Source: an optimization exercise on an open RTL-to-GDS flow (aim: small area, a short achievable clock period and few clock cycles). Production flows keep margins and buffers that such runs may drop. At most, simulation tests tie the RTL to the original design; equivalence was not proved. Not every run is shown, and edits may drop behaviour that the tests do not exercise. No functional check of the RTL was part of runs 6 and 7. Power and IR-drop figures of this design are not reliable: the tool's default activity estimate is inflated in some of its runs.

Fig. 1: run 1, signal wires by layer
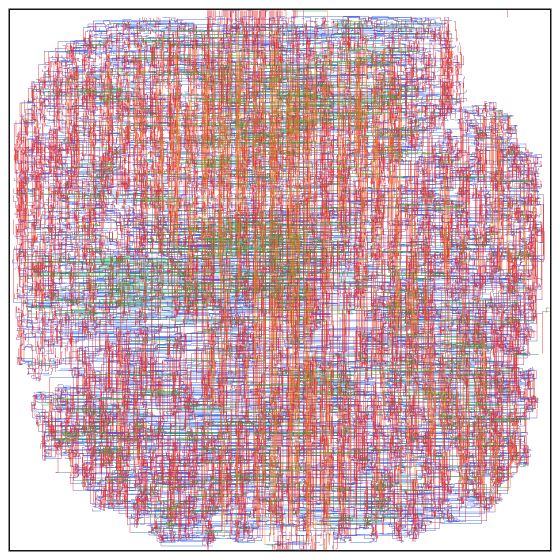
Fig. 2: run 1, metal 1
Supply wires on this layer in gray.
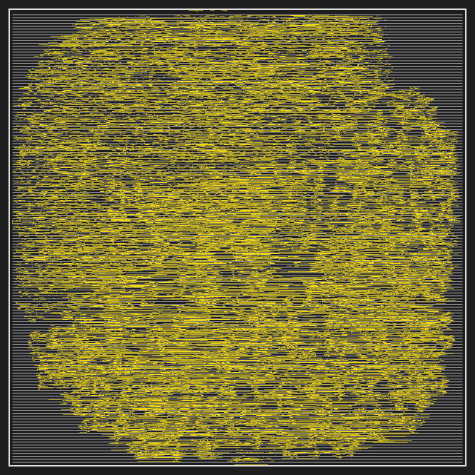
Fig. 3: run 1, IR drop over the die
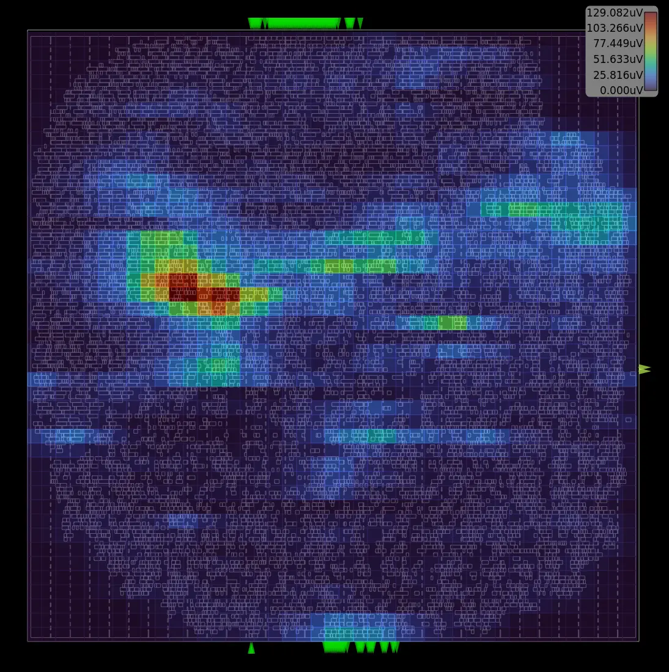
[flow/run.sh]
#!/bin/bash
# synth_recipe.tcl (not shown) runs the flow's synth.tcl, then flattens the netlist and writes it again
# the make line also repeats each setting of config.mk as NAME=value (left out here)
make -C /OpenROAD-flow-scripts/flow DESIGN_CONFIG=/design/flow/config.mk WORK_HOME=/design/flow/orfs CLKGATE_MAP_FILE= SYNTH_SCRIPT=/design/flow/synth_recipe.tcl finish
[flow/config.mk]
export PLATFORM = sky130hd
export DESIGN_NAME = MDU
export DESIGN_NICKNAME = MDU
export VERILOG_FILES = /design/flow/design.v
export SDC_FILE = /design/flow/constraint.sdc
export NUM_CORES = 4
export LEC_CHECK = 0
export CAP_MARGIN = 20
export CORE_MARGIN = 2
export CORE_UTILIZATION = 40
export SLEW_MARGIN = 20
[flow/constraint.sdc]
create_clock -name core_clock -period 100.0 [get_ports {clk}]
set_input_delay 20.0000 -clock core_clock [delete_from_list [all_inputs] [get_ports {clk}]]
set_output_delay 20.0000 -clock core_clock [all_outputs]
set_load 0.01 [all_outputs]
[flow/design.v]
module MDU (
	clk, rst_n,
	A, B, Op, C, D,
	ack, req
);
	input clk, rst_n;
	input  [0:32-1] 	A;
    input  [0:32-1] 	B;
    input  [0:3-1]  	Op;
    output [0:32-1] 	C;         
	output [0:4-1]	D;
	input req;
	output ack;
	wire [3-1:0] cnt;
	slowMDU I_slowMDU (
		.clk(clk),
		.rst_n(rst_n),
		.A(A),
		.B(B),
		.C(C),
		.D(D),
		.Op(Op),
		.cnt(cnt),
		.req(req),
		.ack(ack)
	);
endmodule
module slowMDU (
	clk, rst_n, req, ack,
	A, B, Op, C, D, cnt
);
	input						clk, rst_n;
	input						req;
	input  [0:32-1] 	A;
    input  [0:32-1] 	B;
    input  [0:3-1]  	Op;
    output [0:32-1] 	C;         
	output [0:4-1]	D;
	output						ack;
	output [3-1:0] cnt;
	reg [0:32-1] C;
	reg [3-1:0] cnt;
	wire [3-1:0] ini_cnt;
	reg signed [0:32] srcA, srcB;
	reg signed [0:32*2+1] mulC;
	reg signed [0:32] divC;
	reg req_r;
	wire latch;
	assign latch = req;
	always @(posedge clk or negedge rst_n) begin
		if (~rst_n) begin
			srcA <= 0;
			srcB <= 0;
		end
		else if (latch) begin
			case ( Op )
				3'd1: begin
					srcA <= {A[0], A};
					srcB <= {B[0], B};				
				end
				3'd2: begin
					srcA <= {1'b0, A};
					srcB <= {1'b0, B};					
				end
				3'd3: begin
					srcA <= {A[0], A};
					srcB <= {B[0], B};
				end
				3'd4: begin
					srcA <= {A[0], A};
					srcB <= {B[0], B};
				end
				3'd5: begin
					srcA <= {1'b0, A};
					srcB <= {1'b0, B};
				end
				default: begin
					srcA <= 0;
					srcB <= 0;
				end
			endcase
		end
		else begin
			srcA <= srcA;
			srcB <= srcB;
		end
	end  
	reg [0:3-1] Op_r;
	always @(posedge clk or negedge rst_n) begin
		if (~rst_n) begin
			Op_r <= 3'd0;
		end 
		else if (req) begin
			Op_r <= Op;
		end
		else if (cnt == 0) begin
			Op_r <= 3'd0;
		end
	end  
	always @( * ) begin
		case ( Op_r )
			3'd1: begin
				if (cnt == 0) 
					mulC = srcA * srcB;
				else
					mulC = 0;
				divC = 0;
			end	
			3'd2: begin
				if (cnt == 0) 
					mulC = srcA * srcB;
				else
					mulC = 0;
				divC = 0;
			end
			3'd3: begin
				if (cnt == 0) 
					mulC = srcA * srcB;
				else
					mulC = 0;
				divC = 0;
			end
			3'd4: begin
				if (cnt == 0)
					divC = srcA / srcB;
				else
					divC = 0;
				mulC = 0;
			end
			3'd5: begin
				if (cnt == 0)
					divC = srcA / srcB;
				else
					divC = 0;
				mulC = 0;
			end
			default: begin
				divC = 0;
				mulC = 0;
			end
		endcase
	end  
	always @( * ) begin
		case ( Op_r )
			3'd1: begin
				C = mulC[2:32+1];
			end	
			3'd2: begin
				C = mulC[2:32+1];
			end
			3'd3: begin
				C = mulC[32+2:32*2+1];
			end
			3'd4: begin
				C = divC[1:32];
			end
			3'd5: begin
				C = divC[1:32];
			end
			default: begin
				C = 0;
			end
		endcase		
	end  
	always @(posedge clk or negedge rst_n) begin
		if (~rst_n) begin
			cnt <= 0;
		end
		else if (latch) begin
			cnt <= ini_cnt;
		end
		else if (cnt != 0) begin
			cnt <= cnt - 1;
		end
	end  
	assign ini_cnt = 2 - 2;
	assign ack = (cnt == 0);
	always @(posedge clk or negedge rst_n) begin
		if (~rst_n) begin
			req_r <= 0;
		end
		else begin
			req_r <= req;
		end
	end  
	wire LT0, GT0, EQ0;
	wire [0:2] CR0_3;
	wire OV;
	assign OV = 1'b0;
	assign LT0 = ($signed(C) <  0) ? 1'b1 : 1'b0;
	assign GT0 = ($signed(C) >  0) ? 1'b1 : 1'b0;
	assign EQ0 = (C == 0) ? 1'b1 : 1'b0;
	assign CR0_3 = {LT0, GT0, EQ0};
	assign D = {OV, CR0_3};
endmodule
==> flow_summary.toml, run 1 <==
[finish]
nNetsFinal = 11600
fillCellCount = 18365
layout-drive-gt1-share_pct = 10.13

[timing]
setup_tns_final_ns = 0
final_critical_path_share_of_the_clock_period_pct = 96.88
finalSetupViolCount = 0
max_clk_rate_mhz = 10.32
clock_skew_ns = 0.006357

[routing]
routed_via_density = 6.110
iteration_count_of_the_initial_detailed_routing_pass = 6

[placed_design]
place.detailed.hpwl_um = 280500
numPortBuffers = 105

[die]
ioPinCount = 107
std_cell_rows = 156
die-width_um = 431.6
fp.dieH_um = 431.6
initial_utilization_pct = 40.37

[logic_synthesis]
post-synth-top-count-cell = "sky130_fd_sc_hd__nand2_1"
synthTopCellsByCount = "1377 x sky130_fd_sc_hd__nand2_1, 1281 x sky130_fd_sc_hd__inv_1, 1125 x sky130_fd_sc_hd__fa_1"
post_synth_main_area_contributors = "sky130_fd_sc_hd__fa_1 31%, sky130_fd_sc_hd__ha_1 13%, sky130_fd_sc_hd__nand2_1 7.1%, sky130_fd_sc_hd__inv_1 6.6%, sky130_fd_sc_hd__nor2_1 4.4%"
synth_flop_cell = "sky130_fd_sc_hd__dfrtp_1"
synthCells = 9406
post_synth_instance_area_um2 = 73130
ys_seq_elements = 72
yosys_warnings = 1

[setup_path]
worst_path_largest_cell_delay_ns = 0.92
critical_path.slowest_cell = "sky130_fd_sc_hd__nor3_1"
path_max_fanout = 32
timing.critical_path.mode_cell = "sky130_fd_sc_hd__buf_4"

[global_routing]
first_global_vias = 73873
grt_util_all_layers_pct = 36.86

[min_path]
holdCritPathClass = "register to register"

[clock_network]
clk_latency_ns = 0.37
clock_sinks = 72

[outcome]
status = "finished clean"
Testbench counts for the RTL of run 1, summed over its fixed seeds: cycles 3,200.
Notes on Fig. 1 above:
Key: metal 2 = red [wire length 152 mm]; metal 5 = purple [wire length 66.2 µm]; metal 4 = orange [wire length 26.7 mm]; metal 1 = blue [wire length 138 mm]; metal 3 = green [wire length 31.0 mm]
Routed WL per cell: 28.97 µm
post-detailed-routing wire length: 347900 µm
DR vias: 73.37k

Notes on Fig. 2 above:
The wires run mostly horizontal. The layer holds 40% of the routed length.

Notes on Fig. 3 above:

[run 1: repair_timing]
item                       4_1_cts  5_1_grt
pin swaps                        6       37
setup endpoints to repair       35       35
gates resized for setup         58      242
hold buffers                     0        0
buffers inserted                14       42
[run 1: cells in the final DEF, fill, tap and decap left out, types with 59 or more instances in the layout]
master,n
sky130_fd_sc_hd__xor2_1,159
sky130_fd_sc_hd__nand3_1,140
sky130_fd_sc_hd__or3_1,62
sky130_fd_sc_hd__a31oi_1,76
sky130_fd_sc_hd__nor3_1,196
sky130_fd_sc_hd__buf_4,503
sky130_fd_sc_hd__inv_1,1278
sky130_fd_sc_hd__fa_1,1125
sky130_fd_sc_hd__nor2_1,853
sky130_fd_sc_hd__a21oi_1,431
sky130_fd_sc_hd__ha_1,777
sky130_fd_sc_hd__a21o_1,207
sky130_fd_sc_hd__nor2b_1,72
sky130_fd_sc_hd__nand4_1,87
sky130_fd_sc_hd__clkdlybuf4s50_1,103
sky130_fd_sc_hd__xnor2_1,321
sky130_fd_sc_hd__dfrtp_1,66
sky130_fd_sc_hd__o31ai_1,59
sky130_fd_sc_hd__nand2_1,1369
sky130_fd_sc_hd__mux2_2,80
sky130_fd_sc_hd__o21a_1,168
sky130_fd_sc_hd__o21ai_0,336
[run 1: registers in the layout, indices dropped and copies added (netlist names)]
name,count
I_slowMDU.srcA,33
I_slowMDU.srcB,33
I_slowMDU.Op_r,3
I_slowMDU.cnt,3
[run 1: layer usage]
layer	GRT usage [%]	vias to the layer above	share of wire (%)
li1	-	31798	-
met1	47.39	36703	40
met2	57.38	3882	44
met3	7.112	977	8.9
met4	22.10	10	7.7
met5	0	-	0.019
[run 1: cell type report]
class | count | area, µm² | share of cell area [%]
Tap cell | 2370 | 2965 | 3.644
Timing Repair Buffer | 629 | 5174 | 6.358
Clock inverter | 6 | 43.79 | 0.05382
Antenna cell | 9 | 22.52 | 0.02768
Inverter | 1300 | 4880 | 5.997
Clock buffer | 10 | 229.0 | 0.2814
Multi-Input combinational cell | 7613 | 66240 | 81.41
Sequential cell | 72 | 1814 | 2.230
[run 1: critical path: cells and delay by family, from the launching register on]
family | cells | cell delay [ns]
flops | 1 | 0.43
mux | 8 | 2.36
compound gates | 170 | 34.98
simple gates | 83 | 19.62
fa+ha+maj | 33 | 10.31
xor+xnor | 3 | 0.67
buf+inv | 41 | 7.88
[run 1: kinds of logic (layout without fill, tap and decap cells)]
logic type	after synthesis	count (layout)	share of synthesized area [%]
AO/OA/AOI/OAI	1935	1935	17.58
XOR/XNOR	498	498	5.964
adder cells (fa/ha/maj)	1905	1905	44.14
buffers and inverters	1721	1945	8.967
flip-flops	72	72	2.464
multiplexers	112	112	1.670
other	1	10	0.005128
AND/OR/NAND/NOR	3162	3162	19.21
[run 1: through the flow]
stage          instance area (µm²)  setup WS (ns)  util [%]  instances
6_report                     81370          3.125     44.92      12009
5_1_grt                      81350        -0.2086     44.91      12001
4_1_cts                      80030        0.02233     44.18      11958
3_5_place_dp                 79400         -3.329     43.84      11928
3_3_place_gp                 79400         -3.704     43.83      11928
2_1_floorplan                73130         0.3353         -       9406
[run 1: worst paths after layout]
| kind | startpoint | endpoint | slack (ns) | depth (start not counted) |
|---|---|---|---|---|
| max | I_slowMDU.srcA[17] | D[3] | 3.12 | 338 |
| min | I_slowMDU.cnt[2] | I_slowMDU.cnt[2] | 0.55 | 2 |
| max reg2reg | I_slowMDU.srcA[12] | I_slowMDU.srcA[12] | 97.34 | 3 |
| min reg2reg | I_slowMDU.cnt[2] | I_slowMDU.cnt[2] | 0.55 | 2 |
| max in group asynchronous | rst_n | I_slowMDU.srcB[31] | 79.38 | 1 |
| min in group asynchronous | rst_n | I_slowMDU.cnt[2] | 19.78 | 1 |
==> inputs of run 2 (changes only) <==
==> flow/design.v (replaced) <==
module MDU (
	clk, rst_n,
	A, B, Op, C, D,
	ack, req
);
	input clk, rst_n;
	input  [0:32-1] 	A;
	input  [0:32-1] 	B;
	input  [0:3-1]  	Op;
	output [0:32-1] 	C;
	output [0:4-1]	D;
	input req;
	output ack;
	wire [31:0] a_in  = A;
	wire [31:0] b_in  = B;
	wire [2:0]  op_in = Op;
	reg        busy, prep;
	reg [2:0]  cnt;
	reg        op_div, op_sgn, op_hi, op_u;
	reg        negq, qm1, eq_r;
	reg [31:0] X, Q;
	reg [32:0] R;
	wire last  = (cnt == 3'd0);
	wire dneg  = op_sgn & X[31];
	wire [32:0] x33 = {op_sgn & X[31], X};
	wire [34:0] x1  = {{2{x33[32]}}, x33};
	wire [34:0] x2  = {x33[32], x33, 1'b0};
	wire [7:0] mb = (op_u & last) ? 8'd0 : Q[7:0];
	reg  [32:0] rrow;
	reg  [34:0] opa, opb;
	reg  [35:0] sum;
	reg  [3:0]  qb;
	reg  [7:0]  pl;
	reg         one, two, ng, blo;
	integer i;
	always @(*) begin
		rrow = R;
		qb = 4'd0;
		pl = 8'd0;
		for (i = 0; i < 4; i = i + 1) begin
			if (op_div) begin
				opa = {rrow[32], rrow, Q[31-i]};
				one = 1'b1;
				two = 1'b0;
				ng  = ~(rrow[32] ^ dneg);
			end else begin
				opa = {{2{rrow[32]}}, rrow};
				blo = (i == 0) ? qm1 : mb[2*i-1];
				one = mb[2*i] ^ blo;
				two = (mb[2*i+1] & ~mb[2*i] & ~blo) | (~mb[2*i+1] & mb[2*i] & blo);
				ng  = mb[2*i+1];
			end
			opb = ({35{one}} & x1) | ({35{two}} & x2);
			sum = {opa, 1'b1} + {opb ^ {35{ng}}, ng};
			if (op_div) begin
				rrow = sum[33:1];
				qb[3-i] = ~sum[33];
			end else begin
				rrow = sum[35:3];
				pl[2*i +: 2] = sum[2:1];
			end
		end
	end
	wire [31:0] qdiv   = {Q[27:0], qb};
	wire [31:0] neg_in = prep ? Q : qdiv;
	wire [31:0] neg_o  = -neg_in;
	wire [31:0] absA   = (op_sgn & Q[31]) ? neg_o : Q;
	wire [31:0] T      = dneg ? ~X : X;
	function [2:0] lzb;   
		input [31:0] v;
		begin
			if (|v[31:24])      lzb = 3'd0;
			else if (|v[23:16]) lzb = 3'd1;
			else if (|v[15:8])  lzb = 3'd2;
			else if (|v[7:0])   lzb = 3'd3;
			else                lzb = 3'd4;
		end
	endfunction
	wire [2:0] lza = lzb(absA);
	wire [2:0] lzt = lzb(T);
	wire [3:0] sb_raw = 4'd3 + {1'b0, lza} - {1'b0, lzt};   
	wire [2:0] sb = sb_raw[3] ? 3'd0 : (sb_raw[2:0] > 3'd4 ? 3'd4 : sb_raw[2:0]);
	reg [32:0] r_prep;
	reg [31:0] q_prep;
	always @(*) begin
		case (sb)
			3'd0: begin r_prep = 33'd0;                 q_prep = absA; end
			3'd1: begin r_prep = {25'd0, absA[31:24]};  q_prep = {absA[23:0], 8'd0}; end
			3'd2: begin r_prep = {17'd0, absA[31:16]};  q_prep = {absA[15:0], 16'd0}; end
			3'd3: begin r_prep = {9'd0,  absA[31:8]};   q_prep = {absA[7:0], 24'd0}; end
			default: begin r_prep = {1'b0, absA};       q_prep = 32'd0; end
		endcase
	end
	reg [31:0] q_calc;
	always @(*) begin
		if (prep)
			q_calc = q_prep;
		else if (op_div)
			q_calc = (last & negq) ? neg_o : qdiv;
		else if (last & op_hi)
			q_calc = op_u ? {rrow[23:0], pl} : rrow[31:0];
		else
			q_calc = {pl, Q[31:8]};
	end
	always @(posedge clk) begin
		if (req) begin
			X <= op_in[2] ? b_in : a_in;
			Q <= op_in[2] ? a_in : b_in;
			R <= 33'd0;
			qm1 <= 1'b0;
			op_div <= op_in[2];
			op_sgn <= (op_in == 3'd1) | (op_in == 3'd3) | (op_in == 3'd4);
			op_hi  <= (op_in == 3'd1) | (op_in == 3'd2);
			op_u   <= (op_in == 3'd2);
			cnt    <= (op_in == 3'd2) ? 3'd4 : 3'd3;
		end else begin
			Q <= q_calc;
			R <= prep ? r_prep : rrow;
			qm1 <= Q[7];
			eq_r <= (q_calc == 32'd0);
			if (prep) begin
				negq <= op_sgn & (Q[31] ^ X[31]);
				cnt  <= {(3'd3 - sb[1:0]), 1'b1};
			end else
				cnt <= cnt - 3'd1;
		end
	end
	always @(posedge clk or negedge rst_n) begin
		if (~rst_n) begin
			busy <= 1'b0;
			prep <= 1'b0;
		end else if (req) begin
			busy <= 1'b1;
			prep <= op_in[2];
		end else begin
			prep <= 1'b0;
			if (prep ? (sb == 3'd4) : last)
				busy <= 1'b0;
		end
	end
	assign ack = ~busy;
	assign C = Q;
	assign D = {1'b0, Q[31], ~Q[31] & ~eq_r, eq_r};
endmodule
Fig. 4: run 2, signal wires on met3
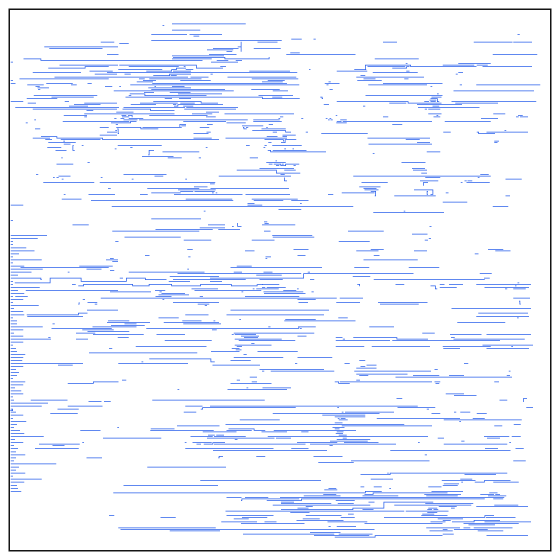
The wires run mostly horizontal. 521 nets have wire on it. The longest straight run is 113 µm. The layer holds 9.3% of the routed length. The layer carries 11600 µm of wire.

==> flow_summary.toml, run 2 <==
[outcome]
status = "finished clean"

[setup_path]
critical_path_start = "op_div"
critical_path_capture_point = "eq_r"
path_max_fanout = 74
destination_of_the_worst_register_to_register_timing_path = "eq_r"
critical_path.slowest_cell = "sky130_fd_sc_hd__nor3_1"
worst_path_largest_cell_delay_ns = 0.77
ff2ff_setup_slack_ns = 75.88
timing.reg2reg.worst_path_depth = 85

[logic_synthesis]
post-synth-top-count-cell = "sky130_fd_sc_hd__nand2_1"
ys_seq_elements = 109
synth_compound_area_share_pct = 32.13
synthCells = 3185
post_synth_main_area_contributors = "sky130_fd_sc_hd__ha_1 8.0%, sky130_fd_sc_hd__xnor2_1 7.5%, sky130_fd_sc_hd__dfxtp_1 6.1%, sky130_fd_sc_hd__a21oi_1 5.7%, sky130_fd_sc_hd__mux2_2 5.4%"
yosys.area_share.simple_pct = 22.37
post_synth_instance_area_um2 = 22500
yosys.area_share.xor_xnor_pct = 11.95
synthAdderAreaFrac_pct = 8.041
synthTopCellsByCount = "319 x sky130_fd_sc_hd__nand2_1, 256 x sky130_fd_sc_hd__a21oi_1, 239 x sky130_fd_sc_hd__nor2_1"
yosys_warnings = 1

[routing]
routed_via_density = 6.766
top_signal_layer_used = "met5"
met3_length_um = 11590
wl_met1_um = 48960
iteration_count_of_the_initial_detailed_routing_pass = 8
routed-wl-met2_um = 52980

[timing]
setup_tns_final_ns = 0
max_clk_rate_mhz = 41.45
clock_skew_ns = 0.03461
final_critical_path_share_of_the_clock_period_pct = 24.12

[finish]
seqCellArea_um2 = 2576
layout.cells.most_common = "sky130_fd_sc_hd__nand2_1"
largest-register = "R"
multi_input_comb_area_um2 = 18690
design_area_um2 = 24690
layout-drive-gt1-share_pct = 9.622
fillCellCount = 5832
largest_reg_flops = 33
nNetsFinal = 3358

[clock_network]
clk_latency_ns = 0.41
cts_hold_buffers = 0
cts_setup_buffers = 0
clock_sinks = 109

[die]
ioPinCount = 107
fp.dieH_um = 241.2
std_cell_rows = 86
initial_utilization_pct = 40.68
die-width_um = 241.2

[global_routing]
first_global_vias = 24763

[placed_design]
numPortBuffers = 105
place.detailed.hpwl_um = 97190
instance_area_at_placement_um2 = 24360

[min_path]
holdCritPathClass = "register to register"
Testbench counts for the RTL of run 2, summed over its fixed seeds: cycles 16,078.
Fig. 5: run 2, signal wires by layer
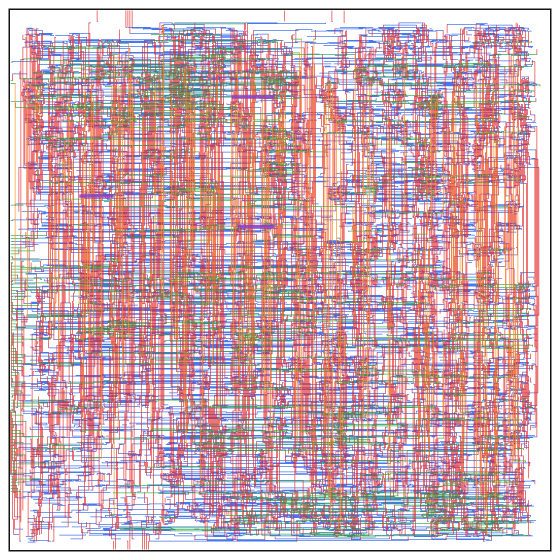
Key: metal 5 = purple [wire length 46.0 µm]; metal 4 = orange [wire length 11200 µm]; metal 3 = green [wire length 11600 µm]; metal 1 = blue [wire length 49.0 mm]; metal 2 = red [wire length 53.0 mm]
post-detailed-routing wire length: 124800 µm
Routed WL per cell: 32.00 µm
total global-route track usage: 41.74%

[run 2: worst min-delay path by stage]
stage	end	start	slack (ns)	cells past startpoint
final	cnt[0]	cnt[0]	0.48	1
after global routing	cnt[0]	cnt[0]	0.50	1
after CTS	cnt[0]	cnt[0]	0.47	1
after detailed placement	cnt[0]	cnt[0]	0.45	1
after global placement	cnt[0]	cnt[0]	0.43	1
after floorplan	cnt[0]	cnt[0]	0.42	1
[run 2: routing by layer]
layer  vias up  track usage (%)
met3       372            7.720
met1     12703            51.83
li1      11769                -
met5         -                0
met4         6            32.36
met2      1531            63.72
[run 2: logic make-up after synthesis]
family                   count (synthesis)
adder cells (fa/ha/maj)                144
XOR/XNOR                               307
AO/OA/AOI/OAI                         1070
multiplexers                           171
flip-flops                             109
buffers and inverters                  342
other                                    1
AND/OR/NAND/NOR                       1041
[run 2: final cells by class]
cell class / count / area share, %
diodes: 2 / 0.02027
clock buffers: 9 / 0.9123
clock inverters: 7 / 0.3903
inverters: 76 / 1.166
multi-input cells: 2734 / 75.69
flip-flops and latches: 109 / 10.44
well taps: 748 / 3.791
repair buffers: 214 / 7.593
[run 2: worst reg2reg max path: cells and delay by family, from the launching register on]
kind            cells  cell delay [ns]
compound gates     32             8.36
xor+xnor            5             1.20
simple gates       34             8.65
buf+inv             7             2.65
fa+ha+maj           7             2.74
flops               1             0.37
[run 2: per-stage QoR]
stage	hold WS (ns)	instances	worst slack, ns	util (%)
6_report	0.4762	3899	75.88	44.63
2_1_floorplan	0.4174	3185	78.40	-
4_1_cts	0.4669	3897	76.52	44.62
3_5_place_dp	0.4524	3881	76.57	44.04
5_1_grt	0.5032	3897	74.62	44.62
3_3_place_gp	0.4285	3880	76.66	44.03
--- run 3 (changed files replaced; the others as in run 2) ---
==> flow/design.v <==
module MDU (
	clk, rst_n,
	A, B, Op, C, D,
	ack, req
);
	input clk, rst_n;
	input  [0:32-1] 	A;
	input  [0:32-1] 	B;
	input  [0:3-1]  	Op;
	output [0:32-1] 	C;
	output [0:4-1]	D;
	input req;
	output ack;
	wire [31:0] a_in  = A;
	wire [31:0] b_in  = B;
	wire [2:0]  op_in = Op;
	reg        busy, first, fix;
	reg [2:0]  cnt;
	reg        op_div, op_sgn, op_hi, op_u;
	reg        negq, qm1, eq_r;
	reg [31:0] X, Q;
	reg [32:0] R;
	wire last  = (cnt == 3'd0);
	wire dneg  = op_sgn & X[31];
	wire [32:0] x33 = {op_sgn & X[31], X};
	wire [34:0] x1  = {{2{x33[32]}}, x33};
	wire [34:0] x2  = {x33[32], x33, 1'b0};
	wire [31:0] neg_o  = -Q;
	wire [31:0] absA   = (op_sgn & Q[31]) ? neg_o : Q;
	wire [31:0] T      = dneg ? ~X : X;
	function [2:0] lzb;   
		input [31:0] v;
		begin
			if (|v[31:24])      lzb = 3'd0;
			else if (|v[23:16]) lzb = 3'd1;
			else if (|v[15:8])  lzb = 3'd2;
			else if (|v[7:0])   lzb = 3'd3;
			else                lzb = 3'd4;
		end
	endfunction
	wire [2:0] lza = lzb(absA);
	wire [2:0] lzt = lzb(T);
	wire [3:0] sb_raw = 4'd3 + {1'b0, lza} - {1'b0, lzt};   
	wire [2:0] sb = sb_raw[3] ? 3'd0 : (sb_raw[2:0] > 3'd4 ? 3'd4 : sb_raw[2:0]);
	wire       qzero = first & (sb == 3'd4);
	reg [32:0] r_prep;
	reg [31:0] q_prep;
	always @(*) begin
		case (sb[1:0])
			2'd0: begin r_prep = 33'd0;                 q_prep = absA; end
			2'd1: begin r_prep = {25'd0, absA[31:24]};  q_prep = {absA[23:0], 8'd0}; end
			2'd2: begin r_prep = {17'd0, absA[31:16]};  q_prep = {absA[15:0], 16'd0}; end
			default: begin r_prep = {9'd0, absA[31:8]}; q_prep = {absA[7:0], 24'd0}; end
		endcase
	end
	wire [32:0] r_in = first ? r_prep : R;
	wire [31:0] q_in = first ? q_prep : Q;
	wire [7:0] mb = (op_u & last) ? 8'd0 : Q[7:0];
	reg  [32:0] rrow;
	reg  [34:0] opa, opb;
	reg  [35:0] sum;
	reg  [3:0]  qb;
	reg  [7:0]  pl;
	reg         one, two, ng, blo;
	integer i;
	always @(*) begin
		rrow = r_in;
		qb = 4'd0;
		pl = 8'd0;
		for (i = 0; i < 4; i = i + 1) begin
			if (op_div) begin
				opa = {rrow[32], rrow, q_in[31-i]};
				one = 1'b1;
				two = 1'b0;
				ng  = ~(rrow[32] ^ dneg);
			end else begin
				opa = {{2{rrow[32]}}, rrow};
				blo = (i == 0) ? qm1 : mb[2*i-1];
				one = mb[2*i] ^ blo;
				two = (mb[2*i+1] & ~mb[2*i] & ~blo) | (~mb[2*i+1] & mb[2*i] & blo);
				ng  = mb[2*i+1];
			end
			opb = ({35{one}} & x1) | ({35{two}} & x2);
			sum = {opa, 1'b1} + {opb ^ {35{ng}}, ng};
			if (op_div) begin
				rrow = sum[33:1];
				qb[3-i] = ~sum[33];
			end else begin
				rrow = sum[35:3];
				pl[2*i +: 2] = sum[2:1];
			end
		end
	end
	reg [31:0] q_calc;
	always @(*) begin
		if (op_div) begin
			if (fix)
				q_calc = neg_o;
			else if (qzero)
				q_calc = 32'd0;
			else
				q_calc = {q_in[27:0], qb};
		end else if (last & op_hi)
			q_calc = op_u ? {rrow[23:0], pl} : rrow[31:0];
		else
			q_calc = {pl, Q[31:8]};
	end
	always @(posedge clk) begin
		if (req) begin
			X <= op_in[2] ? b_in : a_in;
			Q <= op_in[2] ? a_in : b_in;
			R <= 33'd0;
			qm1 <= 1'b0;
			op_div <= op_in[2];
			op_sgn <= (op_in == 3'd1) | (op_in == 3'd3) | (op_in == 3'd4);
			op_hi  <= (op_in == 3'd1) | (op_in == 3'd2);
			op_u   <= (op_in == 3'd2);
			cnt    <= (op_in == 3'd2) ? 3'd4 : 3'd3;
		end else begin
			Q <= q_calc;
			R <= rrow;
			qm1 <= Q[7];
			eq_r <= (q_calc == 32'd0);
			if (first) begin
				negq <= op_sgn & (Q[31] ^ X[31]);
				cnt  <= {(2'd3 - sb[1:0]), 1'b0};
			end else
				cnt <= cnt - 3'd1;
		end
	end
	always @(posedge clk or negedge rst_n) begin
		if (~rst_n) begin
			busy  <= 1'b0;
			first <= 1'b0;
			fix   <= 1'b0;
		end else if (req) begin
			busy  <= 1'b1;
			first <= op_in[2];
			fix   <= 1'b0;
		end else begin
			first <= 1'b0;
			fix   <= 1'b0;
			if (first) begin
				if (qzero)
					busy <= 1'b0;
			end else if (fix)
				busy <= 1'b0;
			else if (last) begin
				if (op_div & negq)
					fix <= 1'b1;
				else
					busy <= 1'b0;
			end
		end
	end
	assign ack = ~busy;
	assign C = Q;
	assign D = {1'b0, Q[31], ~Q[31] & ~eq_r, eq_r};
endmodule
Fig. 6: run 3, logic cells by family
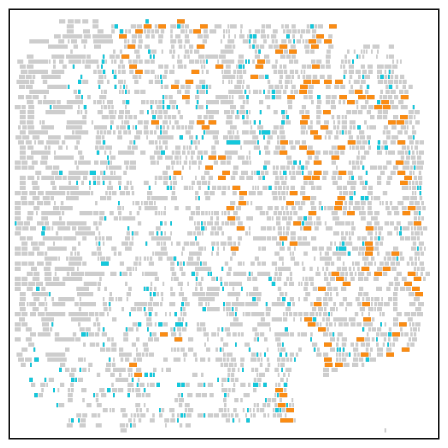
Key: fa/ha/maj cells = orange [cells 145]; nor cells = cyan [cells 312, where spread over the die]

Fig. 7: run 3, metal 1
Supply wires on this layer in gray.
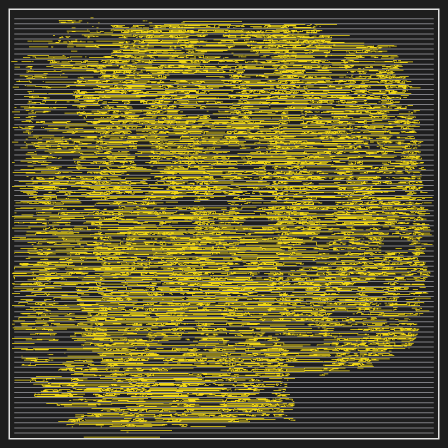
The layer carries 41.6 mm of wire. 2800 nets have wire on it. The longest straight run is 88.3 µm.
post-detailed-routing wire length: 98190 µm
global routing usage on met1: 49.14%

==> flow_summary.toml, run 3 <==
[global_routing]
grt_util_all_layers_pct = 35.78
grt.overflow.total = 0
first_global_vias = 21673

[logic_synthesis]
yosys_warnings = 1
ys_seq_elements = 110
post_synth_main_area_contributors = "sky130_fd_sc_hd__ha_1 8.8%, sky130_fd_sc_hd__xnor2_1 8.7%, sky130_fd_sc_hd__dfxtp_1 6.7%, sky130_fd_sc_hd__xor2_1 6.0%, sky130_fd_sc_hd__a21oi_1 5.9%"
synthCells = 2814
synthTopCellsByCount = "278 x sky130_fd_sc_hd__nand2_1, 243 x sky130_fd_sc_hd__a21oi_1, 203 x sky130_fd_sc_hd__xnor2_1"
post-synth-top-count-cell = "sky130_fd_sc_hd__nand2_1"
post_synth_instance_area_um2 = 20510

[finish]
n_antenna_cell = 0
finalCoreUtilization_pct = 44.30
largest_reg_flops = 33
nNetsFinal = 2978
largest-register = "R"
layout.cells.most_common = "sky130_fd_sc_hd__nand2_1"
fillCellCount = 5217

[timing]
max_clk_rate_mhz = 45.47
whs_ns = 0.4599
final_critical_path_share_of_the_clock_period_pct = 21.99
finalSetupViolCount = 0
setup_tns_final_ns = 0
clock_skew_ns = 0.01138

[outcome]
status = "finished clean"

[routing]
iteration_count_of_the_initial_detailed_routing_pass = 7
avgRoutedWirePerCell_um = 28.54
routed_via_density = 6.647

[setup_path]
worst_path_largest_cell_delay_ns = 0.93
path_max_fanout = 16
critical_path.slowest_cell = "sky130_fd_sc_hd__dfxtp_1"

[placed_design]
pre_cts_slack_ns = 78.07
place.detailed.hpwl_um = 76170
numPortBuffers = 105
instance_area_at_placement_um2 = 22040

[clock_network]
clk_latency_ns = 0.38
cts_hold_buffers = 0
cts_setup_buffers = 0
clock_sinks = 110
clock_root_buffer = "sky130_fd_sc_hd__clkbuf_16"

[die]
std_cell_rows = 82
initial_utilization_pct = 40.72
fp.dieH_um = 230.5
ioPinCount = 107
die-width_um = 230.5
Testbench counts for the RTL of run 3, summed over its fixed seeds: cycles 15,369.
run 3: cell count changes after synthesis, sizes merged, moves of 14 or more:
| cell | change |
|---|---|
| nor3 | -55 |
| nor2 | -43 |
| nand2 | -40 |
| nand3 | -31 |
| xor2 | +25 |
| clkbuf | -20 |
| inv | -20 |
| a211oi | -19 |
| a221oi | -17 |
| mux2 | -17 |
| buf | -16 |
| a21oi | -15 |
| o221ai | +14 |
run 3: worst paths after layout:
kind                          end  slack (ns)  cells after the start
setup / recovery            C[26]       78.01                      1
max in group asynchronous   first       79.92                      1
hold reg to reg            cnt[0]        0.46                      1
setup reg to reg             eq_r       78.35                     80
hold / removal             cnt[0]        0.46                      1
min in group asynchronous    busy       19.85                      1
run 3: worst register-to-register path: cells and delay by family (launching register included):
family	cells	cell delay (ns)
fa+ha+maj	8	2.49
compound gates	37	8.49
buf+inv	4	0.93
simple gates	23	7.64
mux	1	0.11
flops	1	0.30
xor+xnor	7	1.57
run 3: final cells by class:
class | count | area [µm²] | share of cell area (%)
multi-input combinational | 2418 | 16880 | 75.62
clock buffer | 10 | 229.0 | 1.026
timing repair buffer | 168 | 1516 | 6.795
sequential | 110 | 2599 | 11.64
inverter | 56 | 212.7 | 0.9531
tap | 672 | 840.8 | 3.768
clock inverter | 6 | 42.54 | 0.1906
run 3: cell families after synthesis:
logic type	count (synthesis)	synth area share, %
AO/OA/AOI/OAI	951	30.69
XOR/XNOR	344	14.75
adder cells (fa/ha/maj)	145	8.881
buffers and inverters	286	5.306
flip-flops	110	12.66
multiplexers	166	8.710
other	1	0.01828
AND/OR/NAND/NOR	811	18.98
run 3: layer usage:
layer | GRT usage [%] | up-vias | wire (µm)
met5 | 0 | - | 0
met4 | 16.83 | 0 | 5319
met3 | 5.669 | 250 | 9636
met2 | 54.61 | 1447 | 41590
met1 | 49.14 | 10923 | 41640
li1 | - | 10244 | -
run 3: metrics by stage:
step | cells
finish | 3440
global route | 3440
CTS | 3440
detailed placement | 3424
global placement | 3424
floorplan | 2814
==> inputs of run 4 (changes only) <==
--- a/flow/config.mk
+++ b/flow/config.mk
@@ -9,3 +9,3 @@
 export CORE_MARGIN = 2
-export CORE_UTILIZATION = 40
+export CORE_UTILIZATION = 65
 export SLEW_MARGIN = 20
==> flow_summary.toml, run 4 <==
[logic_synthesis]
yosys.area_share.simple_pct = 18.98
synth.area.mux_share_pct = 8.710
synthCells = 2814
ys_seq_elements = 110
post-synth-top-count-cell = "sky130_fd_sc_hd__nand2_1"
yosys.area_share.xor_xnor_pct = 14.75
post_synth_instance_area_um2 = 20510
yosys_warnings = 1
synth_compound_area_share_pct = 30.69

[setup_path]
critical_path.slowest_cell = "sky130_fd_sc_hd__or4_2"
path_max_fanout = 35
worst_path_largest_cell_delay_ns = 1.19

[placed_design]
place.detailed.hpwl_um = 70170

[routing]
iteration_count_of_the_initial_detailed_routing_pass = 9
avgRoutedWirePerCell_um = 29.50
routed_via_density = 7.629

[clock_network]
cts_hold_buffers = 0
clk_latency_ns = 0.38
clock_sinks = 110

[die]
die-width_um = 181.7
initial_utilization_pct = 65.51

[timing]
setup_tns_final_ns = 0
clock_skew_ns = 0.01971
max_clk_rate_mhz = 43.35
final_critical_path_share_of_the_clock_period_pct = 23.07
finalSetupViolCount = 0

[global_routing]
grt_util_all_layers_pct = 54.50

[outcome]
status = "finished clean"
==> run 4: changes by cell type in the layout (fill, tap and decap cells not counted) <==
cell and delta:
sky130_fd_sc_hd__a311oi_1 -1, sky130_fd_sc_hd__a311oi_2 +1, sky130_fd_sc_hd__buf_4 -20, sky130_fd_sc_hd__buf_8 +1
sky130_fd_sc_hd__clkbuf_1 -1, sky130_fd_sc_hd__clkinv_2 -1, sky130_fd_sc_hd__clkinv_4 +1, sky130_fd_sc_hd__clkinv_8 +1
sky130_fd_sc_hd__diode_2 +3, sky130_fd_sc_hd__inv_6 -1, sky130_fd_sc_hd__inv_8 +1
==> run 4: path summary, 6_finish.rpt <==
| check | start | endpoint | slack, ns | cells past startpoint |
|---|---|---|---|---|
| max | Q[1] | Q[0] | 76.93 | 73 |
| min in group asynchronous | rst_n | busy | 19.86 | 1 |
| max reg2reg | Q[1] | Q[0] | 76.93 | 73 |
| min reg2reg | busy | busy | 0.50 | 2 |
| max in group asynchronous | rst_n | first | 79.91 | 1 |
| min | busy | busy | 0.50 | 2 |
==> run 4: metrics by stage <==
| step | util (%) | cell area, µm² | instances | worst slack, ns | hold slack, ns |
|---|---|---|---|---|---|
| after global placement | 68.85 | 21560 | 3134 | 78.18 | 0.4439 |
| after detailed placement | 68.85 | 21560 | 3134 | 78.16 | 0.4657 |
| after global routing | 69.84 | 21870 | 3151 | 76.12 | 0.5119 |
| final | 69.87 | 21880 | 3154 | 76.93 | 0.5036 |
| after CTS | 69.77 | 21850 | 3150 | 77.97 | 0.4953 |
| after floorplan | - | 20510 | 2814 | 78.39 | 0.4236 |
==> run 4: final cells by class <==
| type | count | area [µm²] |
|---|---|---|
| Antenna cell | 3 | 7.507 |
| Clock buffer | 9 | 225.2 |
| Clock inverter | 7 | 65.06 |
| Fill cell | 2591 | 9435 |
| Inverter | 56 | 212.7 |
| Multi-Input combinational cell | 2418 | 16880 |
| Sequential cell | 110 | 2599 |
| Tap cell | 402 | 503.0 |
| Timing Repair Buffer | 149 | 1381 |
==> run 4: kinds of logic (layout without fill, tap and decap cells) <==
kind of cell | Yosys count | after routing
muxes | 166 | 166
DFF | 110 | 110
xor gates and xnor gates | 344 | 344
AOI/OAI and AO/OA | 951 | 951
and+or+nand+nor | 811 | 811
other | 1 | 4
buffers and inverters | 286 | 221
adders and majority gates | 145 | 145
==> run 4: per-layer routing <==
metal / track usage, % / share of wire, % / vias to the layer above
met5: 0.1481 / 0.029 / -
met4: 43.58 / 10 / 4
met3: 21.48 / 16 / 675
met2: 79.13 / 40 / 2162
met1: 63.71 / 34 / 10991
li1: - / - / 10229
==> run 4: worst max-delay path: cells and delay by family, from the launching register on <==
kind / cells / cell delay [ns]
buf+inv: 6 / 1.62
fa+ha+maj: 8 / 2.57
xor+xnor: 8 / 1.71
mux: 1 / 0.21
flops: 1 / 0.53
simple gates: 16 / 6.64
compound gates: 34 / 9.51
Fig. 8: run 4, logic cells by family
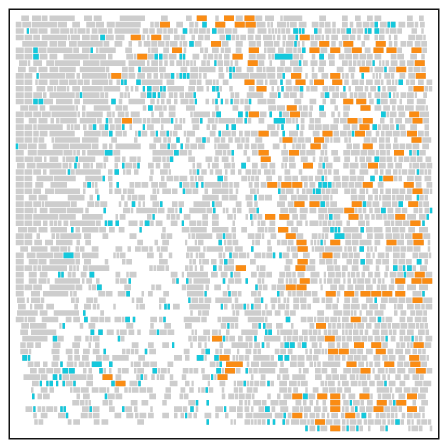
Key: nor cells = cyan [cells 312, where spread over the die]; fa/ha/maj cells = orange [cells 145]
multi-input gate share of total cell area: 77.17%
leading cell type in the layout, fill and taps excluded: sky130_fd_sc_hd__nand2_1
Non-Filler Instances: 3154

Fig. 9: run 4, metal 1
Supply wires on this layer in gray.
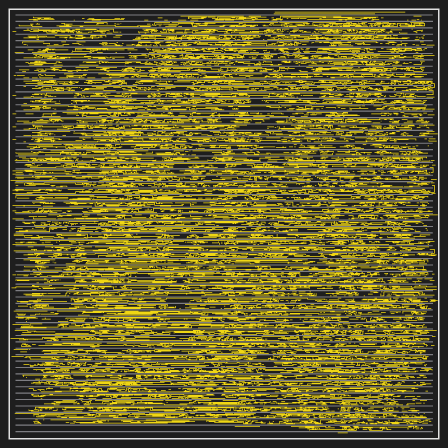
The layer holds 34% of the routed length. 2787 nets have wire on it. The longest straight run is 83.3 µm.
global routing usage on met1: 63.71%
DR vias: 24.06k
post-detailed-routing wire length: 93060 µm

--- run 5 (changed files replaced; the others as in run 4) ---
==> flow/design.v <==
module MDU (
	clk, rst_n,
	A, B, Op, C, D,
	ack, req
);
	input clk, rst_n;
	input  [0:32-1] 	A;
	input  [0:32-1] 	B;
	input  [0:3-1]  	Op;
	output [0:32-1] 	C;
	output [0:4-1]	D;
	input req;
	output ack;
	wire [31:0] a_in  = A;
	wire [31:0] b_in  = B;
	wire [2:0]  op_in = Op;
	reg        busy, first, fix, negd;
	reg [2:0]  cnt;
	reg        op_div, op_sgn, op_hi, op_u;
	reg        negq, qm1;
	reg [31:0] X, Q;
	reg [32:0] R;
	wire last  = (cnt == 3'd0);
	wire dneg  = op_sgn & X[31];
	wire [32:0] x33 = {op_sgn & X[31], X};
	wire [34:0] x1  = {{2{x33[32]}}, x33};
	wire [34:0] x2  = {x33[32], x33, 1'b0};
	reg  [31:0] neg_o;
	reg         nc;
	integer j;
	always @(*) begin
		nc = 1'b1;
		for (j = 0; j < 32; j = j + 1) begin
			neg_o[j] = ~Q[j] ^ nc;
			nc = nc & ~Q[j];
		end
	end
	wire        aneg   = first & op_div & op_sgn & Q[31] & ~negd;
	wire [31:0] T      = dneg ? ~X : X;
	function [2:0] lzb;   
		input [31:0] v;
		begin
			if (|v[31:24])      lzb = 3'd0;
			else if (|v[23:16]) lzb = 3'd1;
			else if (|v[15:8])  lzb = 3'd2;
			else if (|v[7:0])   lzb = 3'd3;
			else                lzb = 3'd4;
		end
	endfunction
	function [2:0] skipb;
		input [2:0] za, zt;
		begin
			case ({za, zt})
				6'o00: skipb = 3'd3; 6'o01: skipb = 3'd2; 6'o02: skipb = 3'd1; 6'o03: skipb = 3'd0; 6'o04: skipb = 3'd0;
				6'o10: skipb = 3'd4; 6'o11: skipb = 3'd3; 6'o12: skipb = 3'd2; 6'o13: skipb = 3'd1; 6'o14: skipb = 3'd0;
				6'o20: skipb = 3'd4; 6'o21: skipb = 3'd4; 6'o22: skipb = 3'd3; 6'o23: skipb = 3'd2; 6'o24: skipb = 3'd1;
				6'o30: skipb = 3'd4; 6'o31: skipb = 3'd4; 6'o32: skipb = 3'd4; 6'o33: skipb = 3'd3; 6'o34: skipb = 3'd2;
				default: skipb = 3'd4;
			endcase
		end
	endfunction
	wire [31:0] absA = Q;
	wire [2:0] lza = lzb(Q);
	wire [2:0] lzt = lzb(T);
	wire [2:0] sb = skipb(lza, lzt);
	wire       qzero = first & ~aneg & (sb == 3'd4);
	reg [32:0] r_prep;
	reg [31:0] q_prep;
	always @(*) begin
		case (sb[1:0])
			2'd0: begin r_prep = 33'd0;                 q_prep = absA; end
			2'd1: begin r_prep = {25'd0, absA[31:24]};  q_prep = {absA[23:0], 8'd0}; end
			2'd2: begin r_prep = {17'd0, absA[31:16]};  q_prep = {absA[15:0], 16'd0}; end
			default: begin r_prep = {9'd0, absA[31:8]}; q_prep = {absA[7:0], 24'd0}; end
		endcase
	end
	wire [32:0] r_in = first ? r_prep : R;
	wire [31:0] q_in = first ? q_prep : Q;
	function [34:0] bkadd;
		input [34:0] a, b;
		input        ci;
		reg [35:0] g, p, G, P;
		integer k, d;
		begin
			g[0] = ci;
			p[0] = 1'b0;
			for (k = 1; k < 36; k = k + 1) begin
				g[k] = a[k-1] & b[k-1];
				p[k] = a[k-1] ^ b[k-1];
			end
			G = g;
			P = p;
			for (d = 1; d < 36; d = d * 2)
				for (k = 2*d-1; k < 36; k = k + 2*d) begin
					G[k] = G[k] | (P[k] & G[k-d]);
					P[k] = P[k] & P[k-d];
				end
			for (d = 16; d >= 1; d = d / 2)
				for (k = 3*d-1; k < 36; k = k + 2*d) begin
					G[k] = G[k] | (P[k] & G[k-d]);
					P[k] = P[k] & P[k-d];
				end
			for (k = 0; k < 35; k = k + 1)
				bkadd[k] = p[k+1] ^ G[k];
		end
	endfunction
	wire [7:0] mb = (op_u & last) ? 8'd0 : Q[7:0];
	reg  [32:0] rrow;
	reg  [34:0] opa, opb;
	reg  [34:0] sum;
	reg  [3:0]  qb;
	reg  [7:0]  pl;
	reg         one, two, ng, blo;
	integer i;
	always @(*) begin
		rrow = r_in;
		qb = 4'd0;
		pl = 8'd0;
		for (i = 0; i < 4; i = i + 1) begin
			if (op_div) begin
				opa = {rrow[32], rrow, q_in[31-i]};
				one = 1'b1;
				two = 1'b0;
				ng  = ~(rrow[32] ^ dneg);
			end else begin
				opa = {{2{rrow[32]}}, rrow};
				blo = (i == 0) ? qm1 : mb[2*i-1];
				one = mb[2*i] ^ blo;
				two = (mb[2*i+1] & ~mb[2*i] & ~blo) | (~mb[2*i+1] & mb[2*i] & blo);
				ng  = mb[2*i+1];
			end
			opb = ({35{one}} & x1) | ({35{two}} & x2);
			sum = bkadd(opa, opb ^ {35{ng}}, ng);
			if (op_div) begin
				rrow = sum[32:0];
				qb[3-i] = ~sum[32];
			end else begin
				rrow = sum[34:2];
				pl[2*i +: 2] = sum[1:0];
			end
		end
	end
	reg [31:0] q_calc;
	always @(*) begin
		if (op_div) begin
			if (fix | aneg)
				q_calc = neg_o;
			else if (qzero)
				q_calc = 32'd0;
			else
				q_calc = {q_in[27:0], qb};
		end else if (last & op_hi)
			q_calc = op_u ? {rrow[23:0], pl} : rrow[31:0];
		else
			q_calc = {pl, Q[31:8]};
	end
	always @(posedge clk) begin
		if (req) begin
			X <= op_in[2] ? b_in : a_in;
			Q <= op_in[2] ? a_in : b_in;
			R <= 33'd0;
			qm1 <= 1'b0;
			op_div <= op_in[2];
			op_sgn <= (op_in == 3'd1) | (op_in == 3'd3) | (op_in == 3'd4);
			op_hi  <= (op_in == 3'd1) | (op_in == 3'd2);
			op_u   <= (op_in == 3'd2);
			cnt    <= (op_in == 3'd2) ? 3'd4 : 3'd3;
		end else begin
			Q <= q_calc;
			R <= rrow;
			qm1 <= Q[7];
			if (first & ~negd)
				negq <= op_sgn & (Q[31] ^ X[31]);
			if (first)
				cnt  <= {(2'd3 - sb[1:0]), 1'b0};
			else
				cnt <= cnt - 3'd1;
		end
	end
	always @(posedge clk or negedge rst_n) begin
		if (~rst_n) begin
			busy  <= 1'b0;
			first <= 1'b0;
			fix   <= 1'b0;
			negd  <= 1'b0;
		end else if (req) begin
			busy  <= 1'b1;
			first <= op_in[2];
			fix   <= 1'b0;
			negd  <= 1'b0;
		end else if (aneg) begin
			negd  <= 1'b1;
		end else begin
			first <= 1'b0;
			fix   <= 1'b0;
			if (first) begin
				if (qzero)
					busy <= 1'b0;
			end else if (fix)
				busy <= 1'b0;
			else if (last) begin
				if (op_div & negq)
					fix <= 1'b1;
				else
					busy <= 1'b0;
			end
		end
	end
	assign ack = ~busy;
	assign C = Q;
	wire eq = (Q == 32'd0);
	assign D = {1'b0, Q[31], ~Q[31] & ~eq, eq};
endmodule
==> flow/config.mk <==
export PLATFORM = sky130hd
export DESIGN_NAME = MDU
export DESIGN_NICKNAME = MDU
export VERILOG_FILES = /design/flow/design.v
export SDC_FILE = /design/flow/constraint.sdc
export NUM_CORES = 4
export LEC_CHECK = 0
export CAP_MARGIN = 20
export CORE_MARGIN = 2
export CORE_UTILIZATION = 40
export SLEW_MARGIN = 20
Fig. 10: run 5, metal 1
Supply wires on this layer in gray.
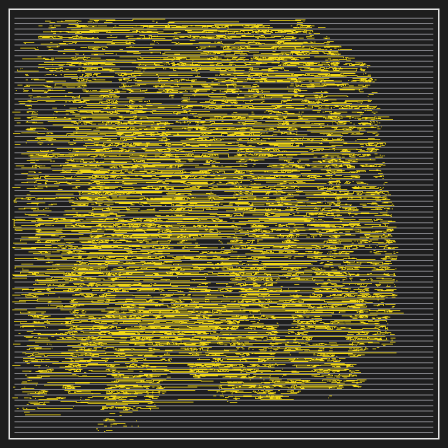
The layer carries 30.5 mm of wire. The longest straight run is 90.8 µm. The layer holds 44% of the routed length. The wires run mostly horizontal. 2413 nets have wire on it.

Fig. 11: run 5, signal wires on met3
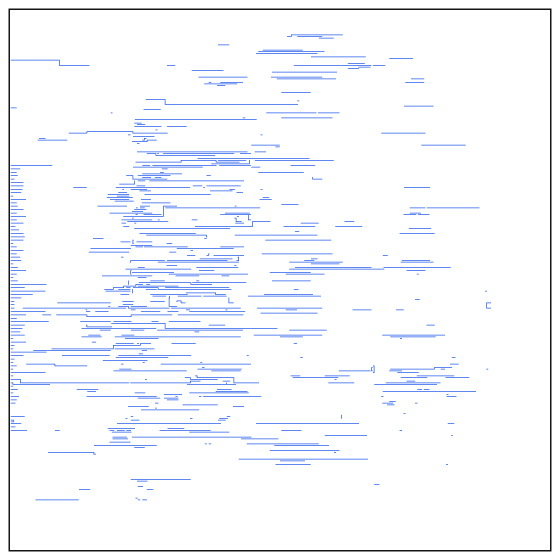
The layer holds 7.4% of the routed length. 302 nets have wire on it.
DR vias: 17.62k
M3 GR Usage: 3.509%
post-detailed-routing wire length: 69260 µm

==> flow_summary.toml, run 5 <==
[setup_path]
destination_of_the_worst_register_to_register_timing_path = "Q[30]"
worst_path_largest_cell_delay_ns = 0.88
critical_path_start = "X[31]"
critical_path.slowest_cell = "sky130_fd_sc_hd__nor4_2"
cp_top_family = "compound AO/OA/AOI/OAI gates"
number_of_buffer_and_inverter_stages_on_the_critical_path = 5
critical_path_data_required_time_ns = 100.25
path_max_fanout = 40
reg2reg_from = "X[31]"
timing.reg2reg.worst_path_depth = 95
ff2ff_setup_slack_ns = 75.99

[timing]
max_clk_rate_mhz = 41.64
setup_tns_final_ns = 0
final_critical_path_share_of_the_clock_period_pct = 24.01
clock_skew_ns = 0.02111
finalSetupViolCount = 0

[logic_synthesis]
post-synth-top-count-cell = "sky130_fd_sc_hd__nor2_1"
ys_seq_elements = 110
post_synth_instance_area_um2 = 18030
yosys_warnings = 1
post_synth_main_area_contributors = "sky130_fd_sc_hd__ha_1 11%, sky130_fd_sc_hd__xnor2_1 8.6%, sky130_fd_sc_hd__dfxtp_1 7.6%, sky130_fd_sc_hd__fa_1 7.6%, sky130_fd_sc_hd__edfxtp_1 6.3%"
post-synth-top-area-fraction_pct = 11.45
edff_count_synth = 38
synthCells = 2292

[clock_network]
clock_sinks = 110
cts_hold_buffers = 0
clock_root_buffer = "sky130_fd_sc_hd__clkbuf_16"
clk_latency_ns = 0.39
numCtsBuffers = 9

[outcome]
status = "finished clean"

[min_path]
worstHoldEndpoint = "cnt[0]"
holdPathStages = 2
startpoint_of_the_worst_hold_path = "cnt[0]"

[die]
die-width_um = 216.3
ioPinCount = 107
initial_utilization_pct = 40.68

[finish]
largest_reg_flops = 33
fillCellCount = 4522
nNetsFinal = 2573
layout.cells.most_common = "sky130_fd_sc_hd__nor2_1"
n_antenna_cell = 0

[routing]
iteration_count_of_the_initial_detailed_routing_pass = 6
avgRoutedWirePerCell_um = 24.16
routed_via_density = 6.146

[placed_design]
place.detailed.hpwl_um = 53360

[global_routing]
grt_util_all_layers_pct = 29.17
Testbench counts for the RTL of run 5, summed over its fixed seeds: cycles 15,650.
run 5: per-layer routing:
layer,global-route usage (%),up-vias,share of wire (%)
li1,-,8091,-
met1,40.66,8526,44
met2,45.20,842,44
met3,3.509,161,7.4
met4,12.85,0,4.8
met5,0,-,0
run 5: worst max path at each step:
stage                     endpoint  cells past startpoint
after floorplan               D[3]                      6
after global placement       Q[30]                     95
after detailed placement     Q[30]                     95
after CTS                    Q[30]                     95
after global routing         Q[30]                     95
final                        Q[30]                     95
run 5: area by class of cell:
type	count	area (µm²)	area share [%]
timing repair buffer	147	1359	6.876
tap	592	740.7	3.748
clock inverter	7	83.83	0.4242
inverter	171	646.9	3.273
sequential	110	2603	13.17
clock buffer	9	225.2	1.140
multi-input combinational	1831	14100	71.37
run 5: cell families after synthesis:
group / count (synthesis) / synth area share [%]
buf+inv: 351 / 7.766
compound gates: 684 / 25.91
flops: 110 / 14.44
fa+ha+maj: 233 / 19.00
other cells: 1 / 0.02080
xor+xnor: 211 / 10.25
mux: 145 / 8.453
simple gates: 557 / 14.16
run 5: through the flow:
stage / setup WS [ns] / hold slack (ns) / instance area, µm² / cells / utilization [%]
finish: 75.99 / 0.5369 / 19760 / 2867 / 44.59
detailed placement: 76.49 / 0.5230 / 19450 / 2851 / 43.90
global route: 74.65 / 0.5839 / 19760 / 2867 / 44.59
floorplan: 78.47 / 0.4903 / 18030 / 2292 / -
global placement: 76.47 / 0.5070 / 19450 / 2851 / 43.88
CTS: 76.38 / 0.5416 / 19760 / 2867 / 44.59
run 5: tightest hold or removal path, delay by kind of cell (launching register included):
| kind | cells | cell delay [ns] |
|---|---|---|
| DFF | 1 | 0.32 |
| AOI/OAI and AO/OA | 1 | 0.11 |
| and+or+nand+nor | 1 | 0.09 |
==> inputs of run 6 (changes only) <==
--- a/flow/design.v
+++ b/flow/design.v
@@ -22,3 +22,7 @@
 	reg [32:0] R;
-	wire last  = (cnt == 3'd0);
+	wire last  = ~first & (cnt == 3'd0);
+	wire mj2 = bzr[3] & bzr[2] & ~Q[15] | op_sgn & bor[3] & bor[2] & Q[15];
+	wire mj5 = op_u & Q[31];
+	wire [2:0] mk = mj5 ? 3'd3 : {op_hi, mj2, 1'b0};
+	reg  [2:0] kreg;
 	wire dneg  = op_sgn & X[31];
@@ -38,2 +42,3 @@
 	wire        aneg   = first & op_div & op_sgn & Q[31] & ~negd;
+	wire        dfirst = first & op_div;
 	wire [31:0] T      = dneg ? ~X : X;
@@ -61,7 +66,11 @@
 	endfunction
+	reg  [3:0] azr, aor, bzr, bor;
+	wire [3:0] alowz = {azr[2] & azr[1] & azr[0], azr[1] & azr[0], azr[0], 1'b1};
+	wire [3:0] az = negd ? ((alowz & azr) | (~alowz & aor)) : azr;
+	wire [3:0] tz = dneg ? bor : bzr;
+	wire [2:0] lza = ~az[3] ? 3'd0 : ~az[2] ? 3'd1 : ~az[1] ? 3'd2 : ~az[0] ? 3'd3 : 3'd4;
+	wire [2:0] lzt = ~tz[3] ? 3'd0 : ~tz[2] ? 3'd1 : ~tz[1] ? 3'd2 : ~tz[0] ? 3'd3 : 3'd4;
 	wire [31:0] absA = Q;
-	wire [2:0] lza = lzb(Q);
-	wire [2:0] lzt = lzb(T);
 	wire [2:0] sb = skipb(lza, lzt);
-	wire       qzero = first & ~aneg & (sb == 3'd4);
+	wire       qzero = dfirst & ~aneg & (sb == 3'd4);
 	reg [32:0] r_prep;
@@ -76,4 +85,4 @@
 	end
-	wire [32:0] r_in = first ? r_prep : R;
-	wire [31:0] q_in = first ? q_prep : Q;
+	wire [32:0] r_in = dfirst ? r_prep : R;
+	wire [31:0] q_in = dfirst ? q_prep : Q;
 	function [34:0] bkadd;
@@ -106,3 +115,3 @@
 	endfunction
-	wire [7:0] mb = (op_u & last) ? 8'd0 : Q[7:0];
+	wire [7:0] mb = (op_u & last & ~kreg[2]) ? 8'd0 : Q[7:0];
 	reg  [32:0] rrow;
@@ -151,4 +160,10 @@
 				q_calc = {q_in[27:0], qb};
-		end else if (last & op_hi)
-			q_calc = op_u ? {rrow[23:0], pl} : rrow[31:0];
+		end else if (last)
+			case (kreg)
+				3'd2:    q_calc = {rrow[15:0], pl, Q[31:24]};
+				3'd3:    q_calc = {rrow[23:0], pl};
+				3'd4:    q_calc = rrow[31:0];
+				3'd6:    q_calc = {{16{rrow[32]}}, rrow[31:16]};
+				default: q_calc = {pl, Q[31:8]};
+			endcase
 		else
@@ -159,2 +174,8 @@
 			X <= op_in[2] ? b_in : a_in;
+			for (j = 0; j < 4; j = j + 1) begin
+				azr[j] <= (a_in[8*j +: 8] == 8'h00);
+				aor[j] <= (a_in[8*j +: 8] == 8'hff);
+				bzr[j] <= (b_in[8*j +: 8] == 8'h00);
+				bor[j] <= (b_in[8*j +: 8] == 8'hff);
+			end
 			Q <= op_in[2] ? a_in : b_in;
@@ -166,3 +187,2 @@
 			op_u   <= (op_in == 3'd2);
-			cnt    <= (op_in == 3'd2) ? 3'd4 : 3'd3;
 		end else begin
@@ -173,5 +193,6 @@
 				negq <= op_sgn & (Q[31] ^ X[31]);
-			if (first)
-				cnt  <= {(2'd3 - sb[1:0]), 1'b0};
-			else
+			if (first) begin
+				kreg <= mk;
+				cnt  <= op_div ? {(2'd3 - sb[1:0]), 1'b0} : mj2 ? 3'd0 : mj5 ? 3'd3 : 3'd2;
+			end else
 				cnt <= cnt - 3'd1;
@@ -187,3 +208,3 @@
 			busy  <= 1'b1;
-			first <= op_in[2];
+			first <= 1'b1;
 			fix   <= 1'b0;
@@ -195,3 +216,3 @@
 			fix   <= 1'b0;
-			if (first) begin
+			if (dfirst) begin
 				if (qzero)
--- a/flow/config.mk
+++ b/flow/config.mk
@@ -7,5 +7,5 @@
 export LEC_CHECK = 0
-export CAP_MARGIN = 20
+export CAP_MARGIN = 50
 export CORE_MARGIN = 2
 export CORE_UTILIZATION = 40
-export SLEW_MARGIN = 20
+export SLEW_MARGIN = 75
Fig. 12: run 6, signal wires on met3
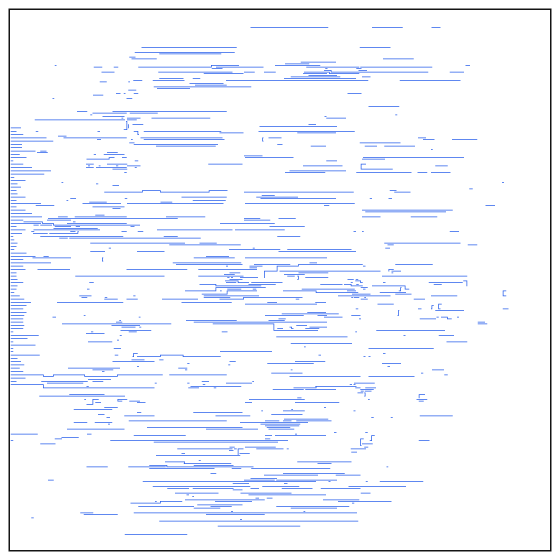
The longest straight run is 92.0 µm. The wires run mostly horizontal.

==> flow_summary.toml, run 6 <==
[timing]
finalSetupViolCount = 0
final_critical_path_share_of_the_clock_period_pct = 22.63
whs_ns = 0.5981
clock_skew_ns = 0.01332
max_clk_rate_mhz = 44.20

[logic_synthesis]
synth.area.mux_share_pct = 6.388
post-synth-top-count-cell = "sky130_fd_sc_hd__nor2_1"
synthCells = 2452
yosys_warnings = 1
post_synth_main_area_contributors = "sky130_fd_sc_hd__ha_1 11%, sky130_fd_sc_hd__edfxtp_1 9.2%, sky130_fd_sc_hd__fa_1 7.1%, sky130_fd_sc_hd__dfxtp_1 6.8%, sky130_fd_sc_hd__xnor2_1 6.6%"
synthAdderAreaFrac_pct = 17.83
post_synth_instance_area_um2 = 19220
synth_compound_area_share_pct = 27.18
yosys.area_share.simple_pct = 15.37
ys_seq_elements = 128
post-synth-top-area-fraction_pct = 10.74
combinational_family_with_the_most_area_after_synthesis = "compound AO/OA/AOI/OAI gates"
yosys.area_share.xor_xnor_pct = 9.526
edff_count_synth = 59

[finish]
finalCoreUtilization_pct = 49.04
largest_reg_flops = 33
fillCellCount = 4621
n_antenna_cell = 0
nNetsFinal = 2831
design_area_um2 = 23310
layout.cells.most_common = "sky130_fd_sc_hd__nor2_1"

[routing]
met3_length_um = 7104
drc_errors = 0
top_signal_layer_used = "met5"
routed_via_density = 6.409
routed-wl-met2_um = 39700
post_detailed_routing_wire_length_um = 87860
iteration_count_of_the_initial_detailed_routing_pass = 5
wl_met1_um = 36070

[setup_path]
critical_path_cell_count = 7
number_of_buffer_and_inverter_stages_on_the_critical_path = 3
path_max_fanout = 5
timing.reg2reg.worst_path_depth = 95
critical_path_data_required_time_ns = 80.00
cp_top_family = "buffers and inverters"
critical_path.slowest_cell = "sky130_fd_sc_hd__clkdlybuf4s50_1"
worst_path_largest_cell_delay_ns = 0.57

[clock_network]
cts_setup_buffers = 0
cts_hold_buffers = 0
clock_sinks = 128
numCtsBuffers = 17
clk_latency_ns = 0.45
clock_root_buffer = "sky130_fd_sc_hd__clkbuf_16"

[die]
initial_utilization_pct = 40.42
die-width_um = 223.2
ioPinCount = 107

[placed_design]
instance_area_at_placement_um2 = 22440
place.detailed.hpwl_um = 69280

[outcome]
status = "finished clean"

[min_path]
holdPathStages = 2
Fig. 13: run 6, signal wires by layer
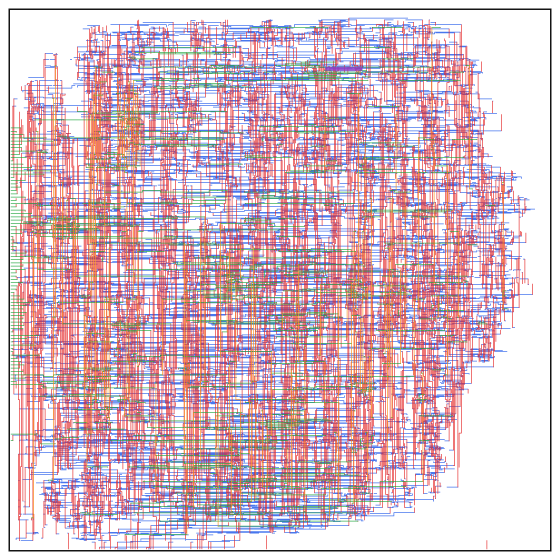
Key: metal 4 = orange [wire length 4980 µm]; metal 1 = blue [wire length 36.1 mm]; metal 2 = red [wire length 39.7 mm]; metal 5 = purple [wire length 13.8 µm]; metal 3 = green [wire length 7100 µm]
total global-route track usage: 34.66%
DR vias: 20.23k
Routed WL per cell: 27.84 µm

-- run 6: path summary, 6_finish.rpt --
path	startpoint	endpoint	slack, ns
min reg2reg	negq	fix	0.60
max	Q[0]	D[3]	77.37
min in group asynchronous	rst_n	first	19.76
max reg2reg	X[31]	Q[9]	79.07
min	negq	fix	0.60
max in group asynchronous	rst_n	negd	80.04
-- run 6: cell families (layout without fill, tap and decap cells) --
family          count (synthesis)  after routing
other cells                     1              1
mux                           115            115
flops                         128            128
xor+xnor                      209            209
buf+inv                       358            447
fa+ha+maj                     233            233
compound gates                772            772
simple gates                  636            636
-- run 6: stage by stage --
stage               worst slack (ns)  cells
floorplan                      78.45   2452
global placement               76.96   3025
detailed placement             77.54   3116
CTS                            77.45   3148
global route                   77.32   3156
finish                         77.37   3156
-- run 6: layer usage --
layer,vias up,track usage (%)
met2,1088,55.69
met5,-,0
met4,2,17.41
met3,262,5.492
li1,9009,-
met1,9865,45.17
-- run 6: cell type report --
| type | count | area, µm² | area share [%] |
|---|---|---|---|
| Multi-Input combinational cell | 1966 | 15840 | 67.93 |
| Sequential cell | 128 | 3217 | 13.80 |
| Clock inverter | 7 | 43.79 | 0.1878 |
| Timing Repair Buffer | 247 | 2261 | 9.697 |
| Clock buffer | 25 | 543.0 | 2.329 |
| Inverter | 168 | 643.1 | 2.758 |
| Tap cell | 615 | 769.5 | 3.300 |
-- run 6: tightest hold or removal path: cells and delay by family, from the launching register on --
kind | cells | cell delay (ns)
AO/OA/AOI/OAI | 1 | 0.07
flip-flops | 1 | 0.39
AND/OR/NAND/NOR | 1 | 0.10
==> inputs of run 7 (changes only) <==
--- a/flow/config.mk
+++ b/flow/config.mk
@@ -7,5 +7,5 @@
 export LEC_CHECK = 0
-export CAP_MARGIN = 50
+export CAP_MARGIN = 20
 export CORE_MARGIN = 2
 export CORE_UTILIZATION = 40
-export SLEW_MARGIN = 75
+export SLEW_MARGIN = 20
Fig. 14: run 7, signal wires by layer
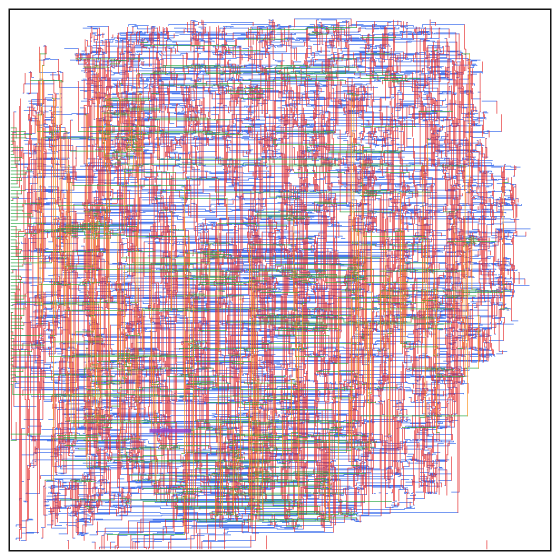
Key: metal 2 = red [wire length 38.3 mm]; metal 1 = blue [wire length 35.0 mm]; metal 4 = orange [wire length 5340 µm]; metal 5 = purple [wire length 15.6 µm]; metal 3 = green [wire length 7520 µm]
Routed WL per cell: 28.20 µm
post-detailed-routing wire length: 86210 µm

==> flow_summary.toml, run 7 <==
[finish]
fillCellCount = 4747
nNetsFinal = 2732
layout.cells.most_common = "sky130_fd_sc_hd__nor2_1"
largest_reg_flops = 33

[setup_path]
critical_path_capture_point = "Q[5]"
path_max_fanout = 34
worst_path_largest_cell_delay_ns = 0.98
critical_path_start = "X[31]"
timing.reg2reg.worst_path_depth = 84

[placed_design]
pre_cts_slack_ns = 76.96

[logic_synthesis]
synthCells = 2452
post_synth_main_area_contributors = "sky130_fd_sc_hd__ha_1 11%, sky130_fd_sc_hd__edfxtp_1 9.2%, sky130_fd_sc_hd__fa_1 7.1%, sky130_fd_sc_hd__dfxtp_1 6.8%, sky130_fd_sc_hd__xnor2_1 6.6%"
synth.area.mux_share_pct = 6.388
combinational_family_with_the_most_area_after_synthesis = "compound AO/OA/AOI/OAI gates"
synthAdderAreaFrac_pct = 17.83
ys_seq_elements = 128
yosys.area_share.simple_pct = 15.37
edff_count_synth = 59
yosys.area_share.xor_xnor_pct = 9.526

[timing]
clock_skew_ns = 0.006969
max_clk_rate_mhz = 43.43

[outcome]
status = "finished clean"

[clock_network]
cts_setup_buffers = 0
clock_root_buffer = "sky130_fd_sc_hd__clkbuf_16"

[die]
ioPinCount = 107
die-width_um = 223.2
initial_utilization_pct = 40.42

[routing]
drc_errors = 0
Fig. 15: run 7, metal 1
Supply wires on this layer in gray.
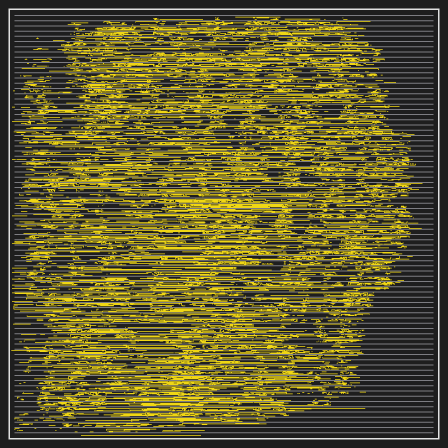
The layer holds 41% of the routed length. The wires run mostly horizontal. The longest straight run is 97.1 µm.

==> run 7: cell count changes in the layout (fill, tap and decap cells not counted), moves of 13 or more <==
cell,delta
sky130_fd_sc_hd__o21ai_0,+21
sky130_fd_sc_hd__a211oi_1,+14
sky130_fd_sc_hd__mux2i_2,-13
sky130_fd_sc_hd__dfxtp_1,+26
sky130_fd_sc_hd__mux2i_4,-13
sky130_fd_sc_hd__o21ai_1,-13
sky130_fd_sc_hd__dfxtp_2,-22
sky130_fd_sc_hd__buf_6,-15
sky130_fd_sc_hd__a21oi_1,+14
sky130_fd_sc_hd__nor2_1,+15
sky130_fd_sc_hd__buf_2,-50
sky130_fd_sc_hd__mux2i_1,+26
sky130_fd_sc_hd__buf_1,-15
==> run 7: worst min-delay path by stage <==
stage | to | cells past startpoint | slack [ns] | from
6_report | fix | 2 | 0.60 | fix
3_5_place_dp | fix | 2 | 0.58 | fix
4_1_cts | fix | 2 | 0.59 | fix
3_3_place_gp | fix | 2 | 0.57 | fix
5_1_grt | busy | 2 | 0.62 | busy
2_1_floorplan | busy | 2 | 0.50 | busy
==> run 7: layer usage <==
metal | global-route usage [%] | up-vias | part of all wire, % | wire, µm
li1 | - | 8797 | - | -
met5 | 0 | - | 0.017 | 15
met1 | 43.91 | 9523 | 41 | 35040
met3 | 6.901 | 262 | 8.7 | 7524
met2 | 53.99 | 1055 | 44 | 38280
met4 | 18.45 | 2 | 6.2 | 5339
==> run 7: worst max-delay path: cells and delay by family, from the launching register on <==
kind,cells,cell delay [ns]
AO/OA/AOI/OAI,43,11.76
XOR/XNOR,9,1.65
adder cells (fa/ha/maj),9,3.01
buffers and inverters,9,2.50
flip-flops,1,0.67
multiplexers,1,0.29
AND/OR/NAND/NOR,13,2.81
==> run 7: final cells by class <==
class | instances | area [µm²] | area share [%]
clock buffers | 22 | 464.2 | 2.178
clock inverters | 10 | 135.1 | 0.6340
inverters | 168 | 633.1 | 2.971
multi-input cells | 1966 | 14760 | 69.25
flip-flops and latches | 128 | 3173 | 14.89
well taps | 615 | 769.5 | 3.610
repair buffers | 148 | 1379 | 6.469
==> run 7: stage by stage <==
| step | area (µm²) | hold slack [ns] | utilization (%) | std cells |
|---|---|---|---|---|
| floorplan | 19220 | 0.5027 | - | 2452 |
| global placement | 20710 | 0.5749 | 43.57 | 3025 |
| detailed placement | 20710 | 0.5777 | 43.57 | 3025 |
| CTS | 21310 | 0.5872 | 44.83 | 3057 |
| global route | 21310 | 0.6240 | 44.83 | 3057 |
| finish | 21310 | 0.5958 | 44.83 | 3057 |
==> run 7: cell families (layout without fill, tap and decap cells) <==
kind of cell,after synthesis,after routing
compound gates,772,772
simple gates,636,636
buf+inv,358,348
fa+ha+maj,233,233
xor+xnor,209,209
flops,128,128
mux,115,115
other cells,1,1
==> inputs of run 8 (changes only) <==
--- a/flow/design.v
+++ b/flow/design.v
@@ -69,3 +69,4 @@
 	wire [3:0] az = negd ? ((alowz & azr) | (~alowz & aor)) : azr;
-	wire [3:0] tz = dneg ? bor : bzr;
+	reg  [3:0] tzr;
+	wire [3:0] tz = tzr;
 	wire [2:0] lza = ~az[3] ? 3'd0 : ~az[2] ? 3'd1 : ~az[1] ? 3'd2 : ~az[0] ? 3'd3 : 3'd4;
@@ -87,30 +88,2 @@
 	wire [31:0] q_in = dfirst ? q_prep : Q;
-	function [34:0] bkadd;
-		input [34:0] a, b;
-		input        ci;
-		reg [35:0] g, p, G, P;
-		integer k, d;
-		begin
-			g[0] = ci;
-			p[0] = 1'b0;
-			for (k = 1; k < 36; k = k + 1) begin
-				g[k] = a[k-1] & b[k-1];
-				p[k] = a[k-1] ^ b[k-1];
-			end
-			G = g;
-			P = p;
-			for (d = 1; d < 36; d = d * 2)
-				for (k = 2*d-1; k < 36; k = k + 2*d) begin
-					G[k] = G[k] | (P[k] & G[k-d]);
-					P[k] = P[k] & P[k-d];
-				end
-			for (d = 16; d >= 1; d = d / 2)
-				for (k = 3*d-1; k < 36; k = k + 2*d) begin
-					G[k] = G[k] | (P[k] & G[k-d]);
-					P[k] = P[k] & P[k-d];
-				end
-			for (k = 0; k < 35; k = k + 1)
-				bkadd[k] = p[k+1] ^ G[k];
-		end
-	endfunction
 	wire [7:0] mb = (op_u & last & ~kreg[2]) ? 8'd0 : Q[7:0];
@@ -141,3 +114,3 @@
 			opb = ({35{one}} & x1) | ({35{two}} & x2);
-			sum = bkadd(opa, opb ^ {35{ng}}, ng);
+			sum = opa + (opb ^ {35{ng}}) + ng;
 			if (op_div) begin
@@ -179,2 +152,3 @@
 				bor[j] <= (b_in[8*j +: 8] == 8'hff);
+				tzr[j] <= (b_in[8*j +: 8] == {8{(op_in == 3'd4) & b_in[31]}});
 			end
Fig. 16: run 8, logic cells by family
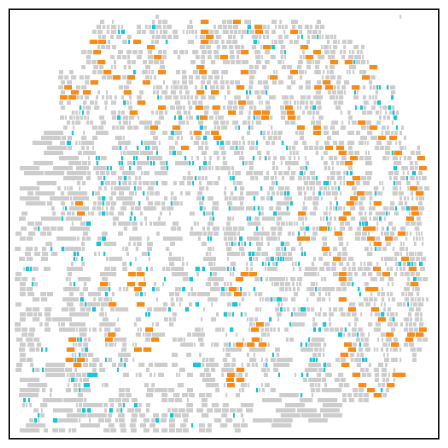
Key: fa/ha/maj cells = orange [cells 173, where spread over the die]; nor cells = cyan [cells 306]
Non-Filler Instances: 3403
multi-input gate share of total cell area: 71.68%

==> flow_summary.toml, run 8 <==
[outcome]
status = "finished clean"

[timing]
clock_skew_ns = 0.01023
max_clk_rate_mhz = 44.26
period_minus_slack_ns = 22.59
timing_worst_slew_pin_value_ns = 1.164
timing.final.max_slew_violations = 0
report.final.hold_viol_count = 0
whs_ns = 0.5787
final_critical_path_share_of_the_clock_period_pct = 22.59

[die]
initial_utilization_pct = 40.26
fp.dieH_um = 230.8
die-width_um = 230.8
std_cell_rows = 83
ioPinCount = 107

[setup_path]
setup.worst_path.start_class = "register"
critical_path_start = "Q[0]"
worst-endpoint-arrival_ns = 2.59
path_max_fanout = 7
critical_path_data_required_time_ns = 80.00

[clock_network]
cts-resized-gates = 0
clock_sinks = 128
cts_setup_buffers = 0
clkTransAtPathRegs_ns = 0.07
clock_root_buffer = "sky130_fd_sc_hd__clkbuf_16"

[routing]
top_signal_layer_used = "met5"
avgRoutedWirePerCell_um = 28.10
routed_via_density = 6.556
wl_met1_um = 41310
routed-wl-met2_um = 41740
met3_length_um = 8238
drc_errors = 0

[finish]
layout-drive-gt1-share_pct = 8.079
area_delta_synth_final_pct = 10.51
layout.cells.most_common = "sky130_fd_sc_hd__nand2_1"
largest_reg_flops = 33
fillCellCount = 5240
nNetsFinal = 2953

[global_routing]
grt_start_max_net_pins = 99
grt_util_all_layers_pct = 34.92

[logic_synthesis]
post_synth_main_area_contributors = "sky130_fd_sc_hd__ha_1 10%, sky130_fd_sc_hd__edfxtp_1 8.6%, sky130_fd_sc_hd__xnor2_1 6.5%, sky130_fd_sc_hd__dfxtp_1 6.3%, sky130_fd_sc_hd__a21oi_1 5.1%"
ys_seq_elements = 128
synthTopCellsByCount = "250 x sky130_fd_sc_hd__nand2_1, 208 x sky130_fd_sc_hd__a21oi_1, 207 x sky130_fd_sc_hd__nor2_1"
synthCells = 2740
edff_count_synth = 59
synthDominantAreaCellType = "sky130_fd_sc_hd__ha_1"

[min_path]
holdCritPathClass = "register to register"
startpoint_of_the_worst_hold_path = "fix"

[placed_design]
place.detailed.hpwl_um = 74930
routabilityCongestion = 1.056
Testbench counts for the RTL of run 8, summed over its fixed seeds: cycles 14,443.
Fig. 17: run 8, signal wires on met3
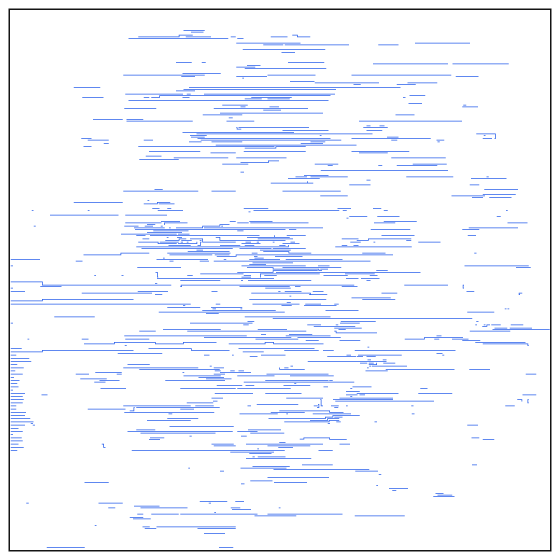
The longest straight run is 90.2 µm. The layer carries 8240 µm of wire. 399 nets have wire on it.
DR vias: 22.31k
post-detailed-routing wire length: 95640 µm
M3 GR Usage: 5.768%

## run 8: final timing paths
path	end	slack, ns	cells past startpoint
setup reg to reg	Q[14]	79.00	61
setup / recovery	D[3]	77.41	6
max in group asynchronous	busy	79.94	1
min in group asynchronous	negd	19.82	1
hold reg to reg	fix	0.58	2
hold / removal	fix	0.58	2
## run 8: layout make-up
| type | instances | area, µm² | area share [%] |
|---|---|---|---|
| tap | 680 | 850.8 | 3.743 |
| sequential | 128 | 3173 | 13.96 |
| inverter | 100 | 377.9 | 1.662 |
| clock inverter | 15 | 193.9 | 0.8532 |
| timing repair buffer | 153 | 1416 | 6.231 |
| multi-input combinational | 2310 | 16290 | 71.68 |
| clock buffer | 17 | 425.4 | 1.872 |
## run 8: layer usage
| metal | track usage [%] | vias to the layer above |
|---|---|---|
| li1 | - | 10127 |
| met1 | 47.79 | 10815 |
| met2 | 54.20 | 1161 |
| met3 | 5.768 | 203 |
| met4 | 14.44 | 4 |
| met5 | 0 | - |
## run 8: metrics by stage
step | util (%) | setup slack, ns | instance area, µm² | instances
floorplan | - | 78.23 | 20570 | 2740
global placement | 43.28 | 77.32 | 22110 | 3371
detailed placement | 43.28 | 77.33 | 22110 | 3371
CTS | 44.49 | 77.44 | 22730 | 3403
global route | 44.49 | 77.37 | 22730 | 3403
finish | 44.49 | 77.41 | 22730 | 3403
## run 8: worst max-delay path: stages (launching register included)
cell                              delay, ns
sky130_fd_sc_hd__edfxtp_1              0.57
sky130_fd_sc_hd__inv_1                 0.19
sky130_fd_sc_hd__ha_1                  0.19
sky130_fd_sc_hd__nor4b_1               0.25
sky130_fd_sc_hd__nand4_1               0.11
sky130_fd_sc_hd__nor2_1                0.24
sky130_fd_sc_hd__clkdlybuf4s50_1       0.60
## run 8: kinds of logic (layout without fill, tap and decap cells)
logic type                 after synthesis  count (layout)  synth area share, %
AOI/OAI and AO/OA                      973             973                32.00
xor gates and xnor gates               264             264                11.24
adders and majority gates              173             173                10.67
DFF                                    128             128                15.43
other                                    1               1              0.01823
buffers and inverters                  302             285                5.633
and+or+nand+nor                        750             750                17.18
muxes                                  149             149                7.835
==> inputs of run 9 (changes only) <==
--- a/flow/design.v
+++ b/flow/design.v
@@ -19,3 +19,3 @@
 	reg        op_div, op_sgn, op_hi, op_u;
-	reg        negq, qm1;
+	reg        negq, qm1, eq_r;
 	reg [31:0] X, Q;
@@ -145,3 +145,3 @@
 	always @(posedge clk) begin
-		if (req) begin
+		if (~busy) begin
 			X <= op_in[2] ? b_in : a_in;
@@ -165,2 +165,3 @@
 			qm1 <= Q[7];
+			eq_r <= (q_calc == 32'd0);
 			if (first & ~negd)
@@ -174,2 +175,5 @@
 	end
+	wire done   = ~aneg & (qzero | fix | (last & ~(op_div & negq)));
+	wire busy_n = busy ? ~done : req;
+	reg ack_r;
 	always @(posedge clk or negedge rst_n) begin
@@ -177,2 +181,3 @@
 			busy  <= 1'b0;
+			ack_r <= 1'b1;
 			first <= 1'b0;
@@ -180,29 +185,20 @@
 			negd  <= 1'b0;
-		end else if (req) begin
-			busy  <= 1'b1;
-			first <= 1'b1;
-			fix   <= 1'b0;
-			negd  <= 1'b0;
-		end else if (aneg) begin
-			negd  <= 1'b1;
 		end else begin
-			first <= 1'b0;
-			fix   <= 1'b0;
-			if (dfirst) begin
-				if (qzero)
-					busy <= 1'b0;
-			end else if (fix)
-				busy <= 1'b0;
-			else if (last) begin
-				if (op_div & negq)
-					fix <= 1'b1;
-				else
-					busy <= 1'b0;
-			end
-		end
-	end
-	assign ack = ~busy;
+			busy  <= busy_n;
+			ack_r <= ~busy_n;
+			if (~busy) begin
+				first <= 1'b1;
+				fix   <= 1'b0;
+				negd  <= 1'b0;
+			end else if (aneg) begin
+				negd  <= 1'b1;
+			end else begin
+				first <= 1'b0;
+				fix   <= ~dfirst & ~fix & last & op_div & negq;
+			end
+		end
+	end
+	assign ack = ack_r;
 	assign C = Q;
-	wire eq = (Q == 32'd0);
-	assign D = {1'b0, Q[31], ~Q[31] & ~eq, eq};
+	assign D = {1'b0, Q[31], ~Q[31] & ~eq_r, eq_r};
 endmodule
==> flow_summary.toml, run 9 <==
[outcome]
status = "finished clean"

[logic_synthesis]
post_synth_main_area_contributors = "sky130_fd_sc_hd__ha_1 10%, sky130_fd_sc_hd__edfxtp_1 8.5%, sky130_fd_sc_hd__dfxtp_1 6.3%, sky130_fd_sc_hd__xnor2_1 6.1%, sky130_fd_sc_hd__a21oi_1 5.5%"
synthTopCellsByCount = "262 x sky130_fd_sc_hd__nand2_1, 231 x sky130_fd_sc_hd__a21oi_1, 231 x sky130_fd_sc_hd__nor2_1"
ys_seq_elements = 130
synthDominantAreaCellType = "sky130_fd_sc_hd__ha_1"
synth_async_sr_flop_share_pct = 3.846
edff_count_synth = 59
synthCells = 2802

[setup_path]
worst_path_largest_cell_delay_ns = 0.81
critical_path.slowest_cell = "sky130_fd_sc_hd__dfxtp_1"
setup.worst_path.start_class = "register"
cp_top_family = "flip-flops"
worst-endpoint-arrival_ns = 1.93
critical_path_data_required_time_ns = 80.00
timing.critical_path.cells = "clkdlybuf4s50_1"
number_of_buffer_and_inverter_stages_on_the_critical_path = 1

[global_routing]
grt_util_met1_pct = 46.87
grt_util_all_layers_pct = 34.73
grt_busiest_layer = "met2"
grt.overflow.total = 0
grt_first_pass_wirelength_um = 139500
groute.layer.met2.usage_pct = 53.22
antenna_found_initial = 2
grt_start_max_net_pins = 156

[die]
ioPinCount = 107
core_um2 = 51510
std_cell_rows = 83
die-width_um = 232.8
initial_utilization_pct = 40.65

[placed_design]
pre_cts_slack_ns = 78.03
routabilityCongestion = 1.023
place.detailed.hpwl_um = 75390

[clock_network]
clkTransAtPathRegs_ns = 0.07
cts_setup_buffers = 0
cts_hold_buffers = 0
clock_root_buffer = "sky130_fd_sc_hd__clkbuf_16"

[timing]
period_minus_slack_ns = 21.93
timing_worst_slew_pin_value_ns = 1.143
max_clk_rate_mhz = 45.60
timing.max_slew.rel_slack_pct = 23.63
final_critical_path_share_of_the_clock_period_pct = 21.93
timing.final.max_slew_violations = 0
report.final.hold_viol_count = 0
clock_skew_ns = 0.008905
postLayoutSetupSlackWorst_ns = 78.07

[finish]
reg_top3 = "R: 33 flops, Q: 32 flops, X: 32 flops"
nNetsFinal = 3014
layout.cells.most_common = "sky130_fd_sc_hd__nand2_1"
fillCellCount = 5251
layout-drive-gt1-share_pct = 8.082
area_delta_synth_final_pct = 10.26
largest_reg_flops = 33

[routing]
routed_via_density = 6.554
iteration_count_of_the_initial_detailed_routing_pass = 8
avgRoutedWirePerCell_um = 27.85

[min_path]
holdCritPathClass = "register to register"
Testbench counts for the RTL of run 9, summed over its fixed seeds: cycles 14,443.
-- run 9: cell types whose count changed in the layout (fill, tap and decap cells not counted), moves of 9 or more --
cell	delta
sky130_fd_sc_hd__o21ai_0	-21
sky130_fd_sc_hd__nand2_1	+11
sky130_fd_sc_hd__mux2_2	-11
sky130_fd_sc_hd__and2_1	+18
sky130_fd_sc_hd__nor2b_1	+21
sky130_fd_sc_hd__o21a_1	+9
sky130_fd_sc_hd__nor3_1	-10
sky130_fd_sc_hd__mux2i_1	-15
sky130_fd_sc_hd__a21o_1	-29
sky130_fd_sc_hd__a21oi_1	+23
sky130_fd_sc_hd__nor2_1	+24
-- run 9: worst paths after layout --
check | depth (start not counted) | to | start | slack [ns]
max in group asynchronous | 1 | ack_r | rst_n | 79.87
worst min register to register | 1 | cnt[0] | cnt[0] | 0.58
worst max-delay path | 1 | C[30] | Q[1] | 78.07
worst min-delay path | 1 | cnt[0] | cnt[0] | 0.58
worst max register to register | 61 | eq_r | tzr[0] | 79.88
min in group asynchronous | 1 | first | rst_n | 19.83
-- run 9: logic make-up after synthesis --
logic type / count (synthesis) / share of synthesized area (%)
AO/OA/AOI/OAI: 982 / 32.34
AND/OR/NAND/NOR: 834 / 19.11
buffers and inverters: 304 / 5.540
XOR/XNOR: 256 / 10.81
adder cells (fa/ha/maj): 173 / 10.48
flip-flops: 130 / 15.38
multiplexers: 122 / 6.317
other: 1 / 0.01791
-- run 9: area by class of cell --
cell class	instances	area, µm²	share of cell area (%)
Timing Repair Buffer	154	1429	6.190
Clock buffer	17	425.4	1.843
Inverter	100	379.1	1.642
Tap cell	680	850.8	3.686
Clock inverter	15	181.4	0.7860
Sequential cell	130	3221	13.95
Multi-Input combinational cell	2368	16600	71.90
-- run 9: layer usage --
metal / part of all wire [%] / vias up
li1: - / 10355
met1: 42 / 10967
met2: 43 / 1162
met3: 8.9 / 217
met4: 5.6 / 2
met5: 0.016 / -
-- run 9: metrics by stage --
| step | util, % | area (µm²) | hold slack [ns] | std cells |
|---|---|---|---|---|
| 2_1_floorplan | - | 20940 | 0.4967 | 2802 |
| 3_3_place_gp | 43.63 | 22470 | 0.5417 | 3432 |
| 3_5_place_dp | 43.63 | 22470 | 0.5686 | 3432 |
| 4_1_cts | 44.80 | 23080 | 0.5802 | 3464 |
| 5_1_grt | 44.81 | 23080 | 0.5951 | 3464 |
| 6_report | 44.81 | 23080 | 0.5829 | 3464 |
Fig. 18: run 9, signal wires by layer
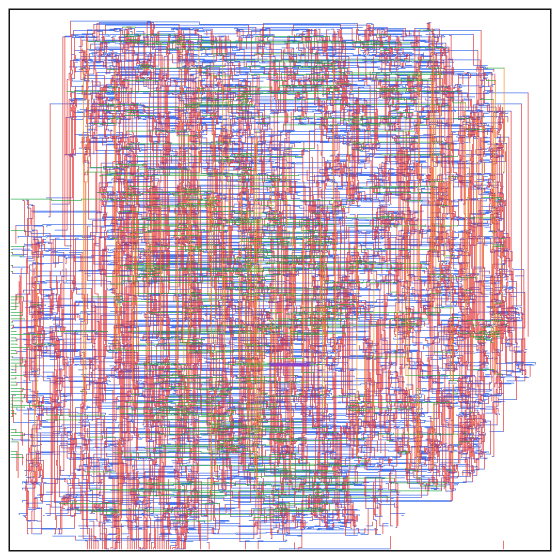
Key: metal 4 = orange [wire length 5380 µm]; metal 2 = red [wire length 41.7 mm]; metal 3 = green [wire length 8600 µm]; metal 5 = purple [wire length 15.6 µm]; metal 1 = blue [wire length 40.7 mm]

Fig. 19: run 9, signal wires on met3
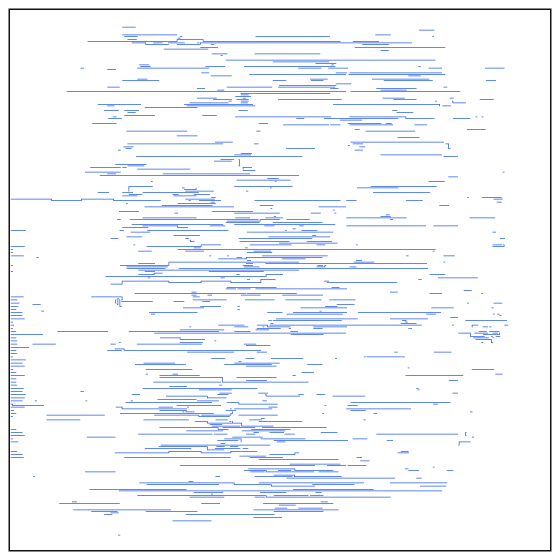
The layer holds 8.9% of the routed length. The longest straight run is 139 µm. 422 nets have wire on it. The wires run mostly horizontal.
DR vias: 22.70k
post-detailed-routing wire length: 96470 µm
M3 GR Usage: 5.907%

==> inputs of run 10 (changes only) <==
--- a/flow/design.v
+++ b/flow/design.v
@@ -23,3 +23,3 @@
 	wire last  = ~first & (cnt == 3'd0);
-	wire mj2 = bzr[3] & bzr[2] & ~Q[15] | op_sgn & bor[3] & bor[2] & Q[15];
+	wire mj2 = azr[3] & azr[2] & ~Q[15] | op_sgn & aor[3] & aor[2] & Q[15];
 	wire mj5 = op_u & Q[31];
@@ -66,3 +66,3 @@
 	endfunction
-	reg  [3:0] azr, aor, bzr, bor;
+	reg  [3:0] azr, aor;
 	wire [3:0] alowz = {azr[2] & azr[1] & azr[0], azr[1] & azr[0], azr[0], 1'b1};
@@ -146,3 +146,3 @@
 		if (~busy) begin
-			X <= op_in[2] ? b_in : a_in;
+			X <= b_in;
 			for (j = 0; j < 4; j = j + 1) begin
@@ -150,7 +150,5 @@
 				aor[j] <= (a_in[8*j +: 8] == 8'hff);
-				bzr[j] <= (b_in[8*j +: 8] == 8'h00);
-				bor[j] <= (b_in[8*j +: 8] == 8'hff);
 				tzr[j] <= (b_in[8*j +: 8] == {8{(op_in == 3'd4) & b_in[31]}});
 			end
-			Q <= op_in[2] ? a_in : b_in;
+			Q <= a_in;
 			R <= 33'd0;
--- a/flow/config.mk
+++ b/flow/config.mk
@@ -10,2 +10,2 @@
 export CORE_UTILIZATION = 40
-export SLEW_MARGIN = 20
+export SLEW_MARGIN = 50
Fig. 20: run 10, signal wires by layer
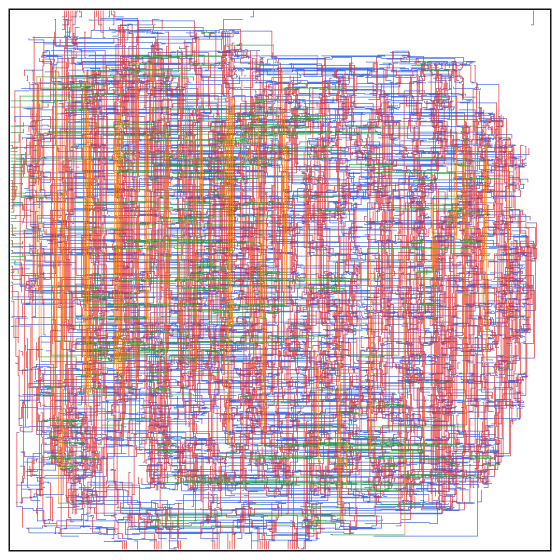
Key: metal 1 = blue [wire length 39.6 mm]; metal 3 = green [wire length 8200 µm]; metal 2 = red [wire length 43.7 mm]; metal 4 = orange [wire length 6780 µm]

Fig. 21: run 10, signal wires on met3
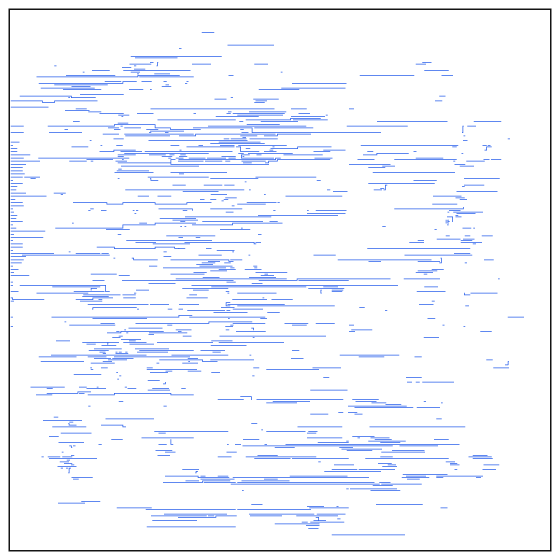
The layer carries 8200 µm of wire. The wires run mostly horizontal.
DR vias: 23.19k
M3 GR Usage: 6.744%
post-detailed-routing wire length: 98220 µm

==> flow_summary.toml, run 10 <==
[global_routing]
antenna_found_initial = 0

[setup_path]
critical_path_data_required_time_ns = 80.00
reg2reg_from = "azr[0]"
critical_path.slowest_cell = "sky130_fd_sc_hd__dfxtp_1"
destination_of_the_worst_register_to_register_timing_path = "eq_r"
timing.critical_path.cells = "clkdlybuf4s50_1"
ff2ff_setup_slack_ns = 80.12
worst-endpoint-arrival_ns = 1.91

[placed_design]
routabilityCongestion = 1.075
place.detailed.hpwl_um = 76660

[timing]
report.final.hold_viol_count = 0
timing.final.max_slew_violations = 0
timing_worst_slew_pin_value_ns = 0.8054
final_critical_path_share_of_the_clock_period_pct = 21.91
clock_skew_ns = 0.02534

[min_path]
startpoint_of_the_worst_hold_path = "op_hi"

[clock_network]
cts_hold_buffers = 0
clock_root_buffer = "sky130_fd_sc_hd__clkbuf_16"

[outcome]
status = "finished clean"

[finish]
layout.cells.most_common = "sky130_fd_sc_hd__nand2_1"
layout-drive-gt1-share_pct = 6.938
nNetsFinal = 3056
fillCellCount = 5328

[logic_synthesis]
synthDominantAreaCellType = "sky130_fd_sc_hd__ha_1"
synthTopCellsByCount = "290 x sky130_fd_sc_hd__nand2_1, 253 x sky130_fd_sc_hd__a21oi_1, 238 x sky130_fd_sc_hd__nor2_1"
post_synth_main_area_contributors = "sky130_fd_sc_hd__ha_1 10%, sky130_fd_sc_hd__edfxtp_1 8.0%, sky130_fd_sc_hd__dfxtp_1 6.4%, sky130_fd_sc_hd__a21oi_1 6.1%, sky130_fd_sc_hd__xnor2_1 6.1%"
edff_count_synth = 55
synthCells = 2837

[die]
die-width_um = 230.9
Testbench counts for the RTL of run 10, summed over its fixed seeds: cycles 14,449.
[run 10: cell count changes in the layout (fill, tap and decap cells not counted), sizes merged, moves of 11 or more]
cell and change:
o22ai -16, nand4 +12, a211oi -14, a21o +12
and4 -12, o21bai +12, nand2 +28, nor3 +18
a21oi +19, mux2 -20, and2 -11
[run 10: metal layers]
metal  wire (µm)  global-route usage [%]
met4        6784                   21.47
met5           0                       0
met2       43680                   58.00
met3        8198                   6.744
met1       39560                   44.86
[run 10: per-stage QoR]
stage / cells / cell area, µm²
finish: 3505 / 22820
CTS: 3505 / 22800
global placement: 3473 / 22170
global route: 3505 / 22820
floorplan: 2837 / 20600
detailed placement: 3474 / 22220
[run 10: logic make-up after synthesis]
| kind of cell | synth area share [%] |
|---|---|
| other | 0.01820 |
| AO/OA/AOI/OAI | 32.31 |
| AND/OR/NAND/NOR | 20.20 |
| adder cells (fa/ha/maj) | 10.65 |
| XOR/XNOR | 10.93 |
| flip-flops | 15.04 |
| buffers and inverters | 5.928 |
| multiplexers | 4.920 |
[run 10: worst max path at each step]
| stage | startpoint | end | slack [ns] | cells past startpoint |
|---|---|---|---|---|
| after CTS | Q[5] | C[26] | 78.07 | 1 |
| after detailed placement | B[11] | tzr[2] | 78.52 | 4 |
| after global placement | Q[31] | C[0] | 78.44 | 1 |
| final | Q[2] | C[29] | 78.09 | 1 |
| after global routing | Q[2] | C[29] | 78.11 | 1 |
| after floorplan | Q[31] | D[2] | 79.16 | 2 |
[run 10: layout make-up]
type	count	share of cell area (%)
clock buffer	17	1.864
inverter	103	1.711
timing repair buffer	163	6.574
tap	680	3.728
multi-input combinational	2402	71.81
clock inverter	14	0.6963
sequential	126	13.62
==> inputs of run 11 (changes only) <==
--- a/flow/config.mk
+++ b/flow/config.mk
@@ -10,2 +10,2 @@
 export CORE_UTILIZATION = 40
-export SLEW_MARGIN = 50
+export SLEW_MARGIN = 20
Fig. 22: run 11, metal 1
Supply wires on this layer in gray.
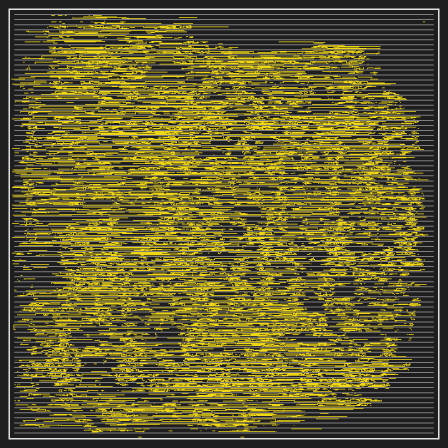
2918 nets have wire on it. The layer holds 41% of the routed length. The layer carries 39.9 mm of wire.

Fig. 23: run 11, logic cells by family
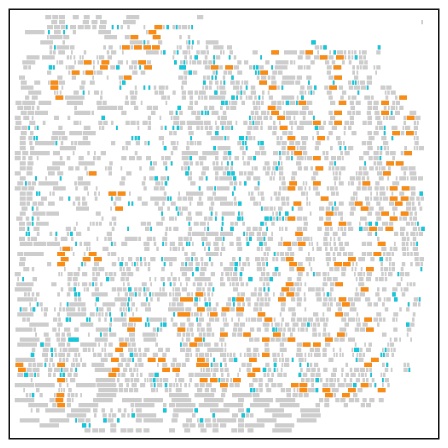
Key: nor cells = cyan [cells 351, where spread over the die]; fa/ha/maj cells = orange [cells 173, where spread over the die]

==> flow_summary.toml, run 11 <==
[finish]
layout-drive-gt1-share_pct = 6.516
layout.cells.most_common = "sky130_fd_sc_hd__nand2_1"
n_antenna_cell = 0
instances_no_fill = 3504
fillCellCount = 5368
nNetsFinal = 3055

[routing]
iteration_count_of_the_initial_detailed_routing_pass = 8
drc_errors = 0
routed_via_density = 6.579
top_signal_layer_used = "met5"
met3_length_um = 7938
routed-wl-met2_um = 43630
wl_met1_um = 39890
post_detailed_routing_wire_length_um = 98150

[logic_synthesis]
edff_count_synth = 55
synthDominantAreaCellType = "sky130_fd_sc_hd__ha_1"
synthCells = 2837
synth_async_sr_flop_share_pct = 3.968
synthTopCellsByCount = "290 x sky130_fd_sc_hd__nand2_1, 253 x sky130_fd_sc_hd__a21oi_1, 238 x sky130_fd_sc_hd__nor2_1"
post_synth_main_area_contributors = "sky130_fd_sc_hd__ha_1 10%, sky130_fd_sc_hd__edfxtp_1 8.0%, sky130_fd_sc_hd__dfxtp_1 6.4%, sky130_fd_sc_hd__a21oi_1 6.1%, sky130_fd_sc_hd__xnor2_1 6.1%"
post-synth-top-area-fraction_pct = 10.26

[timing]
report.final.hold_viol_count = 0
final_critical_path_share_of_the_clock_period_pct = 22.09
timing_worst_slew_pin_value_ns = 1.087

[placed_design]
routabilityCongestion = 1.075
instance_area_at_placement_um2 = 22170
place.detailed.hpwl_um = 76630
pre_cts_slack_ns = 78.42
dp_cells = 3473

[global_routing]
antenna_found_initial = 1
first_global_vias = 22113
grt_start_max_net_pins = 67

[setup_path]
setup.worst_path.start_class = "register"
critical_path_data_required_time_ns = 80.00
critical_path.slowest_cell = "sky130_fd_sc_hd__dfxtp_1"
number_of_buffer_and_inverter_stages_on_the_critical_path = 1
cp_endpoint_kind = "primary output"
worst-endpoint-arrival_ns = 2.09
timing.critical_path.cells = "clkdlybuf4s50_1"

[clock_network]
cts_hold_buffers = 0
numCtsBuffers = 17
clock_root_buffer = "sky130_fd_sc_hd__clkbuf_16"

[outcome]
status = "finished clean"

[die]
die-width_um = 230.9
run 11: changes by cell type in the layout (fill, tap and decap cells not counted), moves of 2 or more:
cell                      delta
sky130_fd_sc_hd__buf_4       +3
sky130_fd_sc_hd__buf_6       -3
sky130_fd_sc_hd__dfxtp_1     +3
sky130_fd_sc_hd__dfxtp_2     -3
sky130_fd_sc_hd__o21ai_0     +2
run 11: layout make-up:
cell class	count	area (µm²)	area share, %
multi-input cells	2402	16350	71.77
flip-flops and latches	126	3102	13.62
repair buffers	162	1479	6.493
well taps	680	850.8	3.736
clock buffers	17	425.4	1.868
inverters	103	390.4	1.714
clock inverters	14	182.7	0.8021
run 11: cells by family after synthesis:
group           share of synthesized area [%]
buf+inv                                 5.928
other cells                           0.01820
xor+xnor                                10.93
flops                                   15.04
simple gates                            20.20
mux                                     4.920
fa+ha+maj                               10.65
compound gates                          32.31
run 11: routing by layer:
layer / vias up / track usage [%]
met1: 11043 / 45.26
met3: 307 / 5.917
li1: 10450 / -
met5: - / 0
met2: 1252 / 57.70
met4: 2 / 21.41
run 11: worst paths after layout:
path | startpoint | to | slack [ns] | cells after the start
hold / removal | op_hi | kreg[2] | 0.55 | 1
setup reg to reg | azr[0] | eq_r | 79.76 | 61
setup / recovery | Q[31] | D[1] | 77.91 | 1
hold reg to reg | op_hi | kreg[2] | 0.55 | 1
min in group asynchronous | rst_n | first | 19.77 | 1
max in group asynchronous | rst_n | ack_r | 79.97 | 1
run 11: per-stage QoR:
step                      utilization (%)
after detailed placement            43.39
after global placement              43.39
after CTS                           44.58
final                               44.58
after global routing                44.58
after floorplan                         -
run 11: worst register-to-register path, delay by kind of cell (launching register included):
kind | cells | cell delay, ns
AO/OA/AOI/OAI | 26 | 7.74
XOR/XNOR | 5 | 1.91
adder cells (fa/ha/maj) | 4 | 1.72
buffers and inverters | 6 | 1.79
flip-flops | 1 | 0.57
multiplexers | 3 | 0.82
AND/OR/NAND/NOR | 17 | 5.53
==> inputs of run 12 (changes only) <==
--- a/flow/design.v
+++ b/flow/design.v
@@ -88,2 +88,30 @@
 	wire [31:0] q_in = dfirst ? q_prep : Q;
+	function [34:0] bkadd;
+		input [34:0] a, b;
+		input        ci;
+		reg [35:0] g, p, G, P;
+		integer k, d;
+		begin
+			g[0] = ci;
+			p[0] = 1'b0;
+			for (k = 1; k < 36; k = k + 1) begin
+				g[k] = a[k-1] & b[k-1];
+				p[k] = a[k-1] ^ b[k-1];
+			end
+			G = g;
+			P = p;
+			for (d = 1; d < 36; d = d * 2)
+				for (k = 2*d-1; k < 36; k = k + 2*d) begin
+					G[k] = G[k] | (P[k] & G[k-d]);
+					P[k] = P[k] & P[k-d];
+				end
+			for (d = 16; d >= 1; d = d / 2)
+				for (k = 3*d-1; k < 36; k = k + 2*d) begin
+					G[k] = G[k] | (P[k] & G[k-d]);
+					P[k] = P[k] & P[k-d];
+				end
+			for (k = 0; k < 35; k = k + 1)
+				bkadd[k] = p[k+1] ^ G[k];
+		end
+	endfunction
 	wire [7:0] mb = (op_u & last & ~kreg[2]) ? 8'd0 : Q[7:0];
@@ -114,3 +142,3 @@
 			opb = ({35{one}} & x1) | ({35{two}} & x2);
-			sum = opa + (opb ^ {35{ng}}) + ng;
+			sum = bkadd(opa, opb ^ {35{ng}}, ng);
 			if (op_div) begin
==> flow/flow/run.sh (new file) <==
#!/bin/bash
set -euo pipefail
bash standard.sh SETUP_SLACK_MARGIN=78.5 finish > standard.log 2>&1
==> flow/standard.sh (new file) <==
#!/bin/bash
# synth_recipe.tcl (not shown) runs the flow's synth.tcl, then flattens the netlist and writes it again
# the make line also repeats each setting of config.mk as NAME=value (left out here)
make -C /OpenROAD-flow-scripts/flow DESIGN_CONFIG=/design/flow/config.mk WORK_HOME=/design/flow/orfs CLKGATE_MAP_FILE= SYNTH_SCRIPT=/design/flow/synth_recipe.tcl "${@:-finish}"
removed: flow/run.sh
Fig. 24: run 12, metal 1
Supply wires on this layer in gray.
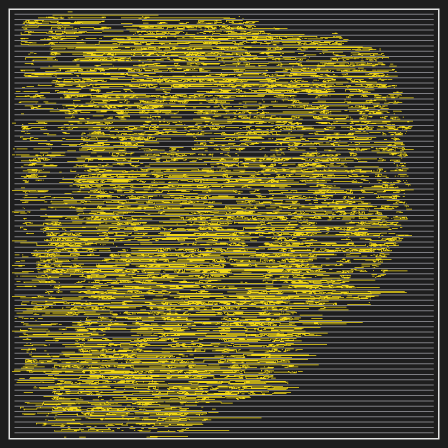
The wires run mostly horizontal. The longest straight run is 132 µm.
post-detailed-routing wire length: 76600 µm
global routing usage on met1: 41.05%
DR vias: 18.76k

==> flow_summary.toml, run 12 <==
[setup_path]
worst-endpoint-arrival_ns = 1.50
timing.reg2reg.worst_path_depth = 89
setup.worst_path.start_class = "register"
critical_path_data_required_time_ns = 80.00
timing.critical_path.cells = "clkdlybuf4s50_1"

[min_path]
worstHoldEndpoint = "fix"

[routing]
drc_errors = 0
routed_via_density = 6.318

[die]
die-width_um = 219.7

[logic_synthesis]
synth_async_sr_flop_share_pct = 3.968
synthTopCellsByCount = "198 x sky130_fd_sc_hd__nand2_1, 182 x sky130_fd_sc_hd__nor2_1, 165 x sky130_fd_sc_hd__ha_1"
edff_count_synth = 55

[finish]
layout.cells.most_common = "sky130_fd_sc_hd__nand2_1"
layout-drive-gt1-share_pct = 8.086
instances_no_fill = 2969
n_antenna_cell = 0
nNetsFinal = 2652

[global_routing]
antenna_found_initial = 2

[timing]
final_critical_path_share_of_the_clock_period_pct = 21.50

[placed_design]
routabilityCongestion = 0.9910

[outcome]
status = "finished clean"
Testbench counts for the RTL of run 12, summed over its fixed seeds: cycles 14,449.
Fig. 25: run 12, signal wires on met3
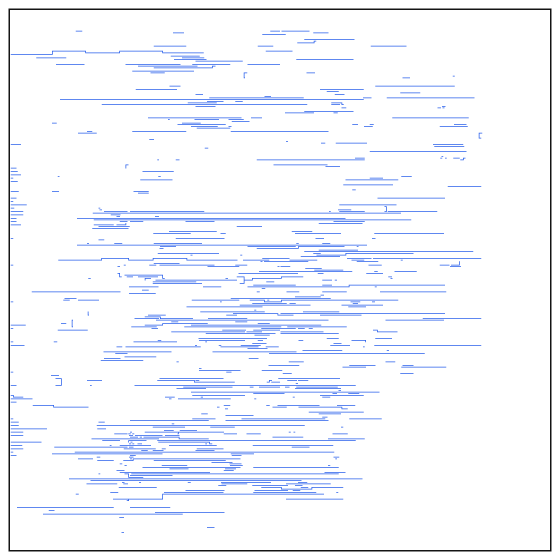
325 nets have wire on it. The layer holds 9.4% of the routed length. The wires run mostly horizontal. The longest straight run is 129 µm.

[run 12: cell count changes after synthesis, sizes merged, moves of 34 or more]
cell / delta
a21oi: -100
a22o: +44
clkbuf: -45
fa: +64
inv: +59
mux2: -34
nand2: -92
nor2: -56
xor2: -53
[run 12: worst max-delay path by stage]
stage,start,to,depth (start not counted)
CTS,Q[5],C[26],1
floorplan,Q[31],D[2],2
detailed placement,Op[2],tzr[2],4
global placement,Op[2],tzr[2],4
finish,Q[28],C[3],1
global route,tzr[0],eq_r,89
[run 12: cell type report]
type | count | area [µm²]
tap | 607 | 759.5
clock inverter | 12 | 178.9
timing repair buffer | 151 | 1426
multi-input combinational | 1889 | 14350
clock buffer | 20 | 456.7
sequential | 126 | 3198
fill | 4625 | 25270
inverter | 164 | 621.8
[run 12: layer usage]
layer  GRT usage, %  up-vias  part of all wire [%]
met5              0        -                     0
met4          14.27        0                   4.4
met3          8.392      215                   9.4
met2          49.25      943                    45
met1          41.05     9105                    41
li1               -     8496                     -
[run 12: kinds of logic after synthesis]
logic type               Yosys count  synth area share, %
XOR/XNOR                         210                9.881
flip-flops                       126                16.65
AO/OA/AOI/OAI                    756                27.92
multiplexers                      81                4.651
other                              1              0.02015
buffers and inverters            343                7.125
adder cells (fa/ha/maj)          233                18.40
AND/OR/NAND/NOR                  608                15.35
[run 12: stage by stage]
stage / hold slack (ns) / setup WS, ns / cell area [µm²]
finish: 0.5941 / 78.50 / 20990
global route: 0.6280 / 78.47 / 20990
CTS: 0.6027 / 78.47 / 20830
detailed placement: 0.5831 / 78.06 / 20070
global placement: 0.5838 / 78.06 / 20070
floorplan: 0.4967 / 79.17 / 18610
[run 12: timing repair]
| item | in CTS | in global routing |
|---|---|---|
| setup endpoints to repair | 34 | 42 |
| setup buffers | 3 | 8 |
| gates cloned | 0 | 0 |
| resized for setup | 59 | 25 |
| pin swaps | 0 | 2 |
==> inputs of run 13 (changes only) <==
==> flow/run.sh (new file) <==
#!/bin/bash
# synth_recipe.tcl (not shown) runs the flow's synth.tcl, then flattens the netlist and writes it again
# the make line also repeats each setting of config.mk as NAME=value (left out here)
make -C /OpenROAD-flow-scripts/flow DESIGN_CONFIG=/design/flow/config.mk WORK_HOME=/design/flow/orfs CLKGATE_MAP_FILE= SYNTH_SCRIPT=/design/flow/synth_recipe.tcl finish
removed: flow/flow/run.sh
removed: flow/standard.sh
Fig. 26: run 13, logic cells by family
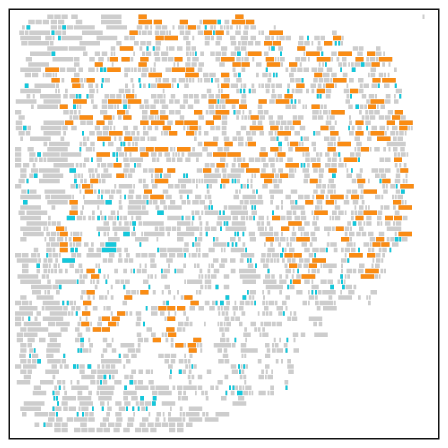
Key: fa/ha/maj cells = orange [cells 233]; nor cells = cyan [cells 247, where spread over the die]

==> flow_summary.toml, run 13 <==
[logic_synthesis]
ys_seq_elements = 126
synth_async_sr_flop_share_pct = 3.968
synthTopCellsByCount = "198 x sky130_fd_sc_hd__nand2_1, 182 x sky130_fd_sc_hd__nor2_1, 165 x sky130_fd_sc_hd__ha_1"

[timing]
period_minus_slack_ns = 22.01
rsz_0062_raised_after_global_routing = "no"
final_critical_path_share_of_the_clock_period_pct = 22.01
postLayoutSetupSlackWorst_ns = 77.99

[global_routing]
grt_busiest_layer = "met2"
groute.layer.met2.usage_pct = 49.07
gr-usage-met3_pct = 8.323
antenna_found_initial = 3

[setup_path]
timing.critical_path.cells = "clkdlybuf4s50_1"
setup.worst_path.start_class = "register"
worst-endpoint-arrival_ns = 2.01

[routing]
routed_via_density = 6.281
drc_errors = 0
iteration_count_of_the_initial_detailed_routing_pass = 6

[clock_network]
cts-resized-gates = 0
htree_levels = 4
cts_setup_buffers = 0

[finish]
layout-drive-gt1-share_pct = 5.827
layout.cells.most_common = "sky130_fd_sc_hd__nand2_1"
fillCellCount = 4626
nNetsFinal = 2641

[die]
die-width_um = 219.7
fp.dieH_um = 219.7

[placed_design]
instance_area_at_placement_um2 = 20070
routabilityCongestion = 0.9910
pre_cts_slack_ns = 78.06

[outcome]
status = "finished clean"
Fig. 27: run 13, metal 1
Supply wires on this layer in gray.
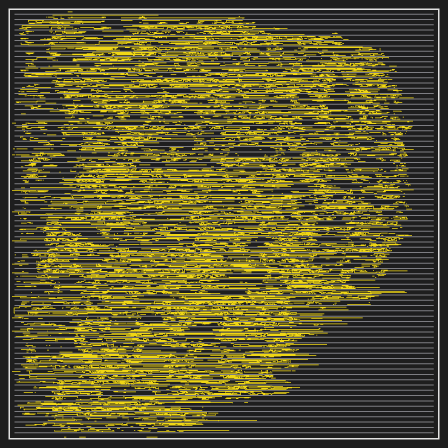
The layer carries 31.8 mm of wire. The longest straight run is 132 µm.
global routing usage on met1: 40.96%
post-detailed-routing wire length: 76390 µm

==> run 13: routing by layer <==
metal  wire, µm  share of wire [%]
met5          0                  0
met4       3321                4.3
met3       7195                9.4
met2      34090                 45
met1      31780                 42
==> run 13: cells by family after synthesis <==
logic type      count (synthesis)  synth area share, %
simple gates                  608                15.35
mux                            81                4.651
fa+ha+maj                     233                18.40
compound gates                756                27.92
buf+inv                       343                7.125
xor+xnor                      210                9.881
other cells                     1              0.02015
flops                         126                16.65
==> run 13: worst paths after layout <==
check | startpoint | to | cells after the start
worst max-delay path | Q[3] | C[28] | 1
worst min-delay path | negq | fix | 2
worst max register to register | tzr[0] | eq_r | 88
worst min register to register | negq | fix | 2
max in group asynchronous | rst_n | ack_r | 1
min in group asynchronous | rst_n | busy | 1
==> run 13: final cells by class <==
cell class              count  area [µm²]  area share (%)
diodes                      1       2.502         0.01208
clock buffers              20       456.7           2.205
clock inverters            12       178.9          0.8639
inverters                 164       621.8           3.002
multi-input cells        1889       14260           68.88
flip-flops and latches    126        3100           14.97
well taps                 607       759.5           3.667
repair buffers            140        1326           6.404
==> run 13: through the flow <==
step | hold WS, ns | cells
6_report | 0.5973 | 2959
5_1_grt | 0.6280 | 2958
4_1_cts | 0.6027 | 2958
3_5_place_dp | 0.5831 | 2926
3_3_place_gp | 0.5838 | 2926
2_1_floorplan | 0.4967 | 2358

==> gallery <==
Signal wires on met3.
picture 1
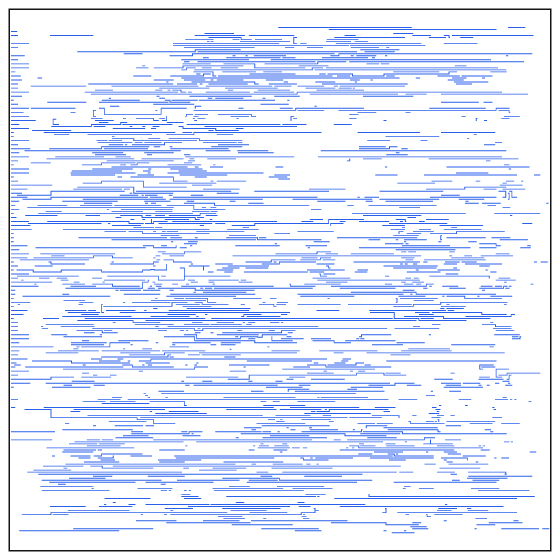
picture 2
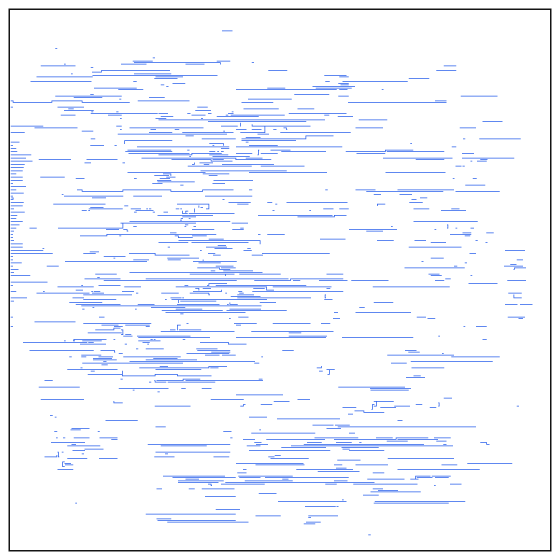
picture 3
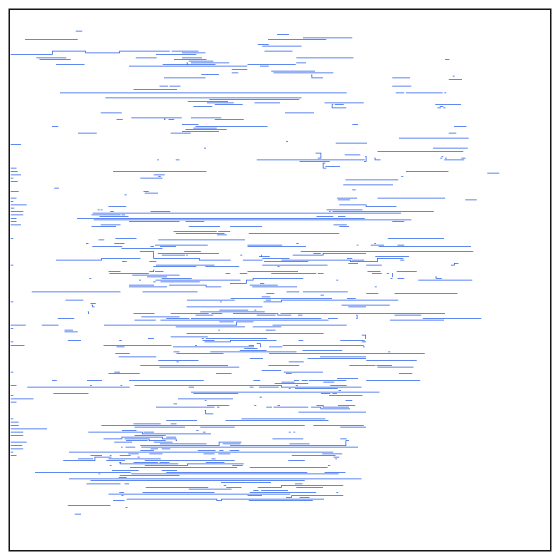
picture 4
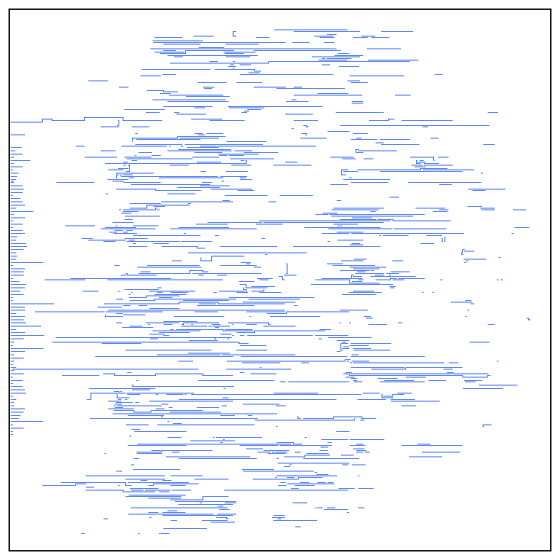
picture 5
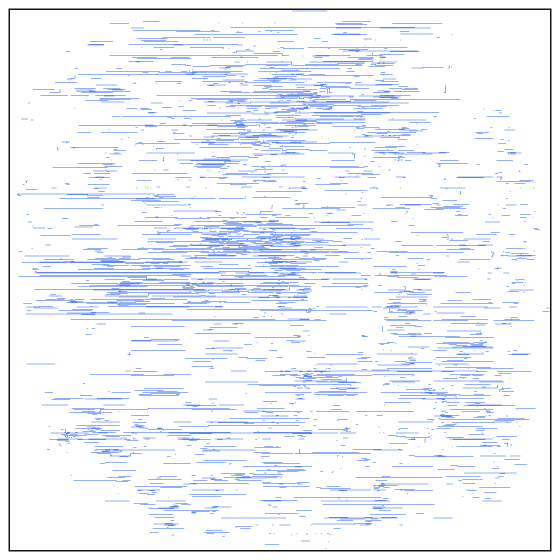
picture 6
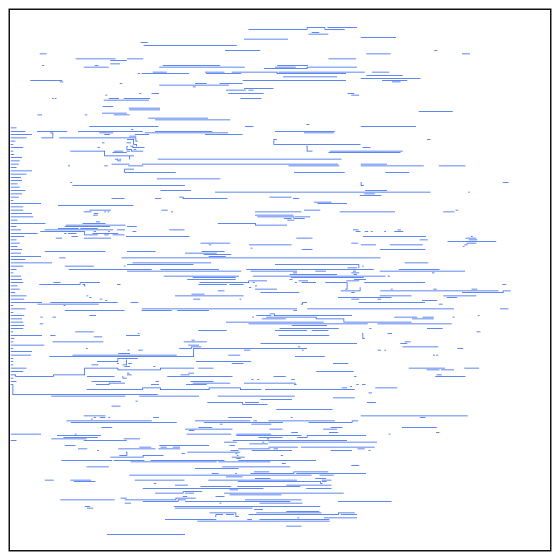
For run 7, see picture 6.
For run 1, see picture 5.
For run 11, see picture 2.
For run 3, see picture 4.
For run 4, see picture 1.
For run 13, see picture 3.


==> layout pictures side by side <==
IR drop over the die.
image #1
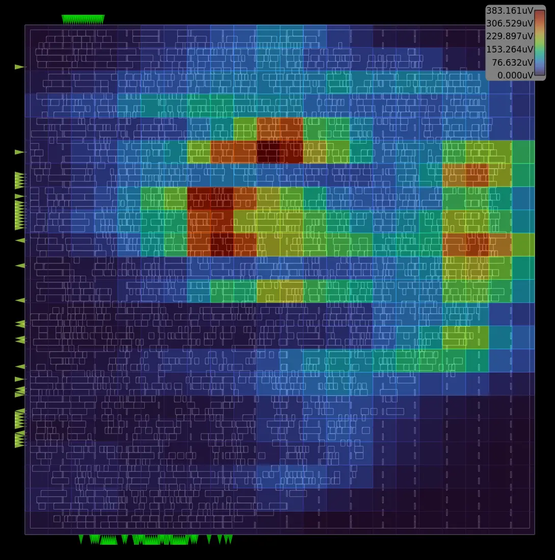
image #2
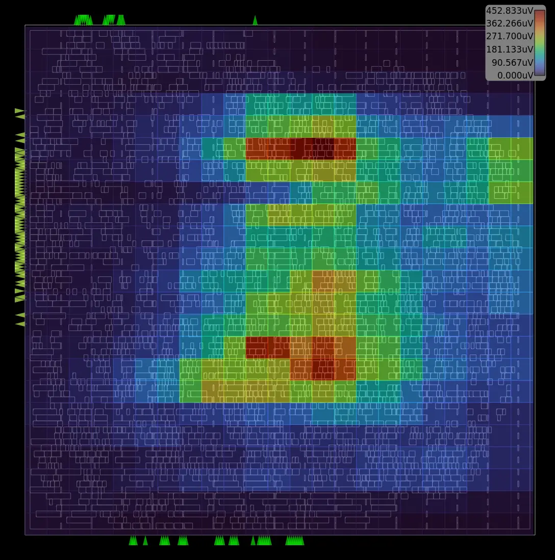
image #3
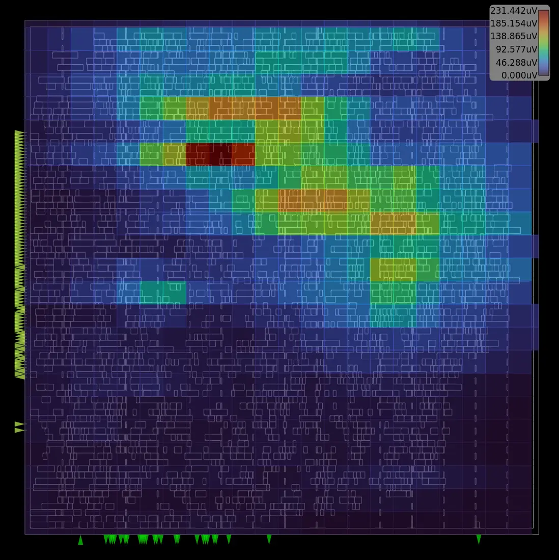
image #4
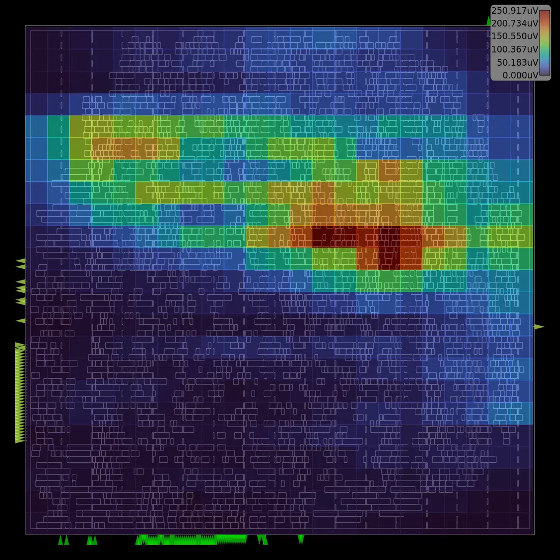
image #5
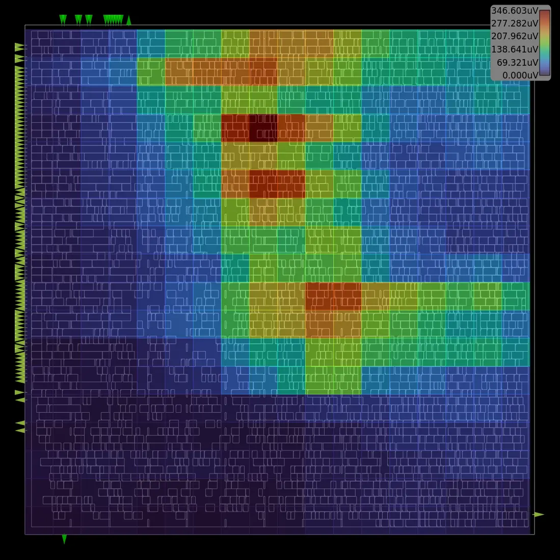
image #6
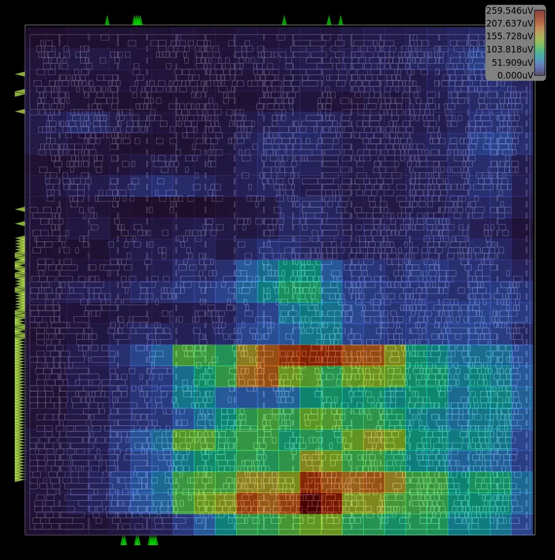
image #3 -> run 7
image #4 -> run 8
image #2 -> run 10
image #5 -> run 4
image #6 -> run 2
image #1 -> run 13

-- separate check: timing with driven ports --
The flow's constraints put no driver on any port. The routed layouts listed below were extracted and timed again, unchanged, in two steps. Step 1 (the two cells are an assumption about what drives the block):
set clk [get_ports {clk}]
set_driving_cell -lib_cell sky130_fd_sc_hd__clkbuf_16 $clk
set_driving_cell -lib_cell sky130_fd_sc_hd__buf_2 [delete_from_list [all_inputs] $clk]
Step 2 adds t to the input delays and takes it off the output delays; t is the mean of the earliest and latest rising clock arrival at the registers after step 1. Input paths then give back, and output paths get back, about the clock's delay inside the block. Three values: ideal ports, drivers, drivers and shift; two values: the first two.
run | shift t [ns] | setup slack, ns | clock arrival spread, ns
run 1 | 0.423 | 3.125 / 3.067 / 3.490 | 0.011 / 0.010
run 2 | 0.440 | 75.877 / 75.877 / 75.877 | 0.035 / 0.034
run 3 | 0.423 | 78.005 / 77.955 / 78.020 | 0.012 / 0.011
run 4 | 0.418 | 76.933 / 76.933 / 76.933 | 0.019 / 0.019
run 5 | 0.425 | 75.987 / 75.986 / 75.986 | 0.021 / 0.022
run 6 | 0.491 | 77.374 / 77.327 / 77.465 | 0.013 / 0.013
run 7 | 0.493 | 76.975 / 76.975 / 76.851 | 0.007 / 0.007
run 8 | 0.491 | 77.407 / 77.354 / 77.258 | 0.010 / 0.011
run 9 | 0.484 | 78.069 / 78.018 / 78.027 | 0.009 / 0.009
run 10 | 0.504 | 78.086 / 78.035 / 78.387 | 0.026 / 0.026
run 11 | 0.505 | 77.908 / 77.856 / 78.361 | 0.022 / 0.022
run 12 | 0.509 | 78.499 / 78.442 / 78.309 | 0.016 / 0.016
run 13 | 0.508 | 77.986 / 77.930 / 78.192 | 0.019 / 0.019
After both steps setup and hold are still met in every run listed. The setup slack of run 12, which loses most, moves by -0.057 ns with the drivers and by -0.190 ns with both steps.
